This is an optimization exercise on Yosys and OpenROAD, whose aim is small area, not a production implementation.
In this exercise RTL edits were held to simulation tests only and were not proved equivalent to the original.
Not every run is shown, and edits may drop behaviour that the tests do not exercise.

### flow/config.mk
export PLATFORM = sky130hd
export DESIGN_NAME = serial_protocol_converter
export DESIGN_NICKNAME = serial_protocol_converter
export VERILOG_FILES = /design/flow/design.v
export SDC_FILE = /design/flow/constraint.sdc
export NUM_CORES = 4
export LEC_CHECK = 0
export CAP_MARGIN = 0
export CORE_MARGIN = 2
export CORE_UTILIZATION = 70
export CTS_BUF_LIST = sky130_fd_sc_hd__clkbuf_16
export CTS_CLUSTER_DIAMETER = 100
export CTS_CLUSTER_SIZE = 30
export SLEW_MARGIN = 0
### flow/constraint.sdc
create_clock -name core_clock -period 10.0 [get_ports {clk}]
set_input_delay 2.0000 -clock core_clock [delete_from_list [all_inputs] [get_ports {clk}]]
set_output_delay 2.0000 -clock core_clock [all_outputs]
set_load 0.01 [all_outputs]
### flow/design.v
module pwm_thresh_mul(input [15:0] a, input [15:0] b, output [15:0] y);
wire one1;
wire two2;
wire neg3;
wire x4;
wire x5;
wire x6;
wire x7;
wire x8;
wire x9;
wire x10;
wire x11;
wire x12;
wire x13;
wire x14;
wire x15;
wire x16;
wire x17;
wire x18;
wire x19;
wire x20;
wire nn21;
wire one22;
wire two23;
wire neg24;
wire x25;
wire x26;
wire x27;
wire x28;
wire x29;
wire x30;
wire x31;
wire x32;
wire x33;
wire x34;
wire x35;
wire x36;
wire x37;
wire x38;
wire x39;
wire x40;
wire x41;
wire nn42;
wire one43;
wire two44;
wire neg45;
wire x46;
wire x47;
wire x48;
wire x49;
wire x50;
wire x51;
wire x52;
wire x53;
wire x54;
wire x55;
wire x56;
wire x57;
wire x58;
wire x59;
wire x60;
wire x61;
wire x62;
wire nn63;
wire one64;
wire two65;
wire neg66;
wire x67;
wire x68;
wire x69;
wire x70;
wire x71;
wire x72;
wire x73;
wire x74;
wire x75;
wire x76;
wire x77;
wire x78;
wire x79;
wire x80;
wire x81;
wire x82;
wire x83;
wire nn84;
wire one85;
wire two86;
wire neg87;
wire x88;
wire x89;
wire x90;
wire x91;
wire x92;
wire x93;
wire x94;
wire x95;
wire x96;
wire x97;
wire x98;
wire x99;
wire x100;
wire x101;
wire x102;
wire x103;
wire x104;
wire nn105;
wire one106;
wire two107;
wire neg108;
wire x109;
wire x110;
wire x111;
wire x112;
wire x113;
wire x114;
wire x115;
wire x116;
wire x117;
wire x118;
wire x119;
wire x120;
wire x121;
wire x122;
wire x123;
wire x124;
wire x125;
wire nn126;
wire one127;
wire two128;
wire neg129;
wire x130;
wire x131;
wire x132;
wire x133;
wire x134;
wire x135;
wire x136;
wire x137;
wire x138;
wire x139;
wire x140;
wire x141;
wire x142;
wire x143;
wire x144;
wire x145;
wire x146;
wire nn147;
wire one148;
wire two149;
wire neg150;
wire x151;
wire x152;
wire x153;
wire x154;
wire x155;
wire x156;
wire x157;
wire x158;
wire x159;
wire x160;
wire x161;
wire x162;
wire x163;
wire x164;
wire x165;
wire x166;
wire x167;
wire nn168;
wire x169;
wire x170;
wire x171;
wire x172;
wire x173;
wire x174;
wire x175;
wire x176;
wire x177;
wire x178;
wire x179;
wire x180;
wire x181;
wire x182;
wire x183;
wire x184;
wire s185;
wire c186;
wire s187;
wire c188;
wire s189;
wire c190;
wire s191;
wire c192;
wire s193;
wire c194;
wire s195;
wire c196;
wire s197;
wire c198;
wire s199;
wire c200;
wire s201;
wire c202;
wire s203;
wire c204;
wire s205;
wire c206;
wire s207;
wire c208;
wire s209;
wire c210;
wire s211;
wire c212;
wire s213;
wire c214;
wire s215;
wire c216;
wire s217;
wire c218;
wire s219;
wire c220;
wire s221;
wire c222;
wire s223;
wire c224;
wire s225;
wire c226;
wire s227;
wire c228;
wire s229;
wire c230;
wire s231;
wire c232;
wire s233;
wire c234;
wire s235;
wire c236;
wire s237;
wire c238;
wire s239;
wire c240;
wire s241;
wire c242;
wire s243;
wire c244;
wire s245;
wire c246;
wire s247;
wire c248;
wire s249;
wire c250;
wire s251;
wire c252;
wire s253;
wire c254;
wire s255;
wire c256;
wire s257;
wire c258;
wire s259;
wire c260;
wire s261;
wire c262;
wire s263;
wire c264;
wire s265;
wire c266;
wire s267;
wire c268;
wire s269;
wire c270;
wire s271;
wire c272;
wire s273;
wire c274;
wire s275;
wire c276;
wire s277;
wire c278;
wire s279;
wire c280;
wire s281;
wire c282;
wire s283;
wire c284;
wire s285;
wire c286;
wire s287;
wire c288;
wire s289;
wire c290;
wire s291;
wire c292;
wire s293;
wire c294;
wire s295;
wire c296;
wire s297;
wire c298;
wire s299;
wire c300;
wire s301;
wire c302;
wire s303;
wire c304;
wire s305;
wire c306;
wire s307;
wire c308;
wire s309;
wire c310;
wire s311;
wire c312;
wire s313;
wire c314;
wire s315;
wire c316;
wire s317;
wire c318;
wire s319;
wire c320;
wire s321;
wire c322;
wire s323;
wire c324;
wire s325;
wire c326;
wire s327;
wire c328;
wire s329;
wire c330;
wire s331;
wire c332;
wire s333;
wire c334;
wire s335;
wire c336;
wire s337;
wire c338;
wire s339;
wire c340;
wire s341;
wire c342;
wire s343;
wire c344;
wire s345;
wire c346;
wire s347;
wire c348;
wire s349;
wire c350;
wire s351;
wire c352;
wire s353;
wire c354;
wire s355;
wire c356;
wire s357;
wire c358;
wire s359;
wire c360;
wire s361;
wire c362;
wire s363;
wire c364;
wire s365;
wire c366;
wire s367;
wire c368;
wire s369;
wire c370;
wire s371;
wire c372;
wire s373;
wire c374;
wire s375;
wire c376;
wire s377;
wire c378;
wire s379;
wire c380;
wire s381;
wire c382;
wire s383;
wire c384;
wire s385;
wire c386;
wire s387;
wire c388;
wire s389;
wire c390;
wire s391;
wire c392;
wire s393;
wire c394;
wire s395;
wire c396;
wire s397;
wire c398;
wire s399;
wire c400;
wire s401;
wire c402;
wire s403;
wire c404;
wire s405;
wire c406;
wire s407;
wire c408;
wire s409;
wire c410;
wire s411;
wire c412;
wire s413;
wire c414;
wire s415;
wire c416;
wire s417;
wire c418;
wire s419;
wire c420;
wire s421;
wire c422;
wire s423;
wire c424;
wire s425;
wire c426;
wire s427;
wire c428;
wire s429;
wire c430;
wire s431;
wire c432;
wire s433;
wire c434;
wire s435;
wire c436;
wire s437;
wire c438;
wire s439;
wire c440;
wire s441;
wire c442;
wire s443;
wire c444;
wire s445;
wire c446;
wire s447;
wire c448;
wire s449;
wire c450;
wire s451;
wire c452;
wire k453;
wire k454;
wire k455;
wire k456;
wire k457;
wire k458;
wire k459;
wire k460;
wire k461;
wire k462;
wire k463;
wire k464;
wire k465;
wire k466;
wire k467;
wire k468;
assign one1 = b[0] ^ 1'b0;
assign two2 = (b[1] & ~b[0] & ~1'b0) | (~b[1] & b[0] & 1'b0);
assign neg3 = b[1] & ~(b[0] & 1'b0);
assign x4 = ((one1 & a[0]) | (two2 & 1'b0)) ^ neg3;
assign x5 = ((one1 & a[1]) | (two2 & a[0])) ^ neg3;
assign x6 = ((one1 & a[2]) | (two2 & a[1])) ^ neg3;
assign x7 = ((one1 & a[3]) | (two2 & a[2])) ^ neg3;
assign x8 = ((one1 & a[4]) | (two2 & a[3])) ^ neg3;
assign x9 = ((one1 & a[5]) | (two2 & a[4])) ^ neg3;
assign x10 = ((one1 & a[6]) | (two2 & a[5])) ^ neg3;
assign x11 = ((one1 & a[7]) | (two2 & a[6])) ^ neg3;
assign x12 = ((one1 & a[8]) | (two2 & a[7])) ^ neg3;
assign x13 = ((one1 & a[9]) | (two2 & a[8])) ^ neg3;
assign x14 = ((one1 & a[10]) | (two2 & a[9])) ^ neg3;
assign x15 = ((one1 & a[11]) | (two2 & a[10])) ^ neg3;
assign x16 = ((one1 & a[12]) | (two2 & a[11])) ^ neg3;
assign x17 = ((one1 & a[13]) | (two2 & a[12])) ^ neg3;
assign x18 = ((one1 & a[14]) | (two2 & a[13])) ^ neg3;
assign x19 = ((one1 & a[15]) | (two2 & a[14])) ^ neg3;
assign x20 = ((one1 & 1'b0) | (two2 & a[15])) ^ neg3;
assign nn21 = ~neg3;
assign one22 = b[2] ^ b[1];
assign two23 = (b[3] & ~b[2] & ~b[1]) | (~b[3] & b[2] & b[1]);
assign neg24 = b[3] & ~(b[2] & b[1]);
assign x25 = ((one22 & a[0]) | (two23 & 1'b0)) ^ neg24;
assign x26 = ((one22 & a[1]) | (two23 & a[0])) ^ neg24;
assign x27 = ((one22 & a[2]) | (two23 & a[1])) ^ neg24;
assign x28 = ((one22 & a[3]) | (two23 & a[2])) ^ neg24;
assign x29 = ((one22 & a[4]) | (two23 & a[3])) ^ neg24;
assign x30 = ((one22 & a[5]) | (two23 & a[4])) ^ neg24;
assign x31 = ((one22 & a[6]) | (two23 & a[5])) ^ neg24;
assign x32 = ((one22 & a[7]) | (two23 & a[6])) ^ neg24;
assign x33 = ((one22 & a[8]) | (two23 & a[7])) ^ neg24;
assign x34 = ((one22 & a[9]) | (two23 & a[8])) ^ neg24;
assign x35 = ((one22 & a[10]) | (two23 & a[9])) ^ neg24;
assign x36 = ((one22 & a[11]) | (two23 & a[10])) ^ neg24;
assign x37 = ((one22 & a[12]) | (two23 & a[11])) ^ neg24;
assign x38 = ((one22 & a[13]) | (two23 & a[12])) ^ neg24;
assign x39 = ((one22 & a[14]) | (two23 & a[13])) ^ neg24;
assign x40 = ((one22 & a[15]) | (two23 & a[14])) ^ neg24;
assign x41 = ((one22 & 1'b0) | (two23 & a[15])) ^ neg24;
assign nn42 = ~neg24;
assign one43 = b[4] ^ b[3];
assign two44 = (b[5] & ~b[4] & ~b[3]) | (~b[5] & b[4] & b[3]);
assign neg45 = b[5] & ~(b[4] & b[3]);
assign x46 = ((one43 & a[0]) | (two44 & 1'b0)) ^ neg45;
assign x47 = ((one43 & a[1]) | (two44 & a[0])) ^ neg45;
assign x48 = ((one43 & a[2]) | (two44 & a[1])) ^ neg45;
assign x49 = ((one43 & a[3]) | (two44 & a[2])) ^ neg45;
assign x50 = ((one43 & a[4]) | (two44 & a[3])) ^ neg45;
assign x51 = ((one43 & a[5]) | (two44 & a[4])) ^ neg45;
assign x52 = ((one43 & a[6]) | (two44 & a[5])) ^ neg45;
assign x53 = ((one43 & a[7]) | (two44 & a[6])) ^ neg45;
assign x54 = ((one43 & a[8]) | (two44 & a[7])) ^ neg45;
assign x55 = ((one43 & a[9]) | (two44 & a[8])) ^ neg45;
assign x56 = ((one43 & a[10]) | (two44 & a[9])) ^ neg45;
assign x57 = ((one43 & a[11]) | (two44 & a[10])) ^ neg45;
assign x58 = ((one43 & a[12]) | (two44 & a[11])) ^ neg45;
assign x59 = ((one43 & a[13]) | (two44 & a[12])) ^ neg45;
assign x60 = ((one43 & a[14]) | (two44 & a[13])) ^ neg45;
assign x61 = ((one43 & a[15]) | (two44 & a[14])) ^ neg45;
assign x62 = ((one43 & 1'b0) | (two44 & a[15])) ^ neg45;
assign nn63 = ~neg45;
assign one64 = b[6] ^ b[5];
assign two65 = (b[7] & ~b[6] & ~b[5]) | (~b[7] & b[6] & b[5]);
assign neg66 = b[7] & ~(b[6] & b[5]);
assign x67 = ((one64 & a[0]) | (two65 & 1'b0)) ^ neg66;
assign x68 = ((one64 & a[1]) | (two65 & a[0])) ^ neg66;
assign x69 = ((one64 & a[2]) | (two65 & a[1])) ^ neg66;
assign x70 = ((one64 & a[3]) | (two65 & a[2])) ^ neg66;
assign x71 = ((one64 & a[4]) | (two65 & a[3])) ^ neg66;
assign x72 = ((one64 & a[5]) | (two65 & a[4])) ^ neg66;
assign x73 = ((one64 & a[6]) | (two65 & a[5])) ^ neg66;
assign x74 = ((one64 & a[7]) | (two65 & a[6])) ^ neg66;
assign x75 = ((one64 & a[8]) | (two65 & a[7])) ^ neg66;
assign x76 = ((one64 & a[9]) | (two65 & a[8])) ^ neg66;
assign x77 = ((one64 & a[10]) | (two65 & a[9])) ^ neg66;
assign x78 = ((one64 & a[11]) | (two65 & a[10])) ^ neg66;
assign x79 = ((one64 & a[12]) | (two65 & a[11])) ^ neg66;
assign x80 = ((one64 & a[13]) | (two65 & a[12])) ^ neg66;
assign x81 = ((one64 & a[14]) | (two65 & a[13])) ^ neg66;
assign x82 = ((one64 & a[15]) | (two65 & a[14])) ^ neg66;
assign x83 = ((one64 & 1'b0) | (two65 & a[15])) ^ neg66;
assign nn84 = ~neg66;
assign one85 = b[8] ^ b[7];
assign two86 = (b[9] & ~b[8] & ~b[7]) | (~b[9] & b[8] & b[7]);
assign neg87 = b[9] & ~(b[8] & b[7]);
assign x88 = ((one85 & a[0]) | (two86 & 1'b0)) ^ neg87;
assign x89 = ((one85 & a[1]) | (two86 & a[0])) ^ neg87;
assign x90 = ((one85 & a[2]) | (two86 & a[1])) ^ neg87;
assign x91 = ((one85 & a[3]) | (two86 & a[2])) ^ neg87;
assign x92 = ((one85 & a[4]) | (two86 & a[3])) ^ neg87;
assign x93 = ((one85 & a[5]) | (two86 & a[4])) ^ neg87;
assign x94 = ((one85 & a[6]) | (two86 & a[5])) ^ neg87;
assign x95 = ((one85 & a[7]) | (two86 & a[6])) ^ neg87;
assign x96 = ((one85 & a[8]) | (two86 & a[7])) ^ neg87;
assign x97 = ((one85 & a[9]) | (two86 & a[8])) ^ neg87;
assign x98 = ((one85 & a[10]) | (two86 & a[9])) ^ neg87;
assign x99 = ((one85 & a[11]) | (two86 & a[10])) ^ neg87;
assign x100 = ((one85 & a[12]) | (two86 & a[11])) ^ neg87;
assign x101 = ((one85 & a[13]) | (two86 & a[12])) ^ neg87;
assign x102 = ((one85 & a[14]) | (two86 & a[13])) ^ neg87;
assign x103 = ((one85 & a[15]) | (two86 & a[14])) ^ neg87;
assign x104 = ((one85 & 1'b0) | (two86 & a[15])) ^ neg87;
assign nn105 = ~neg87;
assign one106 = b[10] ^ b[9];
assign two107 = (b[11] & ~b[10] & ~b[9]) | (~b[11] & b[10] & b[9]);
assign neg108 = b[11] & ~(b[10] & b[9]);
assign x109 = ((one106 & a[0]) | (two107 & 1'b0)) ^ neg108;
assign x110 = ((one106 & a[1]) | (two107 & a[0])) ^ neg108;
assign x111 = ((one106 & a[2]) | (two107 & a[1])) ^ neg108;
assign x112 = ((one106 & a[3]) | (two107 & a[2])) ^ neg108;
assign x113 = ((one106 & a[4]) | (two107 & a[3])) ^ neg108;
assign x114 = ((one106 & a[5]) | (two107 & a[4])) ^ neg108;
assign x115 = ((one106 & a[6]) | (two107 & a[5])) ^ neg108;
assign x116 = ((one106 & a[7]) | (two107 & a[6])) ^ neg108;
assign x117 = ((one106 & a[8]) | (two107 & a[7])) ^ neg108;
assign x118 = ((one106 & a[9]) | (two107 & a[8])) ^ neg108;
assign x119 = ((one106 & a[10]) | (two107 & a[9])) ^ neg108;
assign x120 = ((one106 & a[11]) | (two107 & a[10])) ^ neg108;
assign x121 = ((one106 & a[12]) | (two107 & a[11])) ^ neg108;
assign x122 = ((one106 & a[13]) | (two107 & a[12])) ^ neg108;
assign x123 = ((one106 & a[14]) | (two107 & a[13])) ^ neg108;
assign x124 = ((one106 & a[15]) | (two107 & a[14])) ^ neg108;
assign x125 = ((one106 & 1'b0) | (two107 & a[15])) ^ neg108;
assign nn126 = ~neg108;
assign one127 = b[12] ^ b[11];
assign two128 = (b[13] & ~b[12] & ~b[11]) | (~b[13] & b[12] & b[11]);
assign neg129 = b[13] & ~(b[12] & b[11]);
assign x130 = ((one127 & a[0]) | (two128 & 1'b0)) ^ neg129;
assign x131 = ((one127 & a[1]) | (two128 & a[0])) ^ neg129;
assign x132 = ((one127 & a[2]) | (two128 & a[1])) ^ neg129;
assign x133 = ((one127 & a[3]) | (two128 & a[2])) ^ neg129;
assign x134 = ((one127 & a[4]) | (two128 & a[3])) ^ neg129;
assign x135 = ((one127 & a[5]) | (two128 & a[4])) ^ neg129;
assign x136 = ((one127 & a[6]) | (two128 & a[5])) ^ neg129;
assign x137 = ((one127 & a[7]) | (two128 & a[6])) ^ neg129;
assign x138 = ((one127 & a[8]) | (two128 & a[7])) ^ neg129;
assign x139 = ((one127 & a[9]) | (two128 & a[8])) ^ neg129;
assign x140 = ((one127 & a[10]) | (two128 & a[9])) ^ neg129;
assign x141 = ((one127 & a[11]) | (two128 & a[10])) ^ neg129;
assign x142 = ((one127 & a[12]) | (two128 & a[11])) ^ neg129;
assign x143 = ((one127 & a[13]) | (two128 & a[12])) ^ neg129;
assign x144 = ((one127 & a[14]) | (two128 & a[13])) ^ neg129;
assign x145 = ((one127 & a[15]) | (two128 & a[14])) ^ neg129;
assign x146 = ((one127 & 1'b0) | (two128 & a[15])) ^ neg129;
assign nn147 = ~neg129;
assign one148 = b[14] ^ b[13];
assign two149 = (b[15] & ~b[14] & ~b[13]) | (~b[15] & b[14] & b[13]);
assign neg150 = b[15] & ~(b[14] & b[13]);
assign x151 = ((one148 & a[0]) | (two149 & 1'b0)) ^ neg150;
assign x152 = ((one148 & a[1]) | (two149 & a[0])) ^ neg150;
assign x153 = ((one148 & a[2]) | (two149 & a[1])) ^ neg150;
assign x154 = ((one148 & a[3]) | (two149 & a[2])) ^ neg150;
assign x155 = ((one148 & a[4]) | (two149 & a[3])) ^ neg150;
assign x156 = ((one148 & a[5]) | (two149 & a[4])) ^ neg150;
assign x157 = ((one148 & a[6]) | (two149 & a[5])) ^ neg150;
assign x158 = ((one148 & a[7]) | (two149 & a[6])) ^ neg150;
assign x159 = ((one148 & a[8]) | (two149 & a[7])) ^ neg150;
assign x160 = ((one148 & a[9]) | (two149 & a[8])) ^ neg150;
assign x161 = ((one148 & a[10]) | (two149 & a[9])) ^ neg150;
assign x162 = ((one148 & a[11]) | (two149 & a[10])) ^ neg150;
assign x163 = ((one148 & a[12]) | (two149 & a[11])) ^ neg150;
assign x164 = ((one148 & a[13]) | (two149 & a[12])) ^ neg150;
assign x165 = ((one148 & a[14]) | (two149 & a[13])) ^ neg150;
assign x166 = ((one148 & a[15]) | (two149 & a[14])) ^ neg150;
assign x167 = ((one148 & 1'b0) | (two149 & a[15])) ^ neg150;
assign nn168 = ~neg150;
assign x169 = b[15] & a[0];
assign x170 = b[15] & a[1];
assign x171 = b[15] & a[2];
assign x172 = b[15] & a[3];
assign x173 = b[15] & a[4];
assign x174 = b[15] & a[5];
assign x175 = b[15] & a[6];
assign x176 = b[15] & a[7];
assign x177 = b[15] & a[8];
assign x178 = b[15] & a[9];
assign x179 = b[15] & a[10];
assign x180 = b[15] & a[11];
assign x181 = b[15] & a[12];
assign x182 = b[15] & a[13];
assign x183 = b[15] & a[14];
assign x184 = b[15] & a[15];
assign s185 = nn21 ^ x40;
assign c186 = nn21 & x40;
assign s187 = x41 ^ x60;
assign c188 = x41 & x60;
assign s189 = x14 ^ x33;
assign c190 = x14 & x33;
assign s191 = x15 ^ x34;
assign c192 = x15 & x34;
assign s193 = x16 ^ x35 ^ x54;
assign c194 = (x16 & x35) | (x16 & x54) | (x35 & x54);
assign s195 = x73 ^ x92;
assign c196 = x73 & x92;
assign s197 = x17 ^ x36 ^ x55;
assign c198 = (x17 & x36) | (x17 & x55) | (x36 & x55);
assign s199 = x74 ^ x93;
assign c200 = x74 & x93;
assign s201 = x18 ^ x37 ^ x56;
assign c202 = (x18 & x37) | (x18 & x56) | (x37 & x56);
assign s203 = x75 ^ x94 ^ x113;
assign c204 = (x75 & x94) | (x75 & x113) | (x94 & x113);
assign s205 = x132 ^ x151;
assign c206 = x132 & x151;
assign s207 = x19 ^ x38 ^ x57;
assign c208 = (x19 & x38) | (x19 & x57) | (x38 & x57);
assign s209 = x76 ^ x95 ^ x114;
assign c210 = (x76 & x95) | (x76 & x114) | (x95 & x114);
assign s211 = x133 ^ x152;
assign c212 = x133 & x152;
assign s213 = x20 ^ x39 ^ x58;
assign c214 = (x20 & x39) | (x20 & x58) | (x39 & x58);
assign s215 = x77 ^ x96 ^ x115;
assign c216 = (x77 & x96) | (x77 & x115) | (x96 & x115);
assign s217 = x134 ^ x153 ^ x169;
assign c218 = (x134 & x153) | (x134 & x169) | (x153 & x169);
assign s219 = x59 ^ x78 ^ x97;
assign c220 = (x59 & x78) | (x59 & x97) | (x78 & x97);
assign s221 = x116 ^ x135 ^ x154;
assign c222 = (x116 & x135) | (x116 & x154) | (x135 & x154);
assign s223 = x170 ^ 1'b1 ^ s185;
assign c224 = (x170 & 1'b1) | (x170 & s185) | (1'b1 & s185);
assign s225 = x79 ^ x98 ^ x117;
assign c226 = (x79 & x98) | (x79 & x117) | (x98 & x117);
assign s227 = x136 ^ x155 ^ x171;
assign c228 = (x136 & x155) | (x136 & x171) | (x155 & x171);
assign s229 = 1'b1 ^ s187 ^ c186;
assign c230 = (1'b1 & s187) | (1'b1 & c186) | (s187 & c186);
assign s231 = nn42 ^ x61 ^ x80;
assign c232 = (nn42 & x61) | (nn42 & x80) | (x61 & x80);
assign s233 = x99 ^ x118 ^ x137;
assign c234 = (x99 & x118) | (x99 & x137) | (x118 & x137);
assign s235 = x156 ^ x172 ^ c188;
assign c236 = (x156 & x172) | (x156 & c188) | (x172 & c188);
assign s237 = x62 ^ x81 ^ x100;
assign c238 = (x62 & x81) | (x62 & x100) | (x81 & x100);
assign s239 = x119 ^ x138 ^ x157;
assign c240 = (x119 & x138) | (x119 & x157) | (x138 & x157);
assign s241 = x173 ^ 1'b1;
assign c242 = x173 & 1'b1;
assign s243 = nn63 ^ x82 ^ x101;
assign c244 = (nn63 & x82) | (nn63 & x101) | (x82 & x101);
assign s245 = x120 ^ x139 ^ x158;
assign c246 = (x120 & x139) | (x120 & x158) | (x139 & x158);
assign s247 = x83 ^ x102 ^ x121;
assign c248 = (x83 & x102) | (x83 & x121) | (x102 & x121);
assign s249 = x140 ^ x159;
assign c250 = x140 & x159;
assign s251 = nn84 ^ x103 ^ x122;
assign c252 = (nn84 & x103) | (nn84 & x122) | (x103 & x122);
assign s253 = x104 ^ x123;
assign c254 = x104 & x123;
assign s255 = x10 ^ x29;
assign c256 = x10 & x29;
assign s257 = x11 ^ x30;
assign c258 = x11 & x30;
assign s259 = x12 ^ x31 ^ x50;
assign c260 = (x12 & x31) | (x12 & x50) | (x31 & x50);
assign s261 = x69 ^ x88;
assign c262 = x69 & x88;
assign s263 = x13 ^ x32 ^ x51;
assign c264 = (x13 & x32) | (x13 & x51) | (x32 & x51);
assign s265 = x70 ^ x89;
assign c266 = x70 & x89;
assign s267 = x52 ^ x71 ^ x90;
assign c268 = (x52 & x71) | (x52 & x90) | (x71 & x90);
assign s269 = x109 ^ neg108 ^ s189;
assign c270 = (x109 & neg108) | (x109 & s189) | (neg108 & s189);
assign s271 = x53 ^ x72 ^ x91;
assign c272 = (x53 & x72) | (x53 & x91) | (x72 & x91);
assign s273 = x110 ^ s191 ^ c190;
assign c274 = (x110 & s191) | (x110 & c190) | (s191 & c190);
assign s275 = x111 ^ x130 ^ neg129;
assign c276 = (x111 & x130) | (x111 & neg129) | (x130 & neg129);
assign s277 = s193 ^ s195 ^ c192;
assign c278 = (s193 & s195) | (s193 & c192) | (s195 & c192);
assign s279 = x112 ^ x131 ^ s197;
assign c280 = (x112 & x131) | (x112 & s197) | (x131 & s197);
assign s281 = s199 ^ c194 ^ c196;
assign c282 = (s199 & c194) | (s199 & c196) | (c194 & c196);
assign s283 = neg150 ^ s201 ^ s203;
assign c284 = (neg150 & s201) | (neg150 & s203) | (s201 & s203);
assign s285 = s205 ^ c198 ^ c200;
assign c286 = (s205 & c198) | (s205 & c200) | (c198 & c200);
assign s287 = s207 ^ s209 ^ s211;
assign c288 = (s207 & s209) | (s207 & s211) | (s209 & s211);
assign s289 = c202 ^ c204 ^ c206;
assign c290 = (c202 & c204) | (c202 & c206) | (c204 & c206);
assign s291 = s213 ^ s215 ^ s217;
assign c292 = (s213 & s215) | (s213 & s217) | (s215 & s217);
assign s293 = c208 ^ c210 ^ c212;
assign c294 = (c208 & c210) | (c208 & c212) | (c210 & c212);
assign s295 = s219 ^ s221 ^ s223;
assign c296 = (s219 & s221) | (s219 & s223) | (s221 & s223);
assign s297 = c214 ^ c216 ^ c218;
assign c298 = (c214 & c216) | (c214 & c218) | (c216 & c218);
assign s299 = s225 ^ s227 ^ s229;
assign c300 = (s225 & s227) | (s225 & s229) | (s227 & s229);
assign s301 = c220 ^ c222 ^ c224;
assign c302 = (c220 & c222) | (c220 & c224) | (c222 & c224);
assign s303 = s231 ^ s233 ^ s235;
assign c304 = (s231 & s233) | (s231 & s235) | (s233 & s235);
assign s305 = c226 ^ c228 ^ c230;
assign c306 = (c226 & c228) | (c226 & c230) | (c228 & c230);
assign s307 = s237 ^ s239 ^ s241;
assign c308 = (s237 & s239) | (s237 & s241) | (s239 & s241);
assign s309 = c232 ^ c234 ^ c236;
assign c310 = (c232 & c234) | (c232 & c236) | (c234 & c236);
assign s311 = x174 ^ s243 ^ s245;
assign c312 = (x174 & s243) | (x174 & s245) | (s243 & s245);
assign s313 = c238 ^ c240 ^ c242;
assign c314 = (c238 & c240) | (c238 & c242) | (c240 & c242);
assign s315 = x175 ^ 1'b1 ^ s247;
assign c316 = (x175 & 1'b1) | (x175 & s247) | (1'b1 & s247);
assign s317 = s249 ^ c244 ^ c246;
assign c318 = (s249 & c244) | (s249 & c246) | (c244 & c246);
assign s319 = x141 ^ x160 ^ x176;
assign c320 = (x141 & x160) | (x141 & x176) | (x160 & x176);
assign s321 = s251 ^ c248 ^ c250;
assign c322 = (s251 & c248) | (s251 & c250) | (c248 & c250);
assign s323 = x142 ^ x161 ^ x177;
assign c324 = (x142 & x161) | (x142 & x177) | (x161 & x177);
assign s325 = 1'b1 ^ s253 ^ c252;
assign c326 = (1'b1 & s253) | (1'b1 & c252) | (s253 & c252);
assign s327 = nn105 ^ x124 ^ x143;
assign c328 = (nn105 & x124) | (nn105 & x143) | (x124 & x143);
assign s329 = x162 ^ x178 ^ c254;
assign c330 = (x162 & x178) | (x162 & c254) | (x178 & c254);
assign s331 = x125 ^ x144 ^ x163;
assign c332 = (x125 & x144) | (x125 & x163) | (x144 & x163);
assign s333 = x179 ^ 1'b1;
assign c334 = x179 & 1'b1;
assign s335 = nn126 ^ x145 ^ x164;
assign c336 = (nn126 & x145) | (nn126 & x164) | (x145 & x164);
assign s337 = x146 ^ x165;
assign c338 = x146 & x165;
assign s339 = x8 ^ x27;
assign c340 = x8 & x27;
assign s341 = x9 ^ x28;
assign c342 = x9 & x28;
assign s343 = x48 ^ x67 ^ neg66;
assign c344 = (x48 & x67) | (x48 & neg66) | (x67 & neg66);
assign s345 = x49 ^ x68 ^ s257;
assign c346 = (x49 & x68) | (x49 & s257) | (x68 & s257);
assign s347 = neg87 ^ s259 ^ s261;
assign c348 = (neg87 & s259) | (neg87 & s261) | (s259 & s261);
assign s349 = s263 ^ s265 ^ c260;
assign c350 = (s263 & s265) | (s263 & c260) | (s265 & c260);
assign s351 = s267 ^ s269 ^ c264;
assign c352 = (s267 & s269) | (s267 & c264) | (s269 & c264);
assign s353 = s271 ^ s273 ^ c268;
assign c354 = (s271 & s273) | (s271 & c268) | (s273 & c268);
assign s355 = s275 ^ s277 ^ c272;
assign c356 = (s275 & s277) | (s275 & c272) | (s277 & c272);
assign s357 = s279 ^ s281 ^ c276;
assign c358 = (s279 & s281) | (s279 & c276) | (s281 & c276);
assign s359 = s283 ^ s285 ^ c280;
assign c360 = (s283 & s285) | (s283 & c280) | (s285 & c280);
assign s361 = s287 ^ s289 ^ c284;
assign c362 = (s287 & s289) | (s287 & c284) | (s289 & c284);
assign s363 = s291 ^ s293 ^ c288;
assign c364 = (s291 & s293) | (s291 & c288) | (s293 & c288);
assign s365 = s295 ^ s297 ^ c292;
assign c366 = (s295 & s297) | (s295 & c292) | (s297 & c292);
assign s367 = s299 ^ s301 ^ c296;
assign c368 = (s299 & s301) | (s299 & c296) | (s301 & c296);
assign s369 = s303 ^ s305 ^ c300;
assign c370 = (s303 & s305) | (s303 & c300) | (s305 & c300);
assign s371 = s307 ^ s309 ^ c304;
assign c372 = (s307 & s309) | (s307 & c304) | (s309 & c304);
assign s373 = s311 ^ s313 ^ c308;
assign c374 = (s311 & s313) | (s311 & c308) | (s313 & c308);
assign s375 = s315 ^ s317 ^ c312;
assign c376 = (s315 & s317) | (s315 & c312) | (s317 & c312);
assign s377 = s319 ^ s321 ^ c316;
assign c378 = (s319 & s321) | (s319 & c316) | (s321 & c316);
assign s379 = s323 ^ s325 ^ c320;
assign c380 = (s323 & s325) | (s323 & c320) | (s325 & c320);
assign s381 = s327 ^ s329 ^ c324;
assign c382 = (s327 & s329) | (s327 & c324) | (s329 & c324);
assign s383 = s331 ^ s333 ^ c328;
assign c384 = (s331 & s333) | (s331 & c328) | (s333 & c328);
assign s385 = x180 ^ s335 ^ c332;
assign c386 = (x180 & s335) | (x180 & c332) | (s335 & c332);
assign s387 = x181 ^ 1'b1 ^ s337;
assign c388 = (x181 & 1'b1) | (x181 & s337) | (1'b1 & s337);
assign s389 = nn147 ^ x166 ^ x182;
assign c390 = (nn147 & x166) | (nn147 & x182) | (x166 & x182);
assign s391 = x167 ^ x183;
assign c392 = x167 & x183;
assign s393 = x6 ^ x25;
assign c394 = x6 & x25;
assign s395 = x7 ^ x26;
assign c396 = x7 & x26;
assign s397 = x46 ^ neg45 ^ s339;
assign c398 = (x46 & neg45) | (x46 & s339) | (neg45 & s339);
assign s399 = x47 ^ s341 ^ c340;
assign c400 = (x47 & s341) | (x47 & c340) | (s341 & c340);
assign s401 = s255 ^ s343 ^ c342;
assign c402 = (s255 & s343) | (s255 & c342) | (s343 & c342);
assign s403 = c256 ^ s345 ^ c344;
assign c404 = (c256 & s345) | (c256 & c344) | (s345 & c344);
assign s405 = c258 ^ s347 ^ c346;
assign c406 = (c258 & s347) | (c258 & c346) | (s347 & c346);
assign s407 = c262 ^ s349 ^ c348;
assign c408 = (c262 & s349) | (c262 & c348) | (s349 & c348);
assign s409 = c266 ^ s351 ^ c350;
assign c410 = (c266 & s351) | (c266 & c350) | (s351 & c350);
assign s411 = c270 ^ s353 ^ c352;
assign c412 = (c270 & s353) | (c270 & c352) | (s353 & c352);
assign s413 = c274 ^ s355 ^ c354;
assign c414 = (c274 & s355) | (c274 & c354) | (s355 & c354);
assign s415 = c278 ^ s357 ^ c356;
assign c416 = (c278 & s357) | (c278 & c356) | (s357 & c356);
assign s417 = c282 ^ s359 ^ c358;
assign c418 = (c282 & s359) | (c282 & c358) | (s359 & c358);
assign s419 = c286 ^ s361 ^ c360;
assign c420 = (c286 & s361) | (c286 & c360) | (s361 & c360);
assign s421 = c290 ^ s363 ^ c362;
assign c422 = (c290 & s363) | (c290 & c362) | (s363 & c362);
assign s423 = c294 ^ s365 ^ c364;
assign c424 = (c294 & s365) | (c294 & c364) | (s365 & c364);
assign s425 = c298 ^ s367 ^ c366;
assign c426 = (c298 & s367) | (c298 & c366) | (s367 & c366);
assign s427 = c302 ^ s369 ^ c368;
assign c428 = (c302 & s369) | (c302 & c368) | (s369 & c368);
assign s429 = c306 ^ s371 ^ c370;
assign c430 = (c306 & s371) | (c306 & c370) | (s371 & c370);
assign s431 = c310 ^ s373 ^ c372;
assign c432 = (c310 & s373) | (c310 & c372) | (s373 & c372);
assign s433 = c314 ^ s375 ^ c374;
assign c434 = (c314 & s375) | (c314 & c374) | (s375 & c374);
assign s435 = c318 ^ s377 ^ c376;
assign c436 = (c318 & s377) | (c318 & c376) | (s377 & c376);
assign s437 = c322 ^ s379 ^ c378;
assign c438 = (c322 & s379) | (c322 & c378) | (s379 & c378);
assign s439 = c326 ^ s381 ^ c380;
assign c440 = (c326 & s381) | (c326 & c380) | (s381 & c380);
assign s441 = c330 ^ s383 ^ c382;
assign c442 = (c330 & s383) | (c330 & c382) | (s383 & c382);
assign s443 = c334 ^ s385 ^ c384;
assign c444 = (c334 & s385) | (c334 & c384) | (s385 & c384);
assign s445 = c336 ^ s387 ^ c386;
assign c446 = (c336 & s387) | (c336 & c386) | (s387 & c386);
assign s447 = c338 ^ s389 ^ c388;
assign c448 = (c338 & s389) | (c338 & c388) | (s389 & c388);
assign s449 = 1'b1 ^ s391 ^ c390;
assign c450 = (1'b1 & s391) | (1'b1 & c390) | (s391 & c390);
assign s451 = nn168 ^ x184 ^ c392;
assign c452 = (nn168 & x184) | (nn168 & c392) | (x184 & c392);
assign k453 = (x4 & neg3) | (x4 & 1'b0) | (neg3 & 1'b0);
assign k454 = (x5 & 1'b0) | (x5 & k453) | (1'b0 & k453);
assign k455 = (neg24 & s393) | (neg24 & k454) | (s393 & k454);
assign k456 = (s395 & c394) | (s395 & k455) | (c394 & k455);
assign k457 = (s397 & c396) | (s397 & k456) | (c396 & k456);
assign k458 = (s399 & c398) | (s399 & k457) | (c398 & k457);
assign k459 = (s401 & c400) | (s401 & k458) | (c400 & k458);
assign k460 = (s403 & c402) | (s403 & k459) | (c402 & k459);
assign k461 = (s405 & c404) | (s405 & k460) | (c404 & k460);
assign k462 = (s407 & c406) | (s407 & k461) | (c406 & k461);
assign k463 = (s409 & c408) | (s409 & k462) | (c408 & k462);
assign k464 = (s411 & c410) | (s411 & k463) | (c410 & k463);
assign k465 = (s413 & c412) | (s413 & k464) | (c412 & k464);
assign k466 = (s415 & c414) | (s415 & k465) | (c414 & k465);
assign k467 = (s417 & c416) | (s417 & k466) | (c416 & k466);
assign k468 = (s419 & c418) | (s419 & k467) | (c418 & k467);
wire [15:0] ux = {s451, s449, s447, s445, s443, s441, s439, s437, s435, s433, s431, s429, s427, s425, s423, s421};
wire [15:0] uy = {c450, c448, c446, c444, c442, c440, c438, c436, c434, c432, c430, c428, c426, c424, c422, c420};
assign y = ux + uy + {15'd0, k468};
endmodule
module serial_protocol_converter (
    input               clk,
    input               rst_n,
    input [7:0]         cmd_opcode,
    input [15:0]        cmd_addr,
    input [31:0]        cmd_data,
    input               cmd_valid,
    output reg          spi_sclk,
    output reg          spi_mosi,
    input               spi_miso,
    output reg [3:0]    spi_cs,
    input               uart_rx,
    output reg          uart_tx,
    output [7:0]        pwm_out,
    output reg [31:0]   tx_data,
    output reg          tx_en,
    input               tx_done
);
wire op_hi0 = (cmd_opcode[7:4] == 4'h0);
wire cmd_02 = cmd_valid & op_hi0 & (cmd_opcode[3:0] == 4'h2);
wire cmd_04 = cmd_valid & op_hi0 & (cmd_opcode[3:0] == 4'h4);
wire cmd_05 = cmd_valid & op_hi0 & (cmd_opcode[3:0] == 4'h5);
wire cmd_06 = cmd_valid & op_hi0 & (cmd_opcode[3:0] == 4'h6);
wire cmd_07 = cmd_valid & op_hi0 & (cmd_opcode[3:0] == 4'h7);
wire cmd_08 = cmd_valid & op_hi0 & (cmd_opcode[3:0] == 4'h8);
reg [31:0] spi_tx_reg;       
reg        spi_tx_v;
reg [31:0] i2c_tx_reg;       
reg        i2c_tx_v;
reg [15:0] uart_div;         
reg [7:0]  uart_tx_reg;      
reg        uart_tx_v;
wire        div_zero = (cmd_data[15:0] == 16'd0);
wire [15:0] div_in   = cmd_data[15:0] | (div_zero ? 16'd434 : 16'd0);
always @(posedge clk or negedge rst_n) begin
    if (!rst_n) begin
        spi_tx_v    <= 1'b0;
        i2c_tx_v    <= 1'b0;
        uart_div    <= 16'd434;
        uart_tx_v   <= 1'b0;
    end else begin
        if (cmd_02) spi_tx_v    <= 1'b1;
        if (cmd_04) i2c_tx_v    <= 1'b1;
        if (cmd_05) uart_div    <= div_in;
        if (cmd_06) uart_tx_v   <= 1'b1;
    end
end
always @(posedge clk) begin
    if (cmd_02) spi_tx_reg  <= cmd_data;
    if (cmd_04) i2c_tx_reg  <= cmd_data;
    if (cmd_06) uart_tx_reg <= cmd_data[7:0];
end
reg        spi_busy, spi_oth;
reg [4:0]  spi_bit_cnt;
reg [31:0] spi_shift_reg;
reg [31:0] spi_rx_reg;       
reg        spi_rx_v;
wire spi_idle = ~spi_busy & ~spi_oth;
wire spi_last = spi_sclk & (spi_bit_cnt == 5'd0);
wire spi_load = spi_idle & cmd_02;
wire spi_step = spi_busy & spi_sclk;
always @(posedge clk or negedge rst_n) begin
    if (!rst_n) begin
        spi_busy <= 1'b0;
        spi_oth  <= 1'b0;
        spi_sclk <= 1'b0;
        spi_mosi <= 1'b0;
        spi_cs   <= 4'hF;
        spi_rx_v <= 1'b0;
    end else begin
        spi_busy <= spi_idle ? cmd_02 : (spi_busy & ~spi_last);
        spi_oth  <= spi_idle & ~cmd_02 & (cmd_04 | cmd_06);
        spi_sclk <= spi_busy & ~spi_sclk;
        if (spi_oth)
            spi_mosi <= 1'b0;
        else if (spi_step)
            spi_mosi <= spi_shift_reg[31];
        if (spi_oth | (spi_step & (spi_bit_cnt == 5'd0)))
            spi_cs <= 4'hF;
        else if (spi_load)
            spi_cs <= ~(4'b0001 << cmd_addr[1:0]);
        if (spi_step & (spi_bit_cnt == 5'd0))
            spi_rx_v <= 1'b1;
    end
end
always @(posedge clk) begin
    if (spi_load) begin
        spi_shift_reg <= spi_tx_reg & {32{spi_tx_v}};
        spi_bit_cnt   <= 5'd31;
    end else if (spi_step) begin
        spi_shift_reg <= {spi_shift_reg[30:0], spi_miso};
        spi_bit_cnt   <= spi_bit_cnt - 5'd1;
    end
    if (spi_step & (spi_bit_cnt == 5'd0))
        spi_rx_reg <= {spi_shift_reg[30:0], spi_miso};
end
reg        i2c_busy;
reg [7:0]  i2c_cnt;
reg [31:0] i2c_rx_reg;       
reg        i2c_rx_v;
wire i2c_at200 = (i2c_cnt == 8'h0B);
wire i2c_at201 = (i2c_cnt == 8'h16);
always @(posedge clk or negedge rst_n) begin
    if (!rst_n) begin
        i2c_busy <= 1'b0;
        i2c_rx_v <= 1'b0;
    end else begin
        if (!i2c_busy)
            i2c_busy <= cmd_04;
        else if (i2c_at201)
            i2c_busy <= 1'b0;
        if (i2c_busy & i2c_at200)
            i2c_rx_v <= i2c_tx_v;
    end
end
always @(posedge clk) begin
    if (!i2c_busy)
        i2c_cnt <= 8'd0;
    else
        i2c_cnt <= {i2c_cnt[6:0], ~(i2c_cnt[7] ^ i2c_cnt[5] ^ i2c_cnt[4] ^ i2c_cnt[3])};
    if (i2c_busy & i2c_at200)
        i2c_rx_reg <= i2c_tx_reg;
end
reg        utx_active;
reg [15:0] utx_cnt;
reg [9:0]  utx_shift;        
wire [16:0] utx_ic;
wire [15:0] utx_inc;
wire [16:0] utx_gc;
assign utx_ic[0] = 1'b1;
assign utx_gc[0] = 1'b1;
genvar ub;
generate
    for (ub = 0; ub < 16; ub = ub + 1) begin : utx_bits
        assign utx_inc[ub]  = utx_cnt[ub] ^ utx_ic[ub];
        assign utx_ic[ub+1] = utx_cnt[ub] & utx_ic[ub];
        assign utx_gc[ub+1] = (utx_inc[ub] & ~uart_div[ub])
                            | ((utx_inc[ub] | ~uart_div[ub]) & utx_gc[ub]);
    end
endgenerate
wire utx_tick = utx_ic[16] | utx_gc[16];
always @(posedge clk or negedge rst_n) begin
    if (!rst_n) begin
        utx_active <= 1'b0;
        uart_tx    <= 1'b1;
    end else begin
        if (!utx_active) begin
            utx_active <= cmd_06;
            uart_tx    <= ~cmd_06;
        end else if (utx_tick) begin
            uart_tx <= utx_shift[0];
            if (utx_shift[9:1] == 9'd0)
                utx_active <= 1'b0;
        end
    end
end
always @(posedge clk) begin
    if (!utx_active) begin
        utx_cnt   <= 16'd0;
        utx_shift <= {1'b1, uart_tx_reg & {8{uart_tx_v}}, 1'b0};
    end else if (utx_tick) begin
        utx_cnt   <= 16'd0;
        utx_shift <= {1'b0, utx_shift[9:1]};
    end else begin
        utx_cnt   <= utx_inc;
    end
end
localparam RX_IDLE = 2'd0, RX_START = 2'd1, RX_DATA = 2'd2, RX_STOP = 2'd3;
reg        rx_sync0, rx_sync1;
reg [1:0]  rx_state;
reg [15:0] urx_cnt;          
reg [7:0]  rx_shift;         
reg [7:0]  rx_data;          
reg        rx_data_v;
wire [16:0] urx_bc;
wire [15:0] urx_dec;
assign urx_bc[0] = 1'b1;
genvar rb;
generate
    for (rb = 0; rb < 16; rb = rb + 1) begin : urx_bits
        assign urx_dec[rb]  = urx_cnt[rb] ^ urx_bc[rb];
        assign urx_bc[rb+1] = ~urx_cnt[rb] & urx_bc[rb];
    end
endgenerate
wire urx_hi0  = (urx_cnt[15:1] == 15'd0);
wire urx_zero = urx_hi0 & ~urx_cnt[0];
wire urx_one  = urx_hi0 &  urx_cnt[0];
always @(posedge clk or negedge rst_n) begin
    if (!rst_n) begin
        rx_sync0  <= 1'b1;
        rx_sync1  <= 1'b1;
        rx_state  <= RX_IDLE;
        rx_data_v <= 1'b0;
    end else begin
        rx_sync0 <= uart_rx;
        rx_sync1 <= rx_sync0;
        case (rx_state)
            RX_IDLE:  if (!rx_sync1) rx_state <= RX_START;
            RX_START: if (urx_zero) rx_state <= rx_sync1 ? RX_IDLE : RX_DATA;
            RX_DATA:  if (urx_one & rx_shift[0]) rx_state <= RX_STOP;
            default:  if (urx_one) begin
                          rx_state  <= RX_IDLE;
                          rx_data_v <= 1'b1;
                      end
        endcase
    end
end
always @(posedge clk) begin
    case (rx_state)
        RX_IDLE: urx_cnt <= {1'b0, uart_div[15:1]};
        RX_START: begin
            if (urx_zero) begin
                urx_cnt  <= uart_div;
                rx_shift <= 8'h80;
            end else
                urx_cnt <= urx_dec;
        end
        RX_DATA: begin
            if (urx_one) begin
                urx_cnt  <= uart_div;
                rx_shift <= {rx_sync1, rx_shift[7:1]};
            end else
                urx_cnt <= urx_dec;
        end
        default: begin
            urx_cnt <= urx_dec;
            if (urx_one)
                rx_data <= rx_shift;
        end
    endcase
end
wire addr_hi0 = (cmd_addr[15:2] == 14'd0);
wire sel_spi  = addr_hi0 & (cmd_addr[1:0] == 2'd1) & spi_rx_v;
wire sel_i2c  = addr_hi0 & (cmd_addr[1:0] == 2'd2) & i2c_rx_v;
wire sel_uart = addr_hi0 & (cmd_addr[1:0] == 2'd3) & rx_data_v;
wire [31:0] rd_data = ({32{sel_spi}} & spi_rx_reg)
                    | ({32{sel_i2c}} & i2c_rx_reg)
                    | {24'd0, {8{sel_uart}} & rx_data};
reg [31:0] tx_data_r;
reg        tx_data_v;
always @(*) tx_data = tx_data_r & {32{tx_data_v}};
always @(posedge clk) begin
    if (cmd_08)
        tx_data_r <= rd_data;
end
always @(posedge clk or negedge rst_n) begin
    if (!rst_n) begin
        tx_data_v <= 1'b0;
        tx_en     <= 1'b0;
    end else begin
        if (cmd_08) begin
            tx_data_v <= 1'b1;
            tx_en     <= 1'b1;
        end else if (!cmd_valid && tx_done)
            tx_en     <= 1'b0;
    end
end
wire [15:0] pwm_per  = cmd_data[31:16];
wire [15:0] pwm_thr;         
wire        pwm_wr   = cmd_07 & (cmd_addr[15:3] == 13'd0);
pwm_thresh_mul pwm_mul (
    .a  (cmd_data[31:16]),
    .b  (cmd_data[15:0]),
    .y  (pwm_thr)
);
wire [16:0] pwm_kc;
wire [15:0] pwm_kin;
assign pwm_kc[0] = 1'b1;
genvar kb;
generate
    for (kb = 0; kb < 16; kb = kb + 1) begin : pwm_kbits
        assign pwm_kin[kb]  = ~pwm_per[kb] ^ pwm_kc[kb];
        assign pwm_kc[kb+1] = ~pwm_per[kb] & pwm_kc[kb];
    end
endgenerate
wire pwm_vin = (pwm_per != 16'd0);
reg [7:0]  pwm_v;
reg [7:0]  pwm_q;
assign pwm_out = pwm_q;
genvar j, b;
generate
    for (j = 0; j < 8; j = j + 1) begin : pwm_ch
        reg  [15:0] pwm_k;
        reg  [15:0] pwm_nt;
        reg  [15:0] cnt;
        wire        we = pwm_wr & (cmd_addr[2:0] == j);
        wire [16:0] ic;          
        wire [15:0] inc;
        wire [16:0] wc;          
        wire [16:0] tc;          
        assign ic[0] = 1'b1;
        assign wc[0] = 1'b1;
        assign tc[0] = 1'b1;
        for (b = 0; b < 16; b = b + 1) begin : bits
            assign inc[b]  = cnt[b] ^ ic[b];
            assign ic[b+1] = cnt[b] & ic[b];
            assign wc[b+1] = (cnt[b] & pwm_k[b])  | ((cnt[b] | pwm_k[b])  & wc[b]);
            assign tc[b+1] = (cnt[b] & pwm_nt[b]) | ((cnt[b] | pwm_nt[b]) & tc[b]);
        end
        wire wrap = ~pwm_v[j] | wc[16];
        always @(posedge clk) begin
            if (we) begin
                pwm_k  <= pwm_kin;
                pwm_nt <= ~pwm_thr;
            end
            cnt <= wrap ? 16'd0 : inc;
        end
        always @(posedge clk or negedge rst_n) begin
            if (!rst_n) begin
                pwm_v[j] <= 1'b0;
                pwm_q[j] <= 1'b0;
            end else begin
                if (we)
                    pwm_v[j] <= pwm_vin;
                pwm_q[j] <= pwm_v[j] & ~tc[16];
            end
        end
    end
endgenerate
endmodule
### flow/flow/run.sh
#!/bin/bash
# Own layout flow: the standard flow (standard.sh) with three changes.
#  1. After the standard synthesis, flow/polarity.py re-chooses the polarity of
#     the full-adder cells (a full adder is self-dual) so that fewer inverters
#     are needed between them.
#  2. flow/reabc.sh then re-maps the combinational logic between the
#     registers and adder cells with an area-oriented ABC script (area.abc).
#     Registers keep their instances, names and cell types.
#  3. Ports are buffered with sky130_fd_sc_hd__buf_1 (every port still gets a
#     buffer, as in the standard flow).
# Each tool's output goes to a log file of its own in this folder.
set -euo pipefail
R=orfs/results/${FLOW_PLATFORM}/serial_protocol_converter/base
bash standard.sh synth > synth.log 2>&1
cp "$R/1_2_yosys.v" "$R/1_2_yosys_std.v"
python3 flow/polarity.py "$R/1_2_yosys_std.v" "$R/1_2_yosys_pol.v" > polarity.log 2>&1
bash flow/reabc.sh "$R/1_2_yosys_pol.v" "$R/1_2_yosys_abc.v" > reabc.log 2>&1
cp "$R/1_2_yosys_abc.v" "$R/1_2_yosys.v"
bash standard.sh BUFFER_PORTS_ARGS="-buffer_cell sky130_fd_sc_hd__buf_1" finish > layout.log 2>&1
### flow/flow/area.abc
&get -n
&st
&dch
&nf -R 1000
&st
&dch
&nf -R 1000
&put
### flow/flow/dont_use.txt
sky130_fd_sc_hd__probe_p_8
sky130_fd_sc_hd__probec_p_8
sky130_fd_sc_hd__lpflow_bleeder_1
sky130_fd_sc_hd__lpflow_clkbufkapwr_1
sky130_fd_sc_hd__lpflow_clkbufkapwr_16
sky130_fd_sc_hd__lpflow_clkbufkapwr_2
sky130_fd_sc_hd__lpflow_clkbufkapwr_4
sky130_fd_sc_hd__lpflow_clkbufkapwr_8
sky130_fd_sc_hd__lpflow_clkinvkapwr_1
sky130_fd_sc_hd__lpflow_clkinvkapwr_16
sky130_fd_sc_hd__lpflow_clkinvkapwr_2
sky130_fd_sc_hd__lpflow_clkinvkapwr_4
sky130_fd_sc_hd__lpflow_clkinvkapwr_8
sky130_fd_sc_hd__lpflow_decapkapwr_12
sky130_fd_sc_hd__lpflow_decapkapwr_3
sky130_fd_sc_hd__lpflow_decapkapwr_4
sky130_fd_sc_hd__lpflow_decapkapwr_6
sky130_fd_sc_hd__lpflow_decapkapwr_8
sky130_fd_sc_hd__lpflow_inputiso0n_1
sky130_fd_sc_hd__lpflow_inputiso0p_1
sky130_fd_sc_hd__lpflow_inputiso1n_1
sky130_fd_sc_hd__lpflow_inputiso1p_1
sky130_fd_sc_hd__lpflow_inputisolatch_1
sky130_fd_sc_hd__lpflow_isobufsrc_1
sky130_fd_sc_hd__lpflow_isobufsrc_16
sky130_fd_sc_hd__lpflow_isobufsrc_2
sky130_fd_sc_hd__lpflow_isobufsrc_4
sky130_fd_sc_hd__lpflow_isobufsrc_8
sky130_fd_sc_hd__lpflow_isobufsrckapwr_16
sky130_fd_sc_hd__lpflow_lsbuf_lh_hl_isowell_tap_1
sky130_fd_sc_hd__lpflow_lsbuf_lh_hl_isowell_tap_2
sky130_fd_sc_hd__lpflow_lsbuf_lh_hl_isowell_tap_4
sky130_fd_sc_hd__lpflow_lsbuf_lh_isowell_4
sky130_fd_sc_hd__lpflow_lsbuf_lh_isowell_tap_1
sky130_fd_sc_hd__lpflow_lsbuf_lh_isowell_tap_2
sky130_fd_sc_hd__lpflow_lsbuf_lh_isowell_tap_4
sky130_fd_sc_hd__fill_1
sky130_fd_sc_hd__fill_2
sky130_fd_sc_hd__fill_4
sky130_fd_sc_hd__fill_8
### flow/flow/polarity.py
#!/usr/bin/env python3
"""Full-adder polarity assignment on a mapped sky130 netlist.

A full adder is self-dual: FA(~a,~b,~c) = (~sum, ~carry).  Yosys's adder
extraction picks each adder's polarity on its own, which leaves inverters
between adders.  This script chooses a polarity for every fa cell so that
the fewest inverters are needed, removes the design's inverters (except
those that drive ports or assigns) and rebuilds one inverter per net that
still needs an inverted copy.  The logic function is unchanged.

usage: polarity.py IN.v OUT.v
"""
import re, sys, random

src = open(sys.argv[1]).read()
m = re.search(r'^module\s+(\S+)\s*\((.*?)\);', src, re.S | re.M)
body_start = m.end()
body_end = src.rindex('endmodule')
head, body, tail = src[:body_start], src[body_start:body_end], src[body_end:]

# statements end with ';' ; cell instances contain '(' ... ');'
stmts = []
i = 0
# split body into statements, respecting escaped identifiers (which end at whitespace)
buf = ''
n = len(body)
while i < n:
    ch = body[i]
    if ch == '\\':
        j = i
        while j < n and not body[j].isspace():
            j += 1
        buf += body[i:j]
        i = j
        continue
    buf += ch
    i += 1
    if ch == ';':
        stmts.append(buf)
        buf = ''
trailing = buf

cell_re = re.compile(r'^\s*(\S+)\s+(\S+)\s*\((.*)\)\s*;\s*$', re.S)
pin_re = re.compile(r'\.(\w+)\s*\(\s*((?:\\\S+\s*(?:\[\d+\])?|[^()\s]+(?:\s*\[\d+\])?)?)\s*\)')

def norm(net):
    return re.sub(r'\s+', ' ', net.strip())

cells = []   # dicts: idx, type, name, pins(list of (pin, net)), raw
others = []  # (idx, text)
ports = set()
assign_nets = set()
decl_wires = {}
for k, st in enumerate(stmts):
    s = st.strip()
    if re.match(r'^(input|output|inout)\b', s):
        for w in re.findall(r'(\\\S+|[A-Za-z_][\w$]*)\s*(?:;|,)', s.split(']')[-1] if ']' in s.split()[1] else s):
            pass
        name = s.rstrip(';').split()[-1]
        ports.add(name)
        others.append((k, st)); continue
    if s.startswith('wire') or s.startswith('reg'):
        name = s.rstrip(';').split()[-1]
        decl_wires[name] = k
        others.append((k, st)); continue
    if s.startswith('assign'):
        for tok in re.findall(r'\\\S+|[A-Za-z_][\w$.]*', s[6:]):
            assign_nets.add(tok)
        others.append((k, st)); continue
    mm = cell_re.match(st)
    if mm and mm.group(1).startswith('sky130_fd_sc_hd__'):
        pins = [(p, norm(v)) for p, v in pin_re.findall(mm.group(3))]
        cells.append(dict(idx=k, type=mm.group(1), name=mm.group(2), pins=pins))
    else:
        others.append((k, st))

def base(net):
    # name of the declared vector/scalar a net belongs to
    if net.startswith('\\'):
        return net.split(' ')[0]
    return net.split('[')[0].strip()

OUTP = {'X', 'Y', 'Q', 'Q_N', 'COUT', 'SUM'}
isinv = lambda t: re.match(r'sky130_fd_sc_hd__(clk)?inv_\d+$', t) is not None
isfa = lambda t: t == 'sky130_fd_sc_hd__fa_1' or re.match(r'sky130_fd_sc_hd__fa_\d+$', t) is not None

driver = {}
for c in cells:
    for p, v in c['pins']:
        if p in OUTP and v:
            driver[v] = (c, p)

def keep_inv(c):
    y = dict(c['pins'])['Y']
    return base(y) in ports or y in assign_nets or base(y) in assign_nets

removed = [c for c in cells if isinv(c['type']) and not keep_inv(c)]
removed_ids = set(id(c) for c in removed)

def root(net):
    par = 0
    seen = 0
    while net in driver and id(driver[net][0]) in removed_ids:
        net = dict(driver[net][0]['pins'])['A']
        par ^= 1
        seen += 1
        if seen > 100: raise SystemExit('inverter loop')
    return net, par

fas = [c for c in cells if isfa(c['type'])]
fid = {id(c): i for i, c in enumerate(fas)}
f = [0] * len(fas)

# consumers: (cell, pin index, root, par)
cons = []
for c in cells:
    if id(c) in removed_ids: continue
    for pi, (p, v) in enumerate(c['pins']):
        if p in OUTP or not v: continue
        if re.match(r"^\d+'[hbd]", v): continue
        r, par = root(v)
        cons.append((c, pi, r, par))
by_root = {}
for e in cons:
    by_root.setdefault(e[2], []).append(e)

def fdrv(r):
    d = driver.get(r)
    if d and id(d[0]) in fid: return f[fid[id(d[0])]]
    return 0
def fcons(c):
    return f[fid[id(c)]] if id(c) in fid else 0
def need(r):
    fd = fdrv(r)
    for c, pi, rr, par in by_root.get(r, ()):
        if par ^ fcons(c) != fd: return 1
    return 0

# roots touched by each fa
touch = []
for c in fas:
    rs = set()
    for p, v in c['pins']:
        if not v or re.match(r"^\d+'[hbd]", v): continue
        if p in OUTP: rs.add(v)
        else: rs.add(root(v)[0])
    touch.append(rs)

def cost():
    return sum(need(r) for r in by_root)

before = cost()
best = list(f); bestc = before
rng = random.Random(1)
for restart in range(20):
    if restart:
        f[:] = [rng.randint(0, 1) if rng.random() < 0.3 else b for b in best]
    improved = True
    while improved:
        improved = False
        order = list(range(len(fas))); rng.shuffle(order)
        for i in order:
            old = sum(need(r) for r in touch[i])
            f[i] ^= 1
            new = sum(need(r) for r in touch[i])
            if new < old: improved = True
            elif new == old and rng.random() < 0.1: pass
            else: f[i] ^= 1
    c_ = cost()
    if c_ < bestc: bestc = c_; best = list(f)
f[:] = best
after = cost()

# rewrite
newinv = {}
extra_wires = []
extra_cells = []
def inv_of(r):
    if r not in newinv:
        nm = f'_pol{len(newinv)}_'
        newinv[r] = nm
        extra_wires.append(f'  wire {nm};\n')
        ra = r + ' ' if r.startswith('\\') else r
        extra_cells.append(f'  sky130_fd_sc_hd__inv_1 _polinv{len(newinv)}_ (\n    .A({ra}),\n    .Y({nm})\n  );\n')
    return newinv[r]
newpins = {}
for c, pi, r, par in cons:
    want_phys_inverted = (par ^ fcons(c)) != fdrv(r)
    newpins[(id(c), pi)] = inv_of(r) if want_phys_inverted else r
out_stmts = {}
for c in cells:
    if id(c) in removed_ids:
        out_stmts[c['idx']] = ''
        continue
    fl = fcons(c)
    pins = []
    for pi, (p, v) in enumerate(c['pins']):
        if (id(c), pi) in newpins:
            v = newpins[(id(c), pi)]
        elif fl and re.match(r"^1'h[01]$", v):
            v = "1'h1" if v.endswith('0') else "1'h0"
        if v.startswith('\\'): v += ' '
        pins.append(f'    .{p}({v})')
    out_stmts[c['idx']] = f"\n  {c['type']} {c['name']} (\n" + ',\n'.join(pins) + '\n  );'
# which nets are still used
used = set()
for k, txt in out_stmts.items():
    for v in re.findall(r'\.\w+\(([^()]*)\)', txt):
        used.add(base(norm(v)))
for r in newinv: used.add(base(r))
for k, st in others:
    if not st.strip().startswith('wire'):
        for tok in re.findall(r'\\\S+|[A-Za-z_][\w$]*', st):
            used.add(tok)
res = [head]
for k, st in enumerate(stmts):
    if k in out_stmts:
        res.append(out_stmts[k])
    else:
        s = st.strip()
        if s.startswith('wire'):
            name = s.rstrip(';').split()[-1]
            if name not in used and name not in ports:
                continue
        res.append(st)
res.append('\n' + ''.join(extra_wires) + ''.join(extra_cells))
res.append(trailing)
res.append(tail)
open(sys.argv[2], 'w').write(''.join(res))
print(f'fa cells {len(fas)}, flipped {sum(f)}, inverters removed {len(removed)}, '
      f'kept {sum(1 for c in cells if isinv(c["type"])) - len(removed)}, rebuilt {len(newinv)} '
      f'(needed before {before}, after {after})')
### flow/flow/reabc.sh
#!/bin/bash
# usage: reabc.sh IN.v OUT.v
# Re-maps the combinational logic of a mapped netlist with an area-oriented
# ABC script (area.abc). Flip-flops, latches, adder cells and tie cells are
# kept as they are (same instances, same names).
set -euo pipefail
D=$(cd "$(dirname "$0")" && pwd)
YOSYS=${YOSYS:-$FLOW_HOME/../tools/install/yosys/bin/yosys}
LIB=$FLOW_HOME/platforms/sky130hd/lib/sky130_fd_sc_hd__tt_025C_1v80.lib
DU=$(sed -n 's/^\(sky130_fd_sc_hd__[a-z0-9_]*\)$/-dont_use \1/p' "$D/dont_use.txt" | tr '\n' ' ')
"$YOSYS" -p "read_liberty -ignore_miss_func $LIB; read_verilog $1; hierarchy -top $FLOW_TOP;
  setattr -mod -set blackbox 1 sky130_fd_sc_hd__*df* sky130_fd_sc_hd__fa_* sky130_fd_sc_hd__ha_* sky130_fd_sc_hd__conb_* sky130_fd_sc_hd__dl*;
  flatten; opt_clean -purge;
  abc -liberty $LIB $DU -script $D/area.abc -D 10000;
  opt_clean -purge; splitnets; opt_clean -purge;
  hilomap -singleton -hicell sky130_fd_sc_hd__conb_1 HI -locell sky130_fd_sc_hd__conb_1 LO;
  insbuf -buf sky130_fd_sc_hd__buf_1 A X; opt_clean -purge;
  stat -liberty $LIB;
  write_verilog -noattr -noexpr -nohex -nodec $2"
### flow/standard.sh
#!/bin/bash
# synth_recipe.tcl (not shown) runs the flow's synth.tcl, then flattens the netlist and writes it again
# the make line also repeats each setting of config.mk as NAME=value (left out here)
make -C /OpenROAD-flow-scripts/flow DESIGN_CONFIG=/design/flow/config.mk WORK_HOME=/design/flow/orfs CLKGATE_MAP_FILE= SYNTH_SCRIPT=/design/flow/synth_recipe.tcl "${@:-finish}"
Run 1, metal 2:
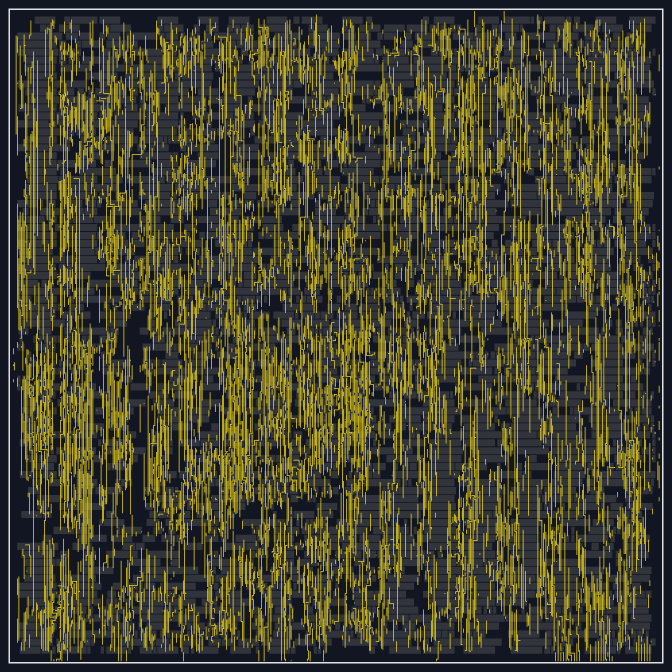
nets with wire on the layer: 2,697
main direction: vertical
share of all routed wire: 44%

Run 1, signal wires by layer:
Bar = 50 um.
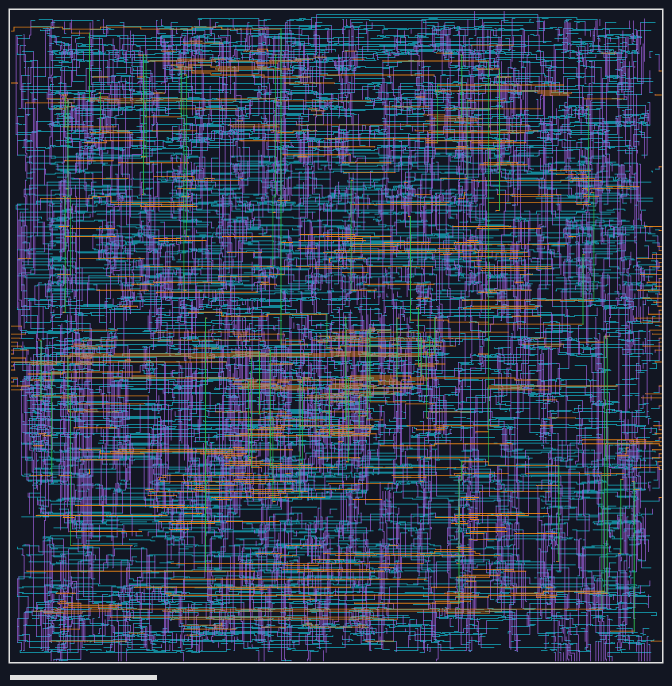
legend:
  orange:
    layer: metal 3
    wire_length: 8,040 um
  green:
    layer: metal 4
    wire_length: 2,040 um
  purple:
    layer: metal 2
    wire_length: 34.5 mm
  cyan:
    layer: metal 1
    wire_length: 34.0 mm

==> reports/qor.yml, run 1 <==
clocking:
  clk_pin_slew_ps: 110
  post_cts_resized: 0
  cts.sinks: 710
  cts_buffers: 28
  clockBufferDepth: 3
  cts_tree: "yes"
  clk_latency_ps: 630
timing:
  rsz0062_at_grt: "no"
  skew_ps: 35.5
  slew_headroom_pct: 8.97
  drv_slew: 0
  fin_crit_sh_pct: 90.9
  period_minus_slack_ps: 9090
  hold_viol: 0
  worstMarginPinSlew_ps: 1370
critical_path:
  critPathLaunchType: "input port"
  cp-startpoint: "cmd_data[2]"
  cpMaxStageDelayCell: "o21ai_0"
  cp_common_cell: "fa_1"
  path_class: "in2reg"
  cp.arrival_ps: 9460
  reg2reg_slack_ps: 5000
  cp_max_fo: 9
  timing.rr.start: "utx_cnt[0]$_SDFF_PP0_"
  worst-r2r-cell-count: 24
  crit_required_ps: 10360
detailed_routing:
  vias_per_cell: 6.48
  first_iter_violations: 2427
  wl_per_cell_um: 22.9
  route.detailed.drc: 0
  top_layer_used: "met4"
  met3_length_um: 8040
  via_count: 22200
grt:
  grt_max_degree: 80
  grt_pass1_wl_um: 122000
  grt-ovfl-total: 0
  antenna_found_initial: 1
finish:
  multiInputGateArea_um2: 13600
  fillerInstances: 3083
  register_area_um2: 19300
  clkbuf_count: 28
  n_all_inverters: 145
  multi_input_gates: 1713
  final_common_cell: "edfxtp_1"
  clock_area_share_pct: 2.34
  largestRegisters: "pwm_ch.cnt: 128 flops, pwm_ch.pwm_k: 128 flops, pwm_ch.pwm_nt: 128 flops"
synthesis:
  synth_warnings: 1
  syn-num-nets: 2940
placed_design:
  post-place-cells: 3376
  place.gp.congestion: 0.906
  portBuffers: 109
hold_path:
  hold_start: "rx_sync0$_DFF_PN1_"
floorplanning:
  coreArea_um2: 47400
run_status:
  run_status: "no timing/DRC/antenna violations"
flow_run:
  maxCapViolations: 0
Run 1, finished layout with every layer on:
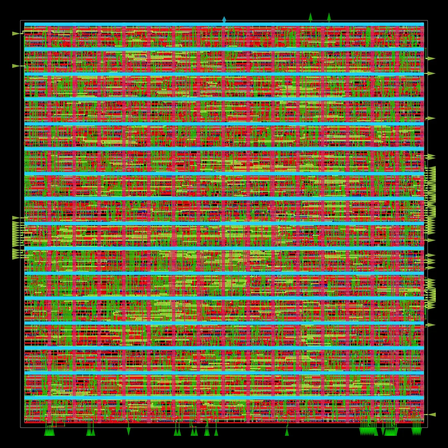
fin cells: 3,429
Die X: 222 um
die area: 49,500 um^2
Final Instance Area: 36,100 um^2
Core Util, Final: 76.1%

Run 1, where the registers sit:
Other sequential cells in the stronger grey, the rest of the logic in the fainter grey.
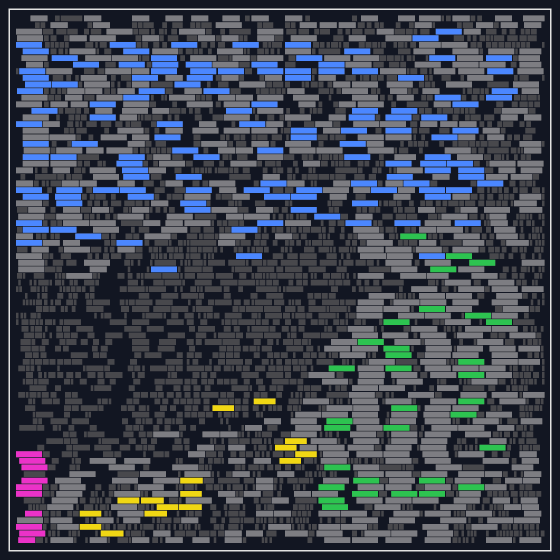
legend:
  magenta:
    name_in_the_netlist: utx_shift
    flops: 10
    where: lower left
  green:
    name_in_the_netlist: i2c_rx_reg
    flops: 32
  yellow:
    name_in_the_netlist: uart_div
    flops: 16
  blue:
    name_in_the_netlist: pwm_ch.pwm_nt
    flops: 128
not coloured: 524

run 1: per-layer routing:
metal  GRT usage [%]  vias to the layer above
met1            48.5                    10900
met4            8.16                        0
met5               0                        -
li1                -                    10100
met3            6.49                      131
met2            48.0                     1066
run 1: per-stage QoR:
stage / hold WS (ps) / util, % / setup slack (ps) / instance area, um^2
2_1_floorplan: 345 / - / 877 / 33400
3_3_place_gp: 346 / 74.3 / 317 / 35200
3_5_place_dp: 347 / 74.3 / 271 / 35200
4_1_cts: 356 / 76.1 / 894 / 36100
5_1_grt: 359 / 76.1 / 144 / 36100
6_report: 358 / 76.1 / 906 / 36100
run 1: worst max-delay path: cells and delay by family:
kind,cells,cell delay [ps]
xor+xnor,2,700
fa+ha+maj,6,2620
simple gates,5,550
buf+inv,3,500
compound gates,15,3100
Run 1, drive-strength map:
Bar = 50 um.
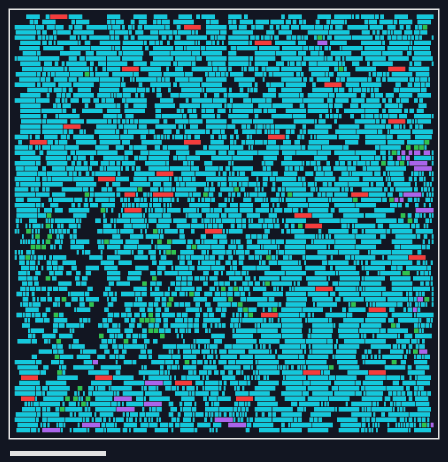

==> run 2, diff against run 1 <==
--- a/flow/design.v
+++ b/flow/design.v
@@ -992,12 +992,12 @@
     if (cmd_06) uart_tx_reg <= cmd_data[7:0];
 end
 reg        spi_busy, spi_oth;
-reg [4:0]  spi_bit_cnt;
+reg [4:0]  spi_bit_ncnt;      
 reg [31:0] spi_shift_reg;
 reg [31:0] spi_rx_reg;       
 reg        spi_rx_v;
 wire spi_idle = ~spi_busy & ~spi_oth;
-wire spi_last = spi_sclk & (spi_bit_cnt == 5'd0);
+wire spi_last = spi_sclk & (spi_bit_ncnt == 5'd31);
 wire spi_load = spi_idle & cmd_02;
 wire spi_step = spi_busy & spi_sclk;
 always @(posedge clk or negedge rst_n) begin
@@ -1016,23 +1016,23 @@
             spi_mosi <= 1'b0;
         else if (spi_step)
             spi_mosi <= spi_shift_reg[31];
-        if (spi_oth | (spi_step & (spi_bit_cnt == 5'd0)))
+        if (spi_oth | (spi_step & (spi_bit_ncnt == 5'd31)))
             spi_cs <= 4'hF;
         else if (spi_load)
             spi_cs <= ~(4'b0001 << cmd_addr[1:0]);
-        if (spi_step & (spi_bit_cnt == 5'd0))
+        if (spi_step & (spi_bit_ncnt == 5'd31))
             spi_rx_v <= 1'b1;
     end
 end
 always @(posedge clk) begin
     if (spi_load) begin
         spi_shift_reg <= spi_tx_reg & {32{spi_tx_v}};
-        spi_bit_cnt   <= 5'd31;
+        spi_bit_ncnt  <= 5'd0;
     end else if (spi_step) begin
         spi_shift_reg <= {spi_shift_reg[30:0], spi_miso};
-        spi_bit_cnt   <= spi_bit_cnt - 5'd1;
+        spi_bit_ncnt  <= spi_bit_ncnt + 5'd1;
     end
-    if (spi_step & (spi_bit_cnt == 5'd0))
+    if (spi_step & (spi_bit_ncnt == 5'd31))
         spi_rx_reg <= {spi_shift_reg[30:0], spi_miso};
 end
 reg        i2c_busy;
@@ -1109,23 +1109,23 @@
 localparam RX_IDLE = 2'd0, RX_START = 2'd1, RX_DATA = 2'd2, RX_STOP = 2'd3;
 reg        rx_sync0, rx_sync1;
 reg [1:0]  rx_state;
-reg [15:0] urx_cnt;          
+reg [15:0] urx_ncnt;         
 reg [7:0]  rx_shift;         
 reg [7:0]  rx_data;          
 reg        rx_data_v;
-wire [16:0] urx_bc;
-wire [15:0] urx_dec;
-assign urx_bc[0] = 1'b1;
+wire [16:0] urx_ic;
+wire [15:0] urx_inc;
+assign urx_ic[0] = 1'b1;
 genvar rb;
 generate
     for (rb = 0; rb < 16; rb = rb + 1) begin : urx_bits
-        assign urx_dec[rb]  = urx_cnt[rb] ^ urx_bc[rb];
-        assign urx_bc[rb+1] = ~urx_cnt[rb] & urx_bc[rb];
+        assign urx_inc[rb]  = urx_ncnt[rb] ^ urx_ic[rb];
+        assign urx_ic[rb+1] = urx_ncnt[rb] & urx_ic[rb];
     end
 endgenerate
-wire urx_hi0  = (urx_cnt[15:1] == 15'd0);
-wire urx_zero = urx_hi0 & ~urx_cnt[0];
-wire urx_one  = urx_hi0 &  urx_cnt[0];
+wire urx_hi0  = (urx_ncnt[15:1] == 15'h7FFF);
+wire urx_zero = urx_hi0 &  urx_ncnt[0];
+wire urx_one  = urx_hi0 & ~urx_ncnt[0];
 always @(posedge clk or negedge rst_n) begin
     if (!rst_n) begin
         rx_sync0  <= 1'b1;
@@ -1148,23 +1148,23 @@
 end
 always @(posedge clk) begin
     case (rx_state)
-        RX_IDLE: urx_cnt <= {1'b0, uart_div[15:1]};
+        RX_IDLE: urx_ncnt <= ~{1'b0, uart_div[15:1]};
         RX_START: begin
             if (urx_zero) begin
-                urx_cnt  <= uart_div;
+                urx_ncnt <= ~uart_div;
                 rx_shift <= 8'h80;
             end else
-                urx_cnt <= urx_dec;
+                urx_ncnt <= urx_inc;
         end
         RX_DATA: begin
             if (urx_one) begin
-                urx_cnt  <= uart_div;
+                urx_ncnt <= ~uart_div;
                 rx_shift <= {rx_sync1, rx_shift[7:1]};
             end else
-                urx_cnt <= urx_dec;
+                urx_ncnt <= urx_inc;
         end
         default: begin
-            urx_cnt <= urx_dec;
+            urx_ncnt <= urx_inc;
             if (urx_one)
                 rx_data <= rx_shift;
         end
--- a/flow/config.mk
+++ b/flow/config.mk
@@ -7,7 +7,7 @@
 export LEC_CHECK = 0
 export CAP_MARGIN = 0
 export CORE_MARGIN = 2
-export CORE_UTILIZATION = 70
+export CORE_UTILIZATION = 80
 export CTS_BUF_LIST = sky130_fd_sc_hd__clkbuf_16
 export CTS_CLUSTER_DIAMETER = 100
 export CTS_CLUSTER_SIZE = 30
Run 2, drive-strength map:
Bar = 50 um.
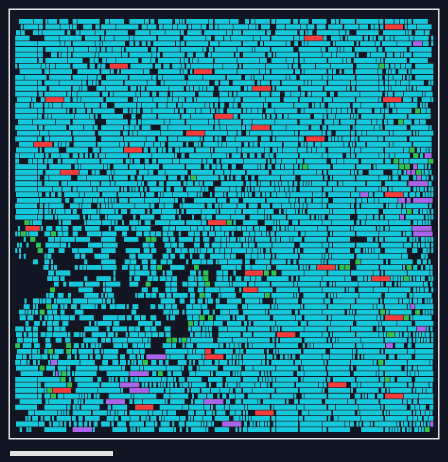
legend:
  green:
    size: _3 and _4 cells
    cells: 65
    share: 2.3%
    most_used: buf_4
  purple:
    size: _2 cells
    cells: 28
    share: 1.0%
    most_used: dfstp_2
  red:
    size: _6 and larger
    cells: 30
    share: 1.1%
    most_used: clkbuf_16
  cyan:
    size: _0 and _1 cells
    cells: 2,678
    share: 96%
    most_used: edfxtp_1

==> reports/qor.yml, run 2 <==
critical_path:
  cp_common_cell: "fa_1"
  worst-r2r-cell-count: 19  # -21%
  reg2reg_slack_ps: 4390  # -610 ps
  cpMaxStageDelayCell: "o21ai_0"
  critPathLaunchType: "input port"
  path_class: "in2reg"
flow_run:
  maxCapViolations: 0  # unchanged
finish:
  clkbuf_count: 27  # -3.6%
  multiInputGateArea_um2: 13600  # about the same
  final_area_um2: 35800  # -0.95%
  multi_input_gates: 1738  # +1.5%
  register_area_um2: 19300  # unchanged
  clock_area_share_pct: 2.19  # -0.15 points
placed_design:
  dpl-instance-area_um2: 35000  # -0.81%
  dp_slack_ps: 428  # +156 ps
  place.gp.congestion: 0.961  # +6.1%
synthesis:
  synth_warnings: 1  # unchanged
  syn-num-nets: 2950  # +0.34%
timing:
  hold_viol: 0  # unchanged
  period_minus_slack_ps: 9120  # +30.0 ps
  whs_ps: 370  # +11.7 ps
  drv_slew: 0  # unchanged
  fin_crit_sh_pct: 91.2  # +0.30 points
  slew_headroom_pct: 11.3  # +2.3 points
  skew_ps: 34.0  # -1.50 ps
detailed_routing:
  route.detailed.drc: 0  # unchanged
clocking:
  cts_tree: "yes"
  cts.sinks: 710  # unchanged
  post_cts_resized: 0  # unchanged
  clk_pin_slew_ps: 110  # about the same
hold_path:
  hold_start: "rx_sync0$_DFF_PN1_"
floorplanning:
  die_w_um: 208  # -6.4%
  fp.dieArea_um2: 43300  # -12%
  coreArea_um2: 41000  # -14%
grt:
  antenna_found_initial: 3  # +2
  grt_max_degree: 56  # -30%
run_status:
  run_status: "no timing/DRC/antenna violations"
Run 2, metal 2:
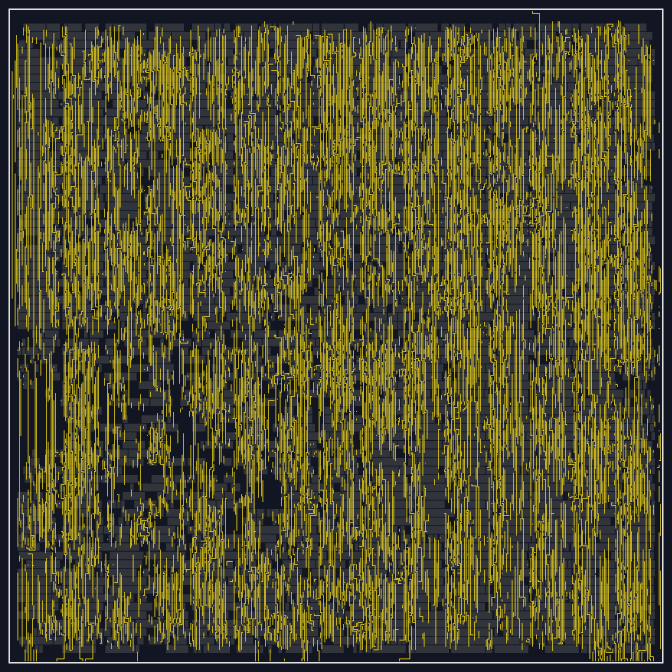
nets with wire on the layer: 2,839
share of all routed wire: 46%

==> run 2: how the worst max path moves through the flow <==
stage,from,to,slack (ps)
4_1_cts,cmd_data[1],pwm_ch[4].pwm_nt[14]$_DFFE_PP_,1050
3_5_place_dp,cmd_data[1],pwm_ch[4].pwm_nt[14]$_DFFE_PP_,430
2_1_floorplan,cmd_data[1],pwm_ch[0].pwm_nt[15]$_DFFE_PP_,1080
5_1_grt,cmd_data[1],pwm_ch[2].pwm_nt[14]$_DFFE_PP_,530
6_report,cmd_data[2],pwm_ch[1].pwm_nt[14]$_DFFE_PP_,880
3_3_place_gp,cmd_data[2],pwm_ch[1].pwm_nt[14]$_DFFE_PP_,700
==> run 2: layer usage <==
layer | up-vias | track usage (%) | routed length [um] | share of wire, %
met1 | 11600 | 58.9 | 32200 | 35
met3 | 382 | 10.9 | 13800 | 15
met4 | 4 | 15.3 | 3690 | 4.0
met5 | - | 0 | 26 | 0.028
met2 | 2149 | 66.6 | 41900 | 46
li1 | 10100 | - | - | -
==> run 2: critical path, delay by kind of cell <==
family	cells	cell delay, ps
AO/OA/AOI/OAI	14	3490
adder cells (fa/ha/maj)	6	2610
buffers and inverters	4	570
AND/OR/NAND/NOR	5	470
XOR/XNOR	1	300
Run 2, signal wires by layer:
Bar = 50 um.
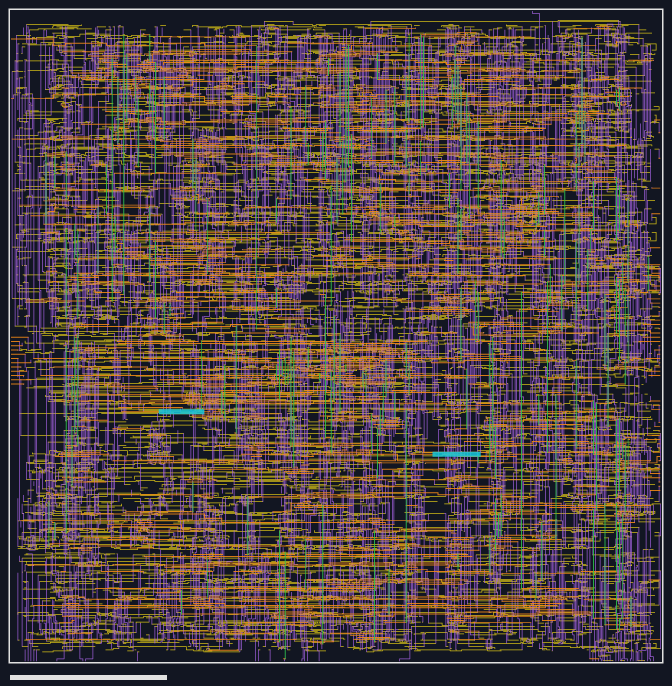

==> run 3, diff against run 2 <==
--- a/flow/flow/run.sh
+++ b/flow/flow/run.sh
@@ -4,7 +4,7 @@
 #     the full-adder cells (a full adder is self-dual) so that fewer inverters
 #     are needed between them.
 #  2. flow/reabc.sh then re-maps the combinational logic between the
-#     registers and adder cells with an area-oriented ABC script (area.abc).
+#     registers and full-adder cells with an area-oriented ABC script (area.abc).
 #     Registers keep their instances, names and cell types.
 #  3. Ports are buffered with sky130_fd_sc_hd__buf_1 (every port still gets a
 #     buffer, as in the standard flow).
==> flow/flow/reabc.sh (replaced) <==
#!/bin/bash
# usage: reabc.sh IN.v OUT.v
# Re-maps the combinational logic of a mapped netlist with an area-oriented
# ABC script (area.abc). Flip-flops, latches, full-adder cells and tie cells are
# kept as they are (same instances, same names).
set -euo pipefail
D=$(cd "$(dirname "$0")" && pwd)
YOSYS=${YOSYS:-$FLOW_HOME/../tools/install/yosys/bin/yosys}
LIB=$FLOW_HOME/platforms/sky130hd/lib/sky130_fd_sc_hd__tt_025C_1v80.lib
DU=$(sed -n 's/^\(sky130_fd_sc_hd__[a-z0-9_]*\)$/-dont_use \1/p' "$D/dont_use.txt" | tr '\n' ' ')
"$YOSYS" -p "read_liberty -ignore_miss_func $LIB; read_verilog $1; hierarchy -top $FLOW_TOP;
  setattr -mod -set blackbox 1 sky130_fd_sc_hd__*df* sky130_fd_sc_hd__fa_* sky130_fd_sc_hd__conb_* sky130_fd_sc_hd__dl*;
  flatten; opt_clean -purge;
  abc -liberty $LIB $DU -script $D/area.abc -D 10000;
  opt_clean -purge; splitnets; opt_clean -purge;
  hilomap -singleton -hicell sky130_fd_sc_hd__conb_1 HI -locell sky130_fd_sc_hd__conb_1 LO;
  insbuf -buf sky130_fd_sc_hd__buf_1 A X; opt_clean -purge;
  stat -liberty $LIB;
  write_verilog -noattr -noexpr -nohex -nodec $2"
--- a/flow/config.mk
+++ b/flow/config.mk
@@ -7,7 +7,7 @@
 export LEC_CHECK = 0
 export CAP_MARGIN = 0
 export CORE_MARGIN = 2
-export CORE_UTILIZATION = 80
+export CORE_UTILIZATION = 70
 export CTS_BUF_LIST = sky130_fd_sc_hd__clkbuf_16
 export CTS_CLUSTER_DIAMETER = 100
 export CTS_CLUSTER_SIZE = 30
Run 3, signal wires by layer:
Bar = 50 um.
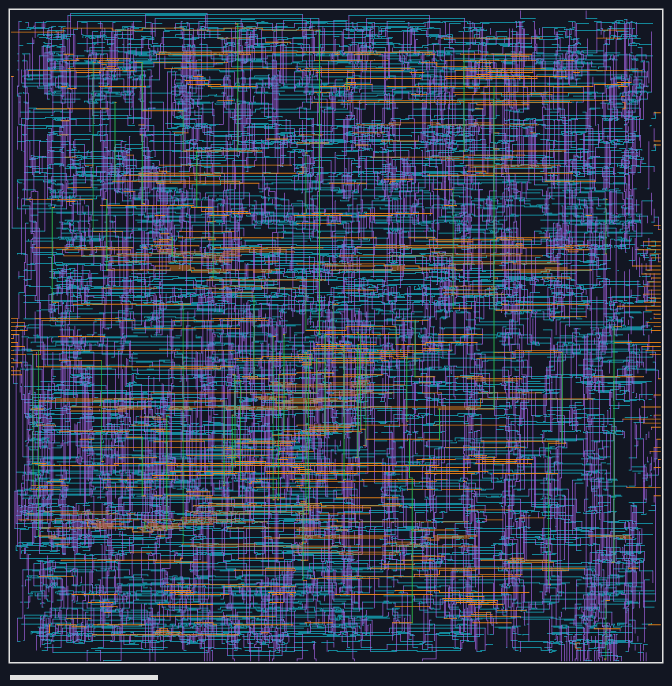
legend:
  purple:
    layer: metal 2
    wire_length: 35.3 mm
  cyan:
    layer: metal 1
    wire_length: 34.3 mm
  orange:
    layer: metal 3
    wire_length: 8,620 um
  green:
    layer: metal 4
    wire_length: 1,820 um

Run 3, where the registers sit:
Other sequential cells in the stronger grey, the rest of the logic in the fainter grey.
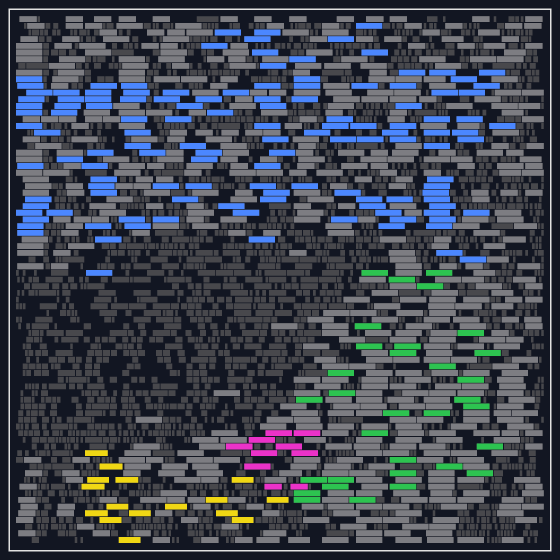
legend:
  magenta:
    name_in_the_netlist: utx_shift
    flops: 10
    where: bottom centre
  yellow:
    name_in_the_netlist: uart_div
    flops: 16
    where: lower left
  green:
    name_in_the_netlist: i2c_rx_reg
    flops: 32
  blue:
    name_in_the_netlist: pwm_ch.pwm_nt
    flops: 128

==> reports/qor.yml, run 3 <==
critical_path:
  critPathLaunchType: "input port"
  path_class: "in2reg"
  cp_slowest_stage_delay_ps: 610
  cp.arrival_ps: 9660
  endpoint_kind: "flop"
  crit_required_ps: 10330
  cpMaxStageDelayCell: "xor2_1"
  cp_max_fo: 15
  cp_common_cell: "fa_1"
synthesis:
  syn-num-nets: 2845  # -3.6%
  syn_area_um2: 32600
  synth_area_per_cell_um2: 12.2
  synth_warnings: 1  # unchanged
  synthCells: 2680
grt:
  use_met3_pct: 6.11  # -4.8 points
  grt_pass1_vias: 21700
  grt-ovfl-total: 0
  met2_usage_pct: 49.9  # -17 points
  busiest_layer: "met1"
  grt_max_degree: 50  # -11%
  use_met1_pct: 51.7  # -7.2 points
  grt_usage_pct: 33.4
  grt_pass1_wl_um: 124000
  antenna_found_initial: 1  # -2
placed_design:
  dpl-instance-area_um2: 34400  # -1.5%
  dp_hpwl_um: 56300
  post-place-cells: 3469
  portBuffers: 109
  place.gp.congestion: 0.943  # -1.9%
  dp_slack_ps: 178  # -250 ps
detailed_routing:
  wl_per_cell_um: 22.7
  met1Wirelength_um: 34300  # +6.4%
  drt_wl_total_um: 80000
  met3_length_um: 8620  # -37%
  wl_met2_um: 35300  # -16%
  vias_per_cell: 6.62
  first_iter_violations: 2768
  top_layer_used: "met4"
  ant_nets: 0
  route.detailed.drc: 0  # unchanged
  dr.pass1.iters: 9
  via_count: 23300
finish:
  fin_nets: 3057
  drive_gt1_share_pct: 4.70
  fin_cells: 3521
  diodes: 0
  final_common_cell: "edfxtp_1"
  largestRegisters: "pwm_ch.cnt: 128 flops, pwm_ch.pwm_k: 128 flops, pwm_ch.pwm_nt: 128 flops"
  layout_common_cells: "480 x edfxtp_1, 237 x nand2_1, 216 x nor2_1"
  final_area_um2: 35300  # -1.3%
  syn_to_final_growth_pct: 8.06
  postLayoutCoreUtil_pct: 76.3
  fillerInstances: 2978
floorplanning:
  fp.dieArea_um2: 48400  # +12%
  fp.dieH_um: 220
  ioPinCount: 110
  die_w_um: 220  # +5.7%
  coreArea_um2: 46300  # +13%
  start_util_pct: 70.6
  rows: 79
timing:
  skew_ps: 16.7  # -17.2 ps
  worstMarginPinSlew_ps: 1290
  drv_slew: 0  # unchanged
  fin_crit_sh_pct: 93.3  # +2.0 points
  rsz0062_at_grt: "no"
  max_freq_mhz: 107
  finalSetupViolCount: 0
  whs_ps: 364  # -5.13 ps
  hold_viol: 0  # unchanged
  fin_tns_setup_ps: 0
  timing.final.ws_setup_ps: 672
  period_minus_slack_ps: 9330  # +204 ps
  slew_headroom_pct: 13.9  # +2.6 points
clocking:
  cts_root_buffer: "clkbuf_16"
  post_cts_resized: 0  # unchanged
  clk_latency_ps: 630
  clockBufferDepth: 3
  cts_buffers: 28
  clk_pin_slew_ps: 120  # about the same
  cts_tree: "yes"
  cts.sinks: 710  # unchanged
  cts_hold_buf: 0
  htree_levels: 1
  cts_setup_buffers: 0
flow_run:
  maxCapViolations: 0  # unchanged
hold_path:
  min_path_type: "reg2reg"
run_status:
  run_status: "no timing/DRC/antenna violations"
## run 3: area by class of cell
type                    count  area, um^2  area share (%)
multi-input cells        1901       13100            37.2
clock buffers              28         701            1.99
clock inverters            24         140           0.397
flip-flops and latches    710       19300            54.7
well taps                 607         759            2.15
inverters                  65         244           0.692
repair buffers            186         990            2.81
## run 3: final timing paths
check / endpoint / slack [ps] / startpoint / depth (start not counted)
setup / recovery: pwm_ch[6].pwm_nt[14]$_DFFE_PP_ / 670 / cmd_data[3] / 29
hold / removal: rx_sync1$_DFF_PN1_ / 360 / rx_sync0$_DFF_PN1_ / 0
setup reg to reg: uart_tx$_DFFE_PN1P_ / 5830 / utx_cnt[0]$_SDFF_PP0_ / 15
hold reg to reg: rx_sync1$_DFF_PN1_ / 360 / rx_sync0$_DFF_PN1_ / 0
max in group asynchronous: spi_tx_v$_DFFE_PN0P_ / 7860 / rst_n / 2
min in group asynchronous: tx_data_v$_DFFE_PN0P_ / 1170 / rst_n / 1
## run 3: critical path: cells and delay by family
family	cells	cell delay, ps
AO/OA/AOI/OAI	14	3020
XOR/XNOR	2	810
adder cells (fa/ha/maj)	6	2740
buffers and inverters	3	520
AND/OR/NAND/NOR	4	570
Run 3, finished layout with every layer on:
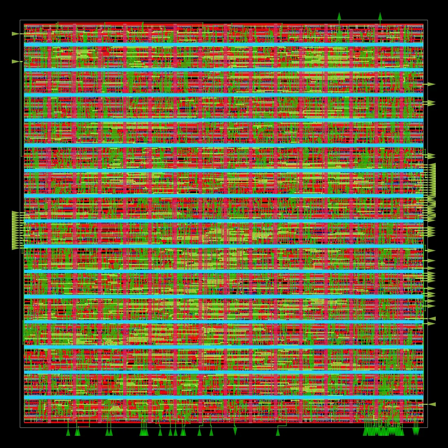

==> run 4, diff against run 3 <==
--- a/flow/config.mk
+++ b/flow/config.mk
@@ -7,7 +7,7 @@
 export LEC_CHECK = 0
 export CAP_MARGIN = 0
 export CORE_MARGIN = 2
-export CORE_UTILIZATION = 70
+export CORE_UTILIZATION = 75
 export CTS_BUF_LIST = sky130_fd_sc_hd__clkbuf_16
 export CTS_CLUSTER_DIAMETER = 100
 export CTS_CLUSTER_SIZE = 30
Run 4, finished layout with every layer on:
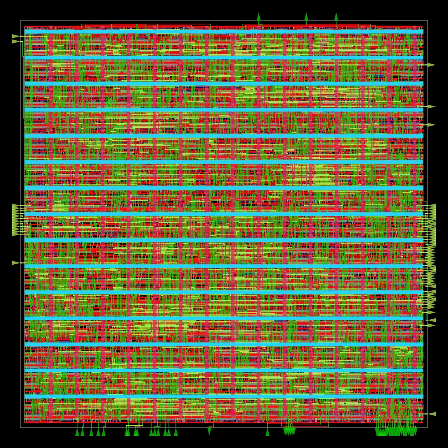
Die X: 213 um
die area: 45,200 um^2
Core Util, Final: 81.9%
Final Routed Wirelength: 82,500 um

==> reports/qor.yml, run 4 <==
finish:
  fillerInstances: 2410  # -19%
  final_common_cell: "edfxtp_1"
  final_area_um2: 35200  # -0.28%
  drive_gt1_share_pct: 4.50  # -0.20 points
  largestRegisters: "pwm_ch.cnt: 128 flops, pwm_ch.pwm_k: 128 flops, pwm_ch.pwm_nt: 128 flops"
  syn_to_final_growth_pct: 7.76
  diodes: 0  # unchanged
  fin_cells: 3495  # -0.74%
  fin_nets: 3054  # -0.098%
  layout_common_cells: "480 x edfxtp_1, 237 x nand2_1, 216 x nor2_1"
clocking:
  cts_tree: "yes"
  htree_levels: 1  # unchanged
  cts_buffers: 27  # -3.6%
  cts_setup_buffers: 0  # unchanged
  cts.sinks: 710  # unchanged
  cts_root_buffer: "clkbuf_16"
  cts_hold_buf: 0  # unchanged
  post_cts_resized: 0  # unchanged
  clk_pin_slew_ps: 110  # about the same
  clockBufferDepth: 3  # unchanged
  clk_latency_ps: 630  # about the same
critical_path:
  critPathLaunchType: "input port"
  crit_required_ps: 10360  # +30 ps
  cp_max_fo: 15  # unchanged
  endpoint_kind: "flop"
  cp_top_family: "compound AO/OA/AOI/OAI gates"
  path_class: "in2reg"
  cpMaxStageDelayCell: "fa_1"
  cp.arrival_ps: 9470  # -190 ps
  cp_num_buf_inv: 4  # +1
  cp_slowest_stage_delay_ps: 540  # -70 ps
  cp_common_cell: "fa_1"
detailed_routing:
  vias_per_cell: 6.84  # +3.3%
  dr.pass1.iters: 7  # -2
  via_count: 23900  # +2.6%
  wl_met2_um: 37500  # +6.2%
  top_layer_used: "met4"
  route.detailed.drc: 0  # unchanged
  wl_per_cell_um: 23.6  # +3.9%
  ant_nets: 0  # unchanged
  met1Wirelength_um: 33200  # -3.1%
  first_iter_violations: 3139  # +13%
  met3_length_um: 10100  # +18%
placed_design:
  place.gp.congestion: 0.974  # +3.2%
  post-place-cells: 3445  # -0.69%
  portBuffers: 109  # unchanged
  dp_slack_ps: 402  # +225 ps
  dpl-instance-area_um2: 34400  # -0.13%
  dp_hpwl_um: 57700  # +2.6%
run_status:
  run_status: "no timing/DRC/antenna violations"
flow_run:
  maxCapViolations: 0  # unchanged
synthesis:
  syn_area_um2: 32600  # unchanged
  synthCells: 2680  # unchanged
  syn-num-nets: 2845  # unchanged
  synth_warnings: 1  # unchanged
  synth_area_per_cell_um2: 12.2  # unchanged
grt:
  use_met1_pct: 56.3  # +4.5 points
  grt_usage_pct: 36.6  # +3.1 points
  met2_usage_pct: 56.1  # +6.2 points
  grt-ovfl-total: 0  # unchanged
  antenna_found_initial: 0  # -1
  grt_max_degree: 56  # +12%
  use_met3_pct: 5.17  # -0.94 points
  grt_pass1_vias: 22400  # +2.8%
  grt_pass1_wl_um: 126000  # +1.6%
  busiest_layer: "met1"
timing:
  fin_crit_sh_pct: 91.1  # -2.2 points
  slew_headroom_pct: 12.9  # -1.0 points
  period_minus_slack_ps: 9110  # -219 ps
  finalSetupViolCount: 0  # unchanged
  worstMarginPinSlew_ps: 1300  # +15.1 ps
  whs_ps: 365  # +0.690 ps
  fin_tns_setup_ps: 0  # unchanged
  hold_viol: 0  # unchanged
  rsz0062_at_grt: "no"
  skew_ps: 30.2  # +13.5 ps
  timing.final.ws_setup_ps: 891  # +219 ps
  max_freq_mhz: 110  # +2.4%
  drv_slew: 0  # unchanged
hold_path:
  min_path_type: "reg2reg"
floorplanning:
  ioPinCount: 110  # unchanged
  start_util_pct: 76.0  # +5.4 points
  coreArea_um2: 43000  # -7.1%
  rows: 76  # -3.8%
Run 4, where the registers sit:
Other sequential cells in the stronger grey, the rest of the logic in the fainter grey.
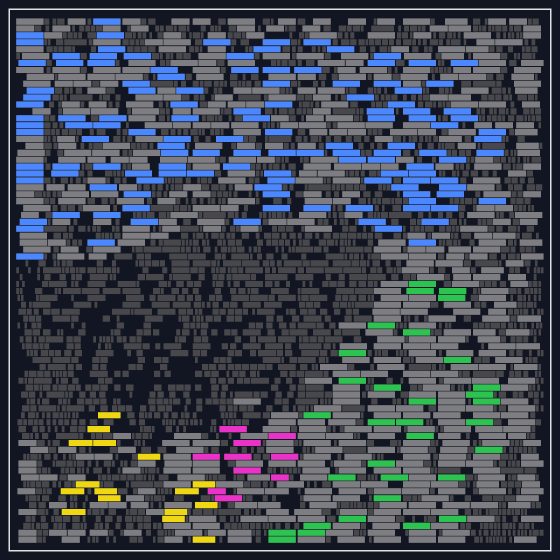
legend:
  magenta:
    name_in_the_netlist: utx_shift
    flops: 10
    where: bottom centre
  blue:
    name_in_the_netlist: pwm_ch.pwm_nt
    flops: 128
  green:
    name_in_the_netlist: i2c_rx_reg
    flops: 32
  yellow:
    name_in_the_netlist: uart_div
    flops: 16
    where: lower left

-- run 4: path summary, 6_finish.rpt --
check	cells after the start	end	slack, ps	from
worst min-delay path	0	rx_sync1$_DFF_PN1_	370	rx_sync0$_DFF_PN1_
worst max-delay path	32	pwm_ch[4].pwm_nt[14]$_DFFE_PP_	890	cmd_data[1]
worst min register to register	0	rx_sync1$_DFF_PN1_	370	rx_sync0$_DFF_PN1_
min in group asynchronous	2	pwm_q[2]$_DFF_PN0_	1550	rst_n
worst max register to register	15	uart_tx$_DFFE_PN1P_	5750	utx_cnt[0]$_SDFF_PP0_
max in group asynchronous	2	uart_div[0]$_DFFE_PN0P_	7880	rst_n
-- run 4: layout make-up --
class | count | area (um^2) | area share, %
Clock inverter | 23 | 110 | 0.313
Inverter | 65 | 244 | 0.693
Clock buffer | 27 | 676 | 1.92
Multi-Input combinational cell | 1901 | 13100 | 37.3
Sequential cell | 710 | 19300 | 54.9
Timing Repair Buffer | 184 | 975 | 2.77
Tap cell | 585 | 732 | 2.08
Run 4, signal wires by layer:
Bar = 50 um.
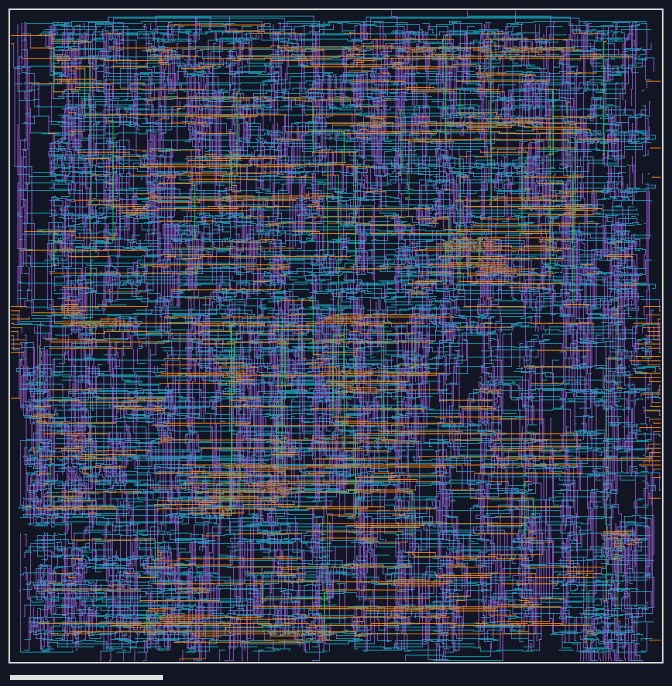

==> run 5, diff against run 4 <==
--- a/flow/design.v
+++ b/flow/design.v
@@ -1177,12 +1177,12 @@
 wire [31:0] rd_data = ({32{sel_spi}} & spi_rx_reg)
                     | ({32{sel_i2c}} & i2c_rx_reg)
                     | {24'd0, {8{sel_uart}} & rx_data};
-reg [31:0] tx_data_r;
+reg [31:0] tx_data_n;        
 reg        tx_data_v;
-always @(*) tx_data = tx_data_r & {32{tx_data_v}};
+always @(*) tx_data = ~(tx_data_n | {32{~tx_data_v}});
 always @(posedge clk) begin
     if (cmd_08)
-        tx_data_r <= rd_data;
+        tx_data_n <= ~rd_data;
 end
 always @(posedge clk or negedge rst_n) begin
     if (!rst_n) begin
Run 5, signal wires by layer:
Bar = 50 um.
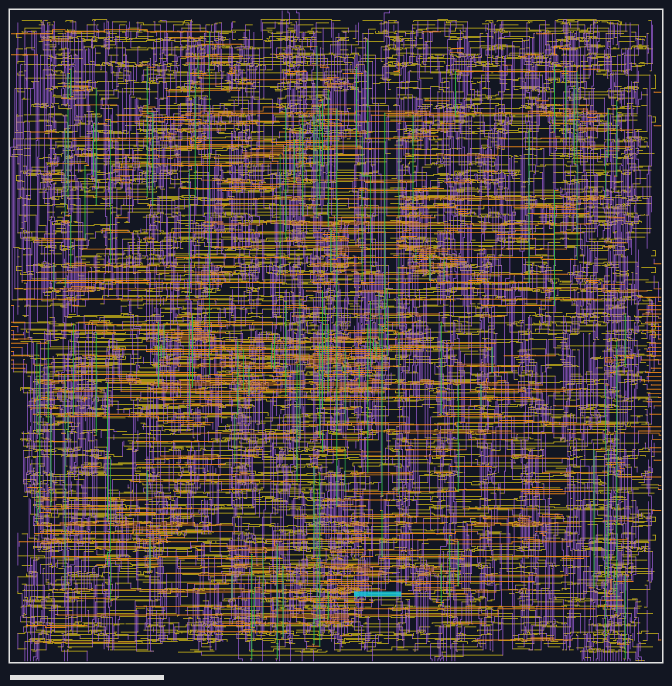
legend:
  purple:
    layer: metal 2
    wire_length: 39.5 mm
  cyan:
    layer: metal 5
    wire_length: 13.8 um
  orange:
    layer: metal 3
    wire_length: 10,300 um
  yellow:
    layer: metal 1
    wire_length: 31.7 mm
  green:
    layer: metal 4
    wire_length: 3,280 um

Run 5, finished layout with every layer on:
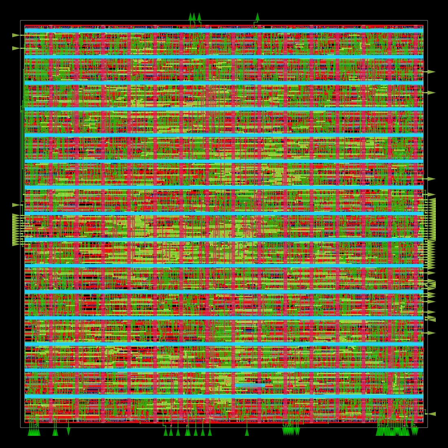
Final Instance Area: 35,200 um^2
num rows: 76
Core Util, Final: 82.0%
die area: 45,000 um^2
Final Routed Wirelength: 84,900 um

==> reports/qor.yml, run 5 <==
finish:
  fin_cells: 3488  # -0.20%
  fin_nets: 3041  # -0.43%
  layout_common_cells: "480 x edfxtp_1, 231 x nor2_1, 224 x nand2_1"
  fillerInstances: 2350  # -2.5%
  multiInputGateArea_um2: 13000  # -0.75%
  syn_to_final_growth_pct: 8.36
  final_common_cell: "edfxtp_1"
  register_area_um2: 19300  # unchanged
  largestRegisters: "pwm_ch.cnt: 128 flops, pwm_ch.pwm_k: 128 flops, pwm_ch.pwm_nt: 128 flops"
floorplanning:
  coreArea_um2: 42900  # -0.22%
  ioPinCount: 110  # unchanged
timing:
  fin_tns_setup_ps: 0  # unchanged
  finalSetupViolCount: 0  # unchanged
  hold_viol: 0  # unchanged
  slew_headroom_pct: 10.3  # -2.6 points
  rsz0062_at_grt: "no"
  whs_ps: 366  # +0.738 ps
  worstMarginPinSlew_ps: 1340  # +37.3 ps
  max_freq_mhz: 111  # +0.81%
  drv_slew: 0  # unchanged
  period_minus_slack_ps: 9040  # -72.9 ps
  fin_crit_sh_pct: 90.4  # -0.73 points
  timing.final.ws_setup_ps: 964  # +72.9 ps
  skew_ps: 32.6  # +2.42 ps
clocking:
  cts.sinks: 710  # unchanged
  cts_hold_buf: 0  # unchanged
  cts_setup_buffers: 0  # unchanged
  htree_levels: 1  # unchanged
  cts_root_buffer: "clkbuf_16"
  clk_latency_ps: 620  # about the same
  post_cts_resized: 0  # unchanged
  cts_buffers: 28  # +3.7%
  clockBufferDepth: 3  # unchanged
  clk_pin_slew_ps: 110  # about the same
  cts_tree: "yes"
placed_design:
  post-place-cells: 3431  # -0.41%
  portBuffers: 109  # unchanged
  dp_hpwl_um: 58500  # +1.3%
  place.gp.congestion: 0.968  # -0.54%
  dp_slack_ps: 479  # +76.5 ps
critical_path:
  crit_required_ps: 10320  # -40 ps
  cp_max_fo: 9  # -6
  cpMaxStageDelayCell: "xnor2_1"
  cp.arrival_ps: 9360  # -110 ps
  cp_slowest_stage_delay_ps: 710  # +170 ps
  path_class: "in2reg"
  critPathLaunchType: "input port"
  cp_top_family: "adder cells"
grt:
  use_met3_pct: 9.11  # +3.9 points
  antenna_found_initial: 10  # +10
  grt_pass1_wl_um: 129000  # +2.8%
  busiest_layer: "met2"
  met2_usage_pct: 60.1  # +4.0 points
  grt_pass1_vias: 23200  # +3.7%
  grt-ovfl-total: 0  # unchanged
  grt_max_degree: 56  # unchanged
  grt_usage_pct: 38.0  # +1.4 points
run_status:
  run_status: "no timing/DRC/antenna violations"
detailed_routing:
  dr.pass1.iters: 7  # unchanged
  ant_nets: 0  # unchanged
  vias_per_cell: 6.87  # +0.42%
  first_iter_violations: 3113  # -0.83%
  via_count: 24000  # +0.22%
  route.detailed.drc: 0  # unchanged
  wl_per_cell_um: 24.3  # +3.1%
synthesis:
  syn_area_um2: 32500  # -0.54%
  syn-num-nets: 2820  # -0.88%
  synth_warnings: 1  # unchanged
  synth_area_per_cell_um2: 12.2  # +0.40%
flow_run:
  maxCapViolations: 0  # unchanged
hold_path:
  min_path_type: "reg2reg"
## run 5: area by class of cell
type,count,share of cell area (%)
diodes,5,0.0356
clock buffers,28,1.99
inverters,52,0.555
flip-flops and latches,710,54.9
multi-input cells,1889,37.1
clock inverters,24,0.402
repair buffers,195,3.00
well taps,585,2.08
## run 5: routing by layer
layer	vias up	share of wire, %
met4	2	3.9
met2	1491	47
li1	10500	-
met3	275	12
met5	-	0.015
met1	11700	37
## run 5: path summary, 6_finish.rpt
| check | start | to | slack (ps) | cells past startpoint |
|---|---|---|---|---|
| max in group asynchronous | rst_n | uart_tx_v$_DFFE_PN0P_ | 7750 | 2 |
| min in group asynchronous | rst_n | tx_en$_DFFE_PN0P_ | 1590 | 2 |
| worst min-delay path | rx_sync0$_DFF_PN1_ | rx_sync1$_DFF_PN1_ | 370 | 0 |
| worst max-delay path | cmd_data[2] | pwm_ch[4].pwm_nt[12]$_DFFE_PP_ | 960 | 30 |
| worst min register to register | rx_sync0$_DFF_PN1_ | rx_sync1$_DFF_PN1_ | 370 | 0 |
| worst max register to register | utx_cnt[1]$_SDFF_PP0_ | utx_shift[5]$_DFFE_PP_ | 4840 | 16 |
Run 5, where the registers sit:
Other sequential cells in the stronger grey, the rest of the logic in the fainter grey.
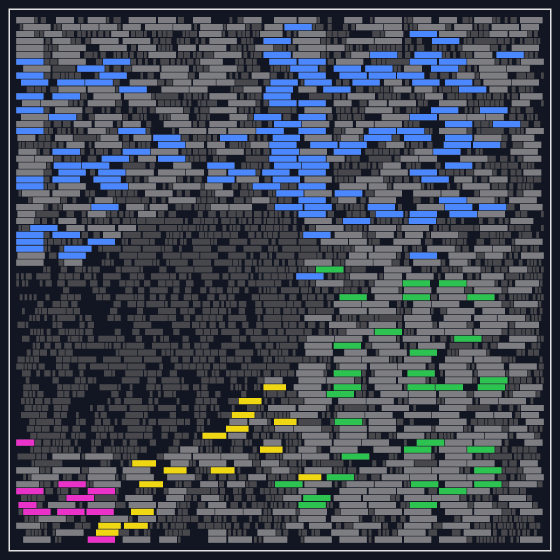

## Run 6: large edit since run 5, in outline
flow/design.v: 1261 -> 1445 lines; modules unchanged: 0
  pwm_thresh_mul: edited, 941 -> 1135 lines
  serial_protocol_converter: edited, 320 -> 310 lines
==> flow/run.sh (new file) <==
#!/bin/bash
# synth_recipe.tcl (not shown) runs the flow's synth.tcl, then flattens the netlist and writes it again
# the make line also repeats each setting of config.mk as NAME=value (left out here)
make -C /OpenROAD-flow-scripts/flow DESIGN_CONFIG=/design/flow/config.mk WORK_HOME=/design/flow/orfs CLKGATE_MAP_FILE= SYNTH_SCRIPT=/design/flow/synth_recipe.tcl finish
==> flow/config.mk (replaced) <==
export PLATFORM = sky130hd
export DESIGN_NAME = serial_protocol_converter
export DESIGN_NICKNAME = serial_protocol_converter
export VERILOG_FILES = /design/flow/design.v
export SDC_FILE = /design/flow/constraint.sdc
export NUM_CORES = 4
export LEC_CHECK = 0
export CAP_MARGIN = 20
export CORE_MARGIN = 2
export CORE_UTILIZATION = 40
export SLEW_MARGIN = 20
removed: flow/flow/run.sh
removed: flow/flow/area.abc
removed: flow/flow/dont_use.txt
removed: flow/flow/polarity.py
removed: flow/flow/reabc.sh
removed: flow/standard.sh
Run 6, where the registers sit:
Other sequential cells in the stronger grey, the rest of the logic in the fainter grey.
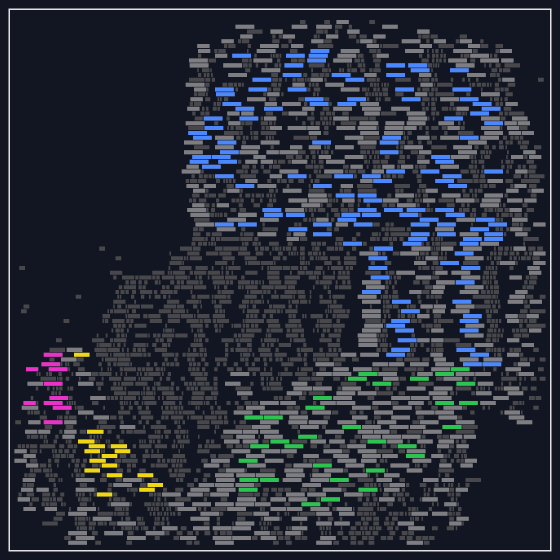
legend:
  blue:
    name_in_the_netlist: pwm_ch.pwm_nt
    flops: 128
  green:
    name_in_the_netlist: i2c_rx_reg
    flops: 32
  yellow:
    name_in_the_netlist: uart_div
    flops: 16
    where: lower left
  magenta:
    name_in_the_netlist: utx_shift
    flops: 10

==> reports/qor.yml, run 6 <==
critical_path:
  cp_max_fo: 18  # +9
  cp_slowest_stage_delay_ps: 590  # -120 ps
  critPathLaunchType: "input port"
  cp_top_family: "adder cells"
  crit_required_ps: 10340  # +20 ps
  cp.arrival_ps: 9740  # +380 ps
  cpMaxStageDelayCell: "fa_1"
timing:
  whs_ps: 357  # -9.35 ps
  fin_tns_setup_ps: 0  # unchanged
  drv_slew: 0  # unchanged
  max_freq_mhz: 106  # -3.9%
  skew_ps: 38.6  # +5.94 ps
  period_minus_slack_ps: 9400  # +369 ps
  hold_viol: 0  # unchanged
  rsz0062_at_grt: "no"
finish:
  multi_input_gates: 1878  # -0.58%
  sh_seq_area_pct: 45.6  # -9.3 points
  multiInputGateArea_um2: 16000  # +23%
  buffers_excl_clock: 191  # -2.1%
  multi_input_area_share_pct: 38.4  # +1.3 points
  diodes: 1  # -4
  fin_cells: 4313  # +24%
  buffer_area_share_pct: 4.17  # +1.2 points
  n_all_inverters: 214  # +310%
  syn_to_final_growth_pct: 15.5
  final_common_cell: "edfxtp_1"
  postLayoutCoreUtil_pct: 46.5  # -36 points
  register_area_um2: 19000  # -1.4%
detailed_routing:
  wl_per_cell_um: 21.4  # -12%
  top_layer_used: "met5"
  dr.pass1.iters: 5  # -2
  via_count: 23300  # -2.9%
  ant_nets: 0  # unchanged
  drt_wl_total_um: 92200  # +8.6%
  wl_met2_um: 44400  # +12%
  first_iter_violations: 1590  # -49%
  met1Wirelength_um: 40000  # +26%
  met3_length_um: 4660  # -55%
synthesis:
  syn_area_um2: 36100  # +11%
  synth_warnings: 1  # unchanged
  synth_area_per_cell_um2: 12.5  # +2.1%
placed_design:
  place.gp.congestion: 0.897  # -7.4%
  post-place-cells: 4166  # +21%
grt:
  grt_pass1_wl_um: 142000  # +10%
  use_met3_pct: 3.19  # -5.9 points
hold_path:
  min_path_type: "reg2reg"
clocking:
  cts_buffers: 78  # +180%
  cts_setup_buffers: 0  # unchanged
floorplanning:
  fp.dieArea_um2: 92800  # +110%
  ioPinCount: 110  # unchanged
run_status:
  run_status: "no timing/DRC/antenna violations"
Run 6, signal wires by layer:
Bar = 100 um.
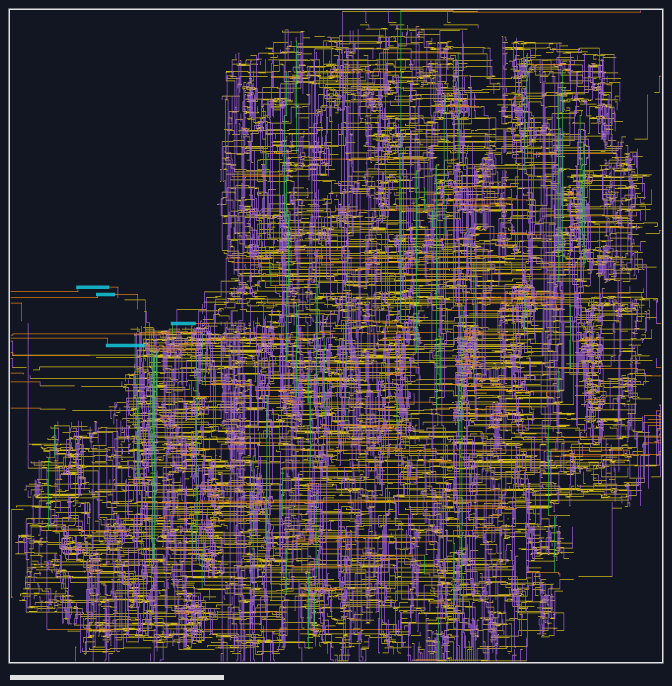
legend:
  yellow:
    layer: metal 1
    wire_length: 40.0 mm
  purple:
    layer: metal 2
    wire_length: 44.4 mm
  cyan:
    layer: metal 5
    wire_length: 47.8 um
  green:
    layer: metal 4
    wire_length: 3,100 um
  orange:
    layer: metal 3
    wire_length: 4,660 um

-- run 6: final timing paths --
path,end,from,slack (ps),cells past startpoint
worst max-delay path,pwm_ch[7].pwm_nt[14]$_DFFE_PP_,cmd_data[26],600,28
worst min-delay path,rx_sync1$_DFF_PN1_,rx_sync0$_DFF_PN1_,360,0
worst max register to register,utx_shift[5]$_DFFE_PP_,utx_cnt[0]$_SDFF_PP0_,5410,21
worst min register to register,rx_sync1$_DFF_PN1_,rx_sync0$_DFF_PN1_,360,0
max in group asynchronous,spi_tx_reg[10]$_DFFE_PN0P_,rst_n,7190,2
min in group asynchronous,uart_div[11]$_DFFE_PN0P_,rst_n,1460,1
-- run 6: kinds of logic (layout without fill, tap and decap cells) --
logic type                 after synthesis  after routing  synth area share, %
AOI/OAI and AO/OA                      533            533                 9.95
xor gates and xnor gates                27             27                0.654
adders and majority gates              424            424                 18.5
buffers and inverters                  310            551                 3.28
DFF                                    707            707                 52.7
muxes                                   92             92                 2.86
other                                    0              1                    0
and+or+nand+nor                        802            802                 12.1

==> layout pictures side by side <==
Drive-strength map.
image #1
Bar = 50 um.
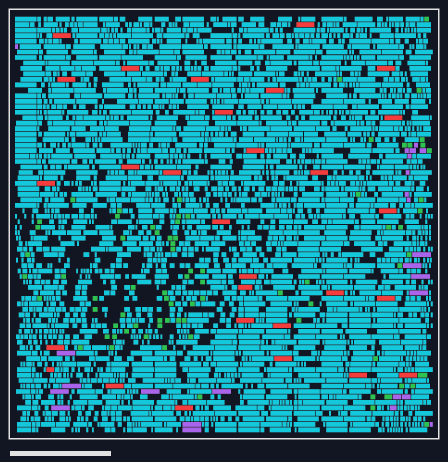
image #2
Bar = 100 um.
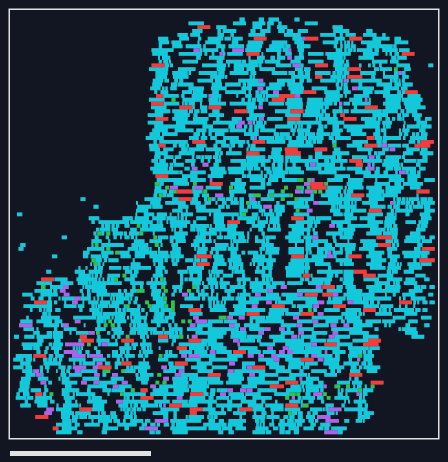
image #2 -> run 6
image #1 -> run 4
The one with the largest die is image #2.


==> gallery <==
Metal 2.
(a)
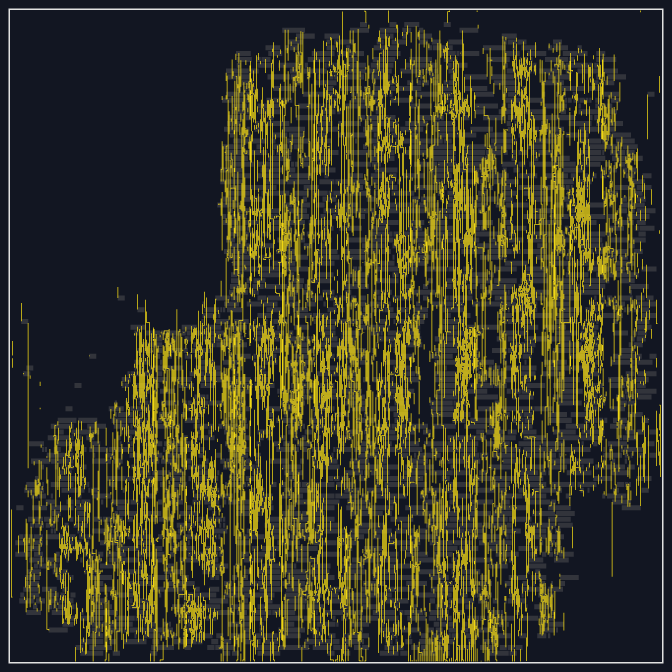
(b)
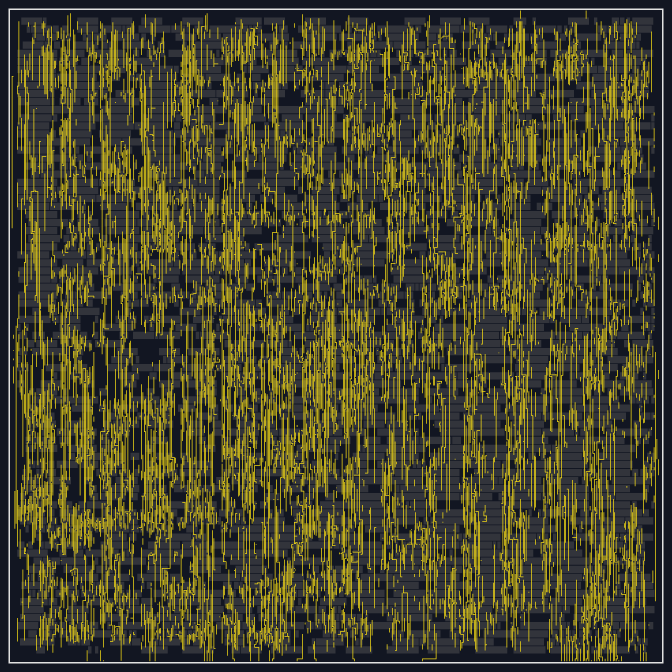
(c)
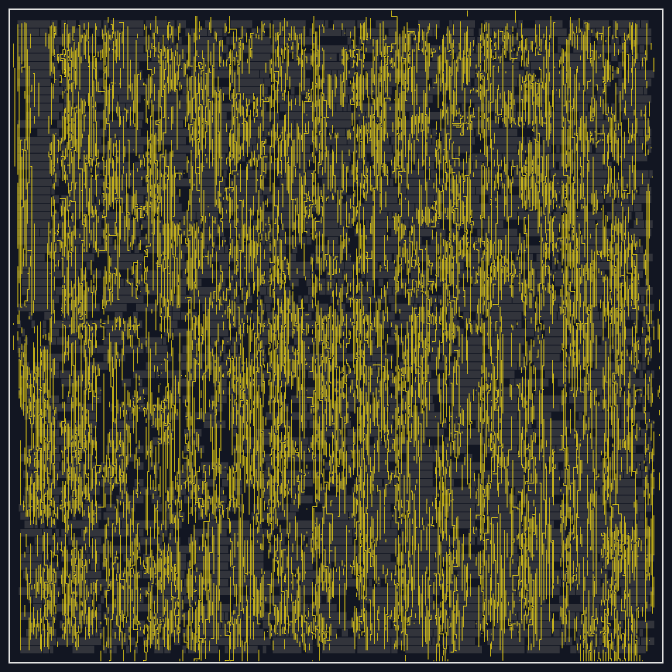
(d)
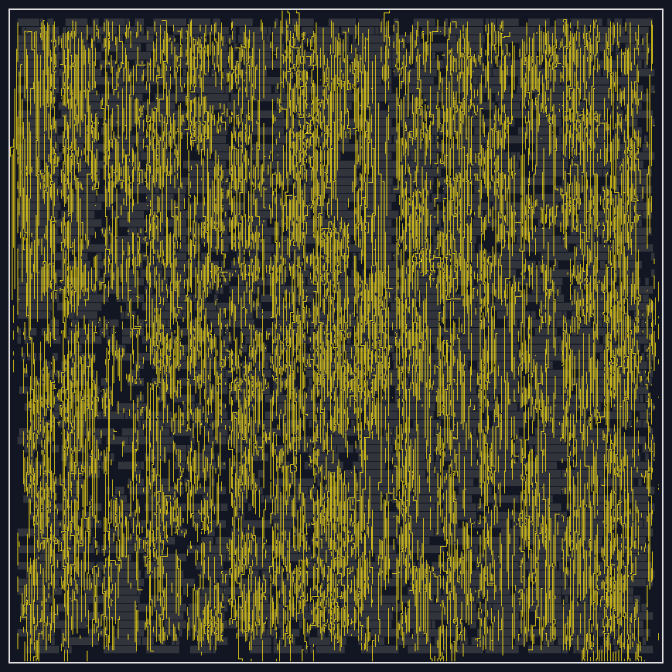
- (a) = run 6
- (c) = run 4
- (d) = run 5
- (b) = run 3

Key to (b):
main direction: vertical
longest straight run: 84.0 um
wire length on this layer: 35.3 mm

==> re-timing with driven ports <==
In the flow no input, the clock included, has a driving cell. The finished layouts below were timed again as built, in two steps. Step 1: set_driving_cell puts a clkbuf_16 on clk and a buf_2 on each other input, an assumption about the parent block. Step 2 times the ports against the registers' clock, not the clock port: input delays grow and output delays shrink by t, the midpoint of the rising clock arrivals with the driver on. a / b / c = no drivers / after step 1 / after step 2; a / b = the first two.
run | t (ns) | slack for setup (ns) | hold WS [ns]
run 1 | 0.674 | 0.906 / 0.942 / 0.268 | 0.358 / 0.358 / 0.358
run 2 | 0.681 | 0.876 / 0.904 / 0.223 | 0.370 / 0.370 / 0.370
run 3 | 0.682 | 0.672 / 0.707 / 0.025 | 0.364 / 0.364 / 0.364
run 4 | 0.672 | 0.891 / 0.924 / 0.251 | 0.365 / 0.365 / 0.365
run 5 | 0.673 | 0.964 / 0.995 / 0.321 | 0.366 / 0.366 / 0.366
run 6 | 0.689 | 0.595 / 0.607 / -0.082 | 0.357 / 0.357 / 0.357
Met with ideal ports but missed after step 2: setup timing in run 6. For run 6, which loses most, drivers alone change the setup slack by +0.012 ns; drivers and shift together by -0.677 ns.
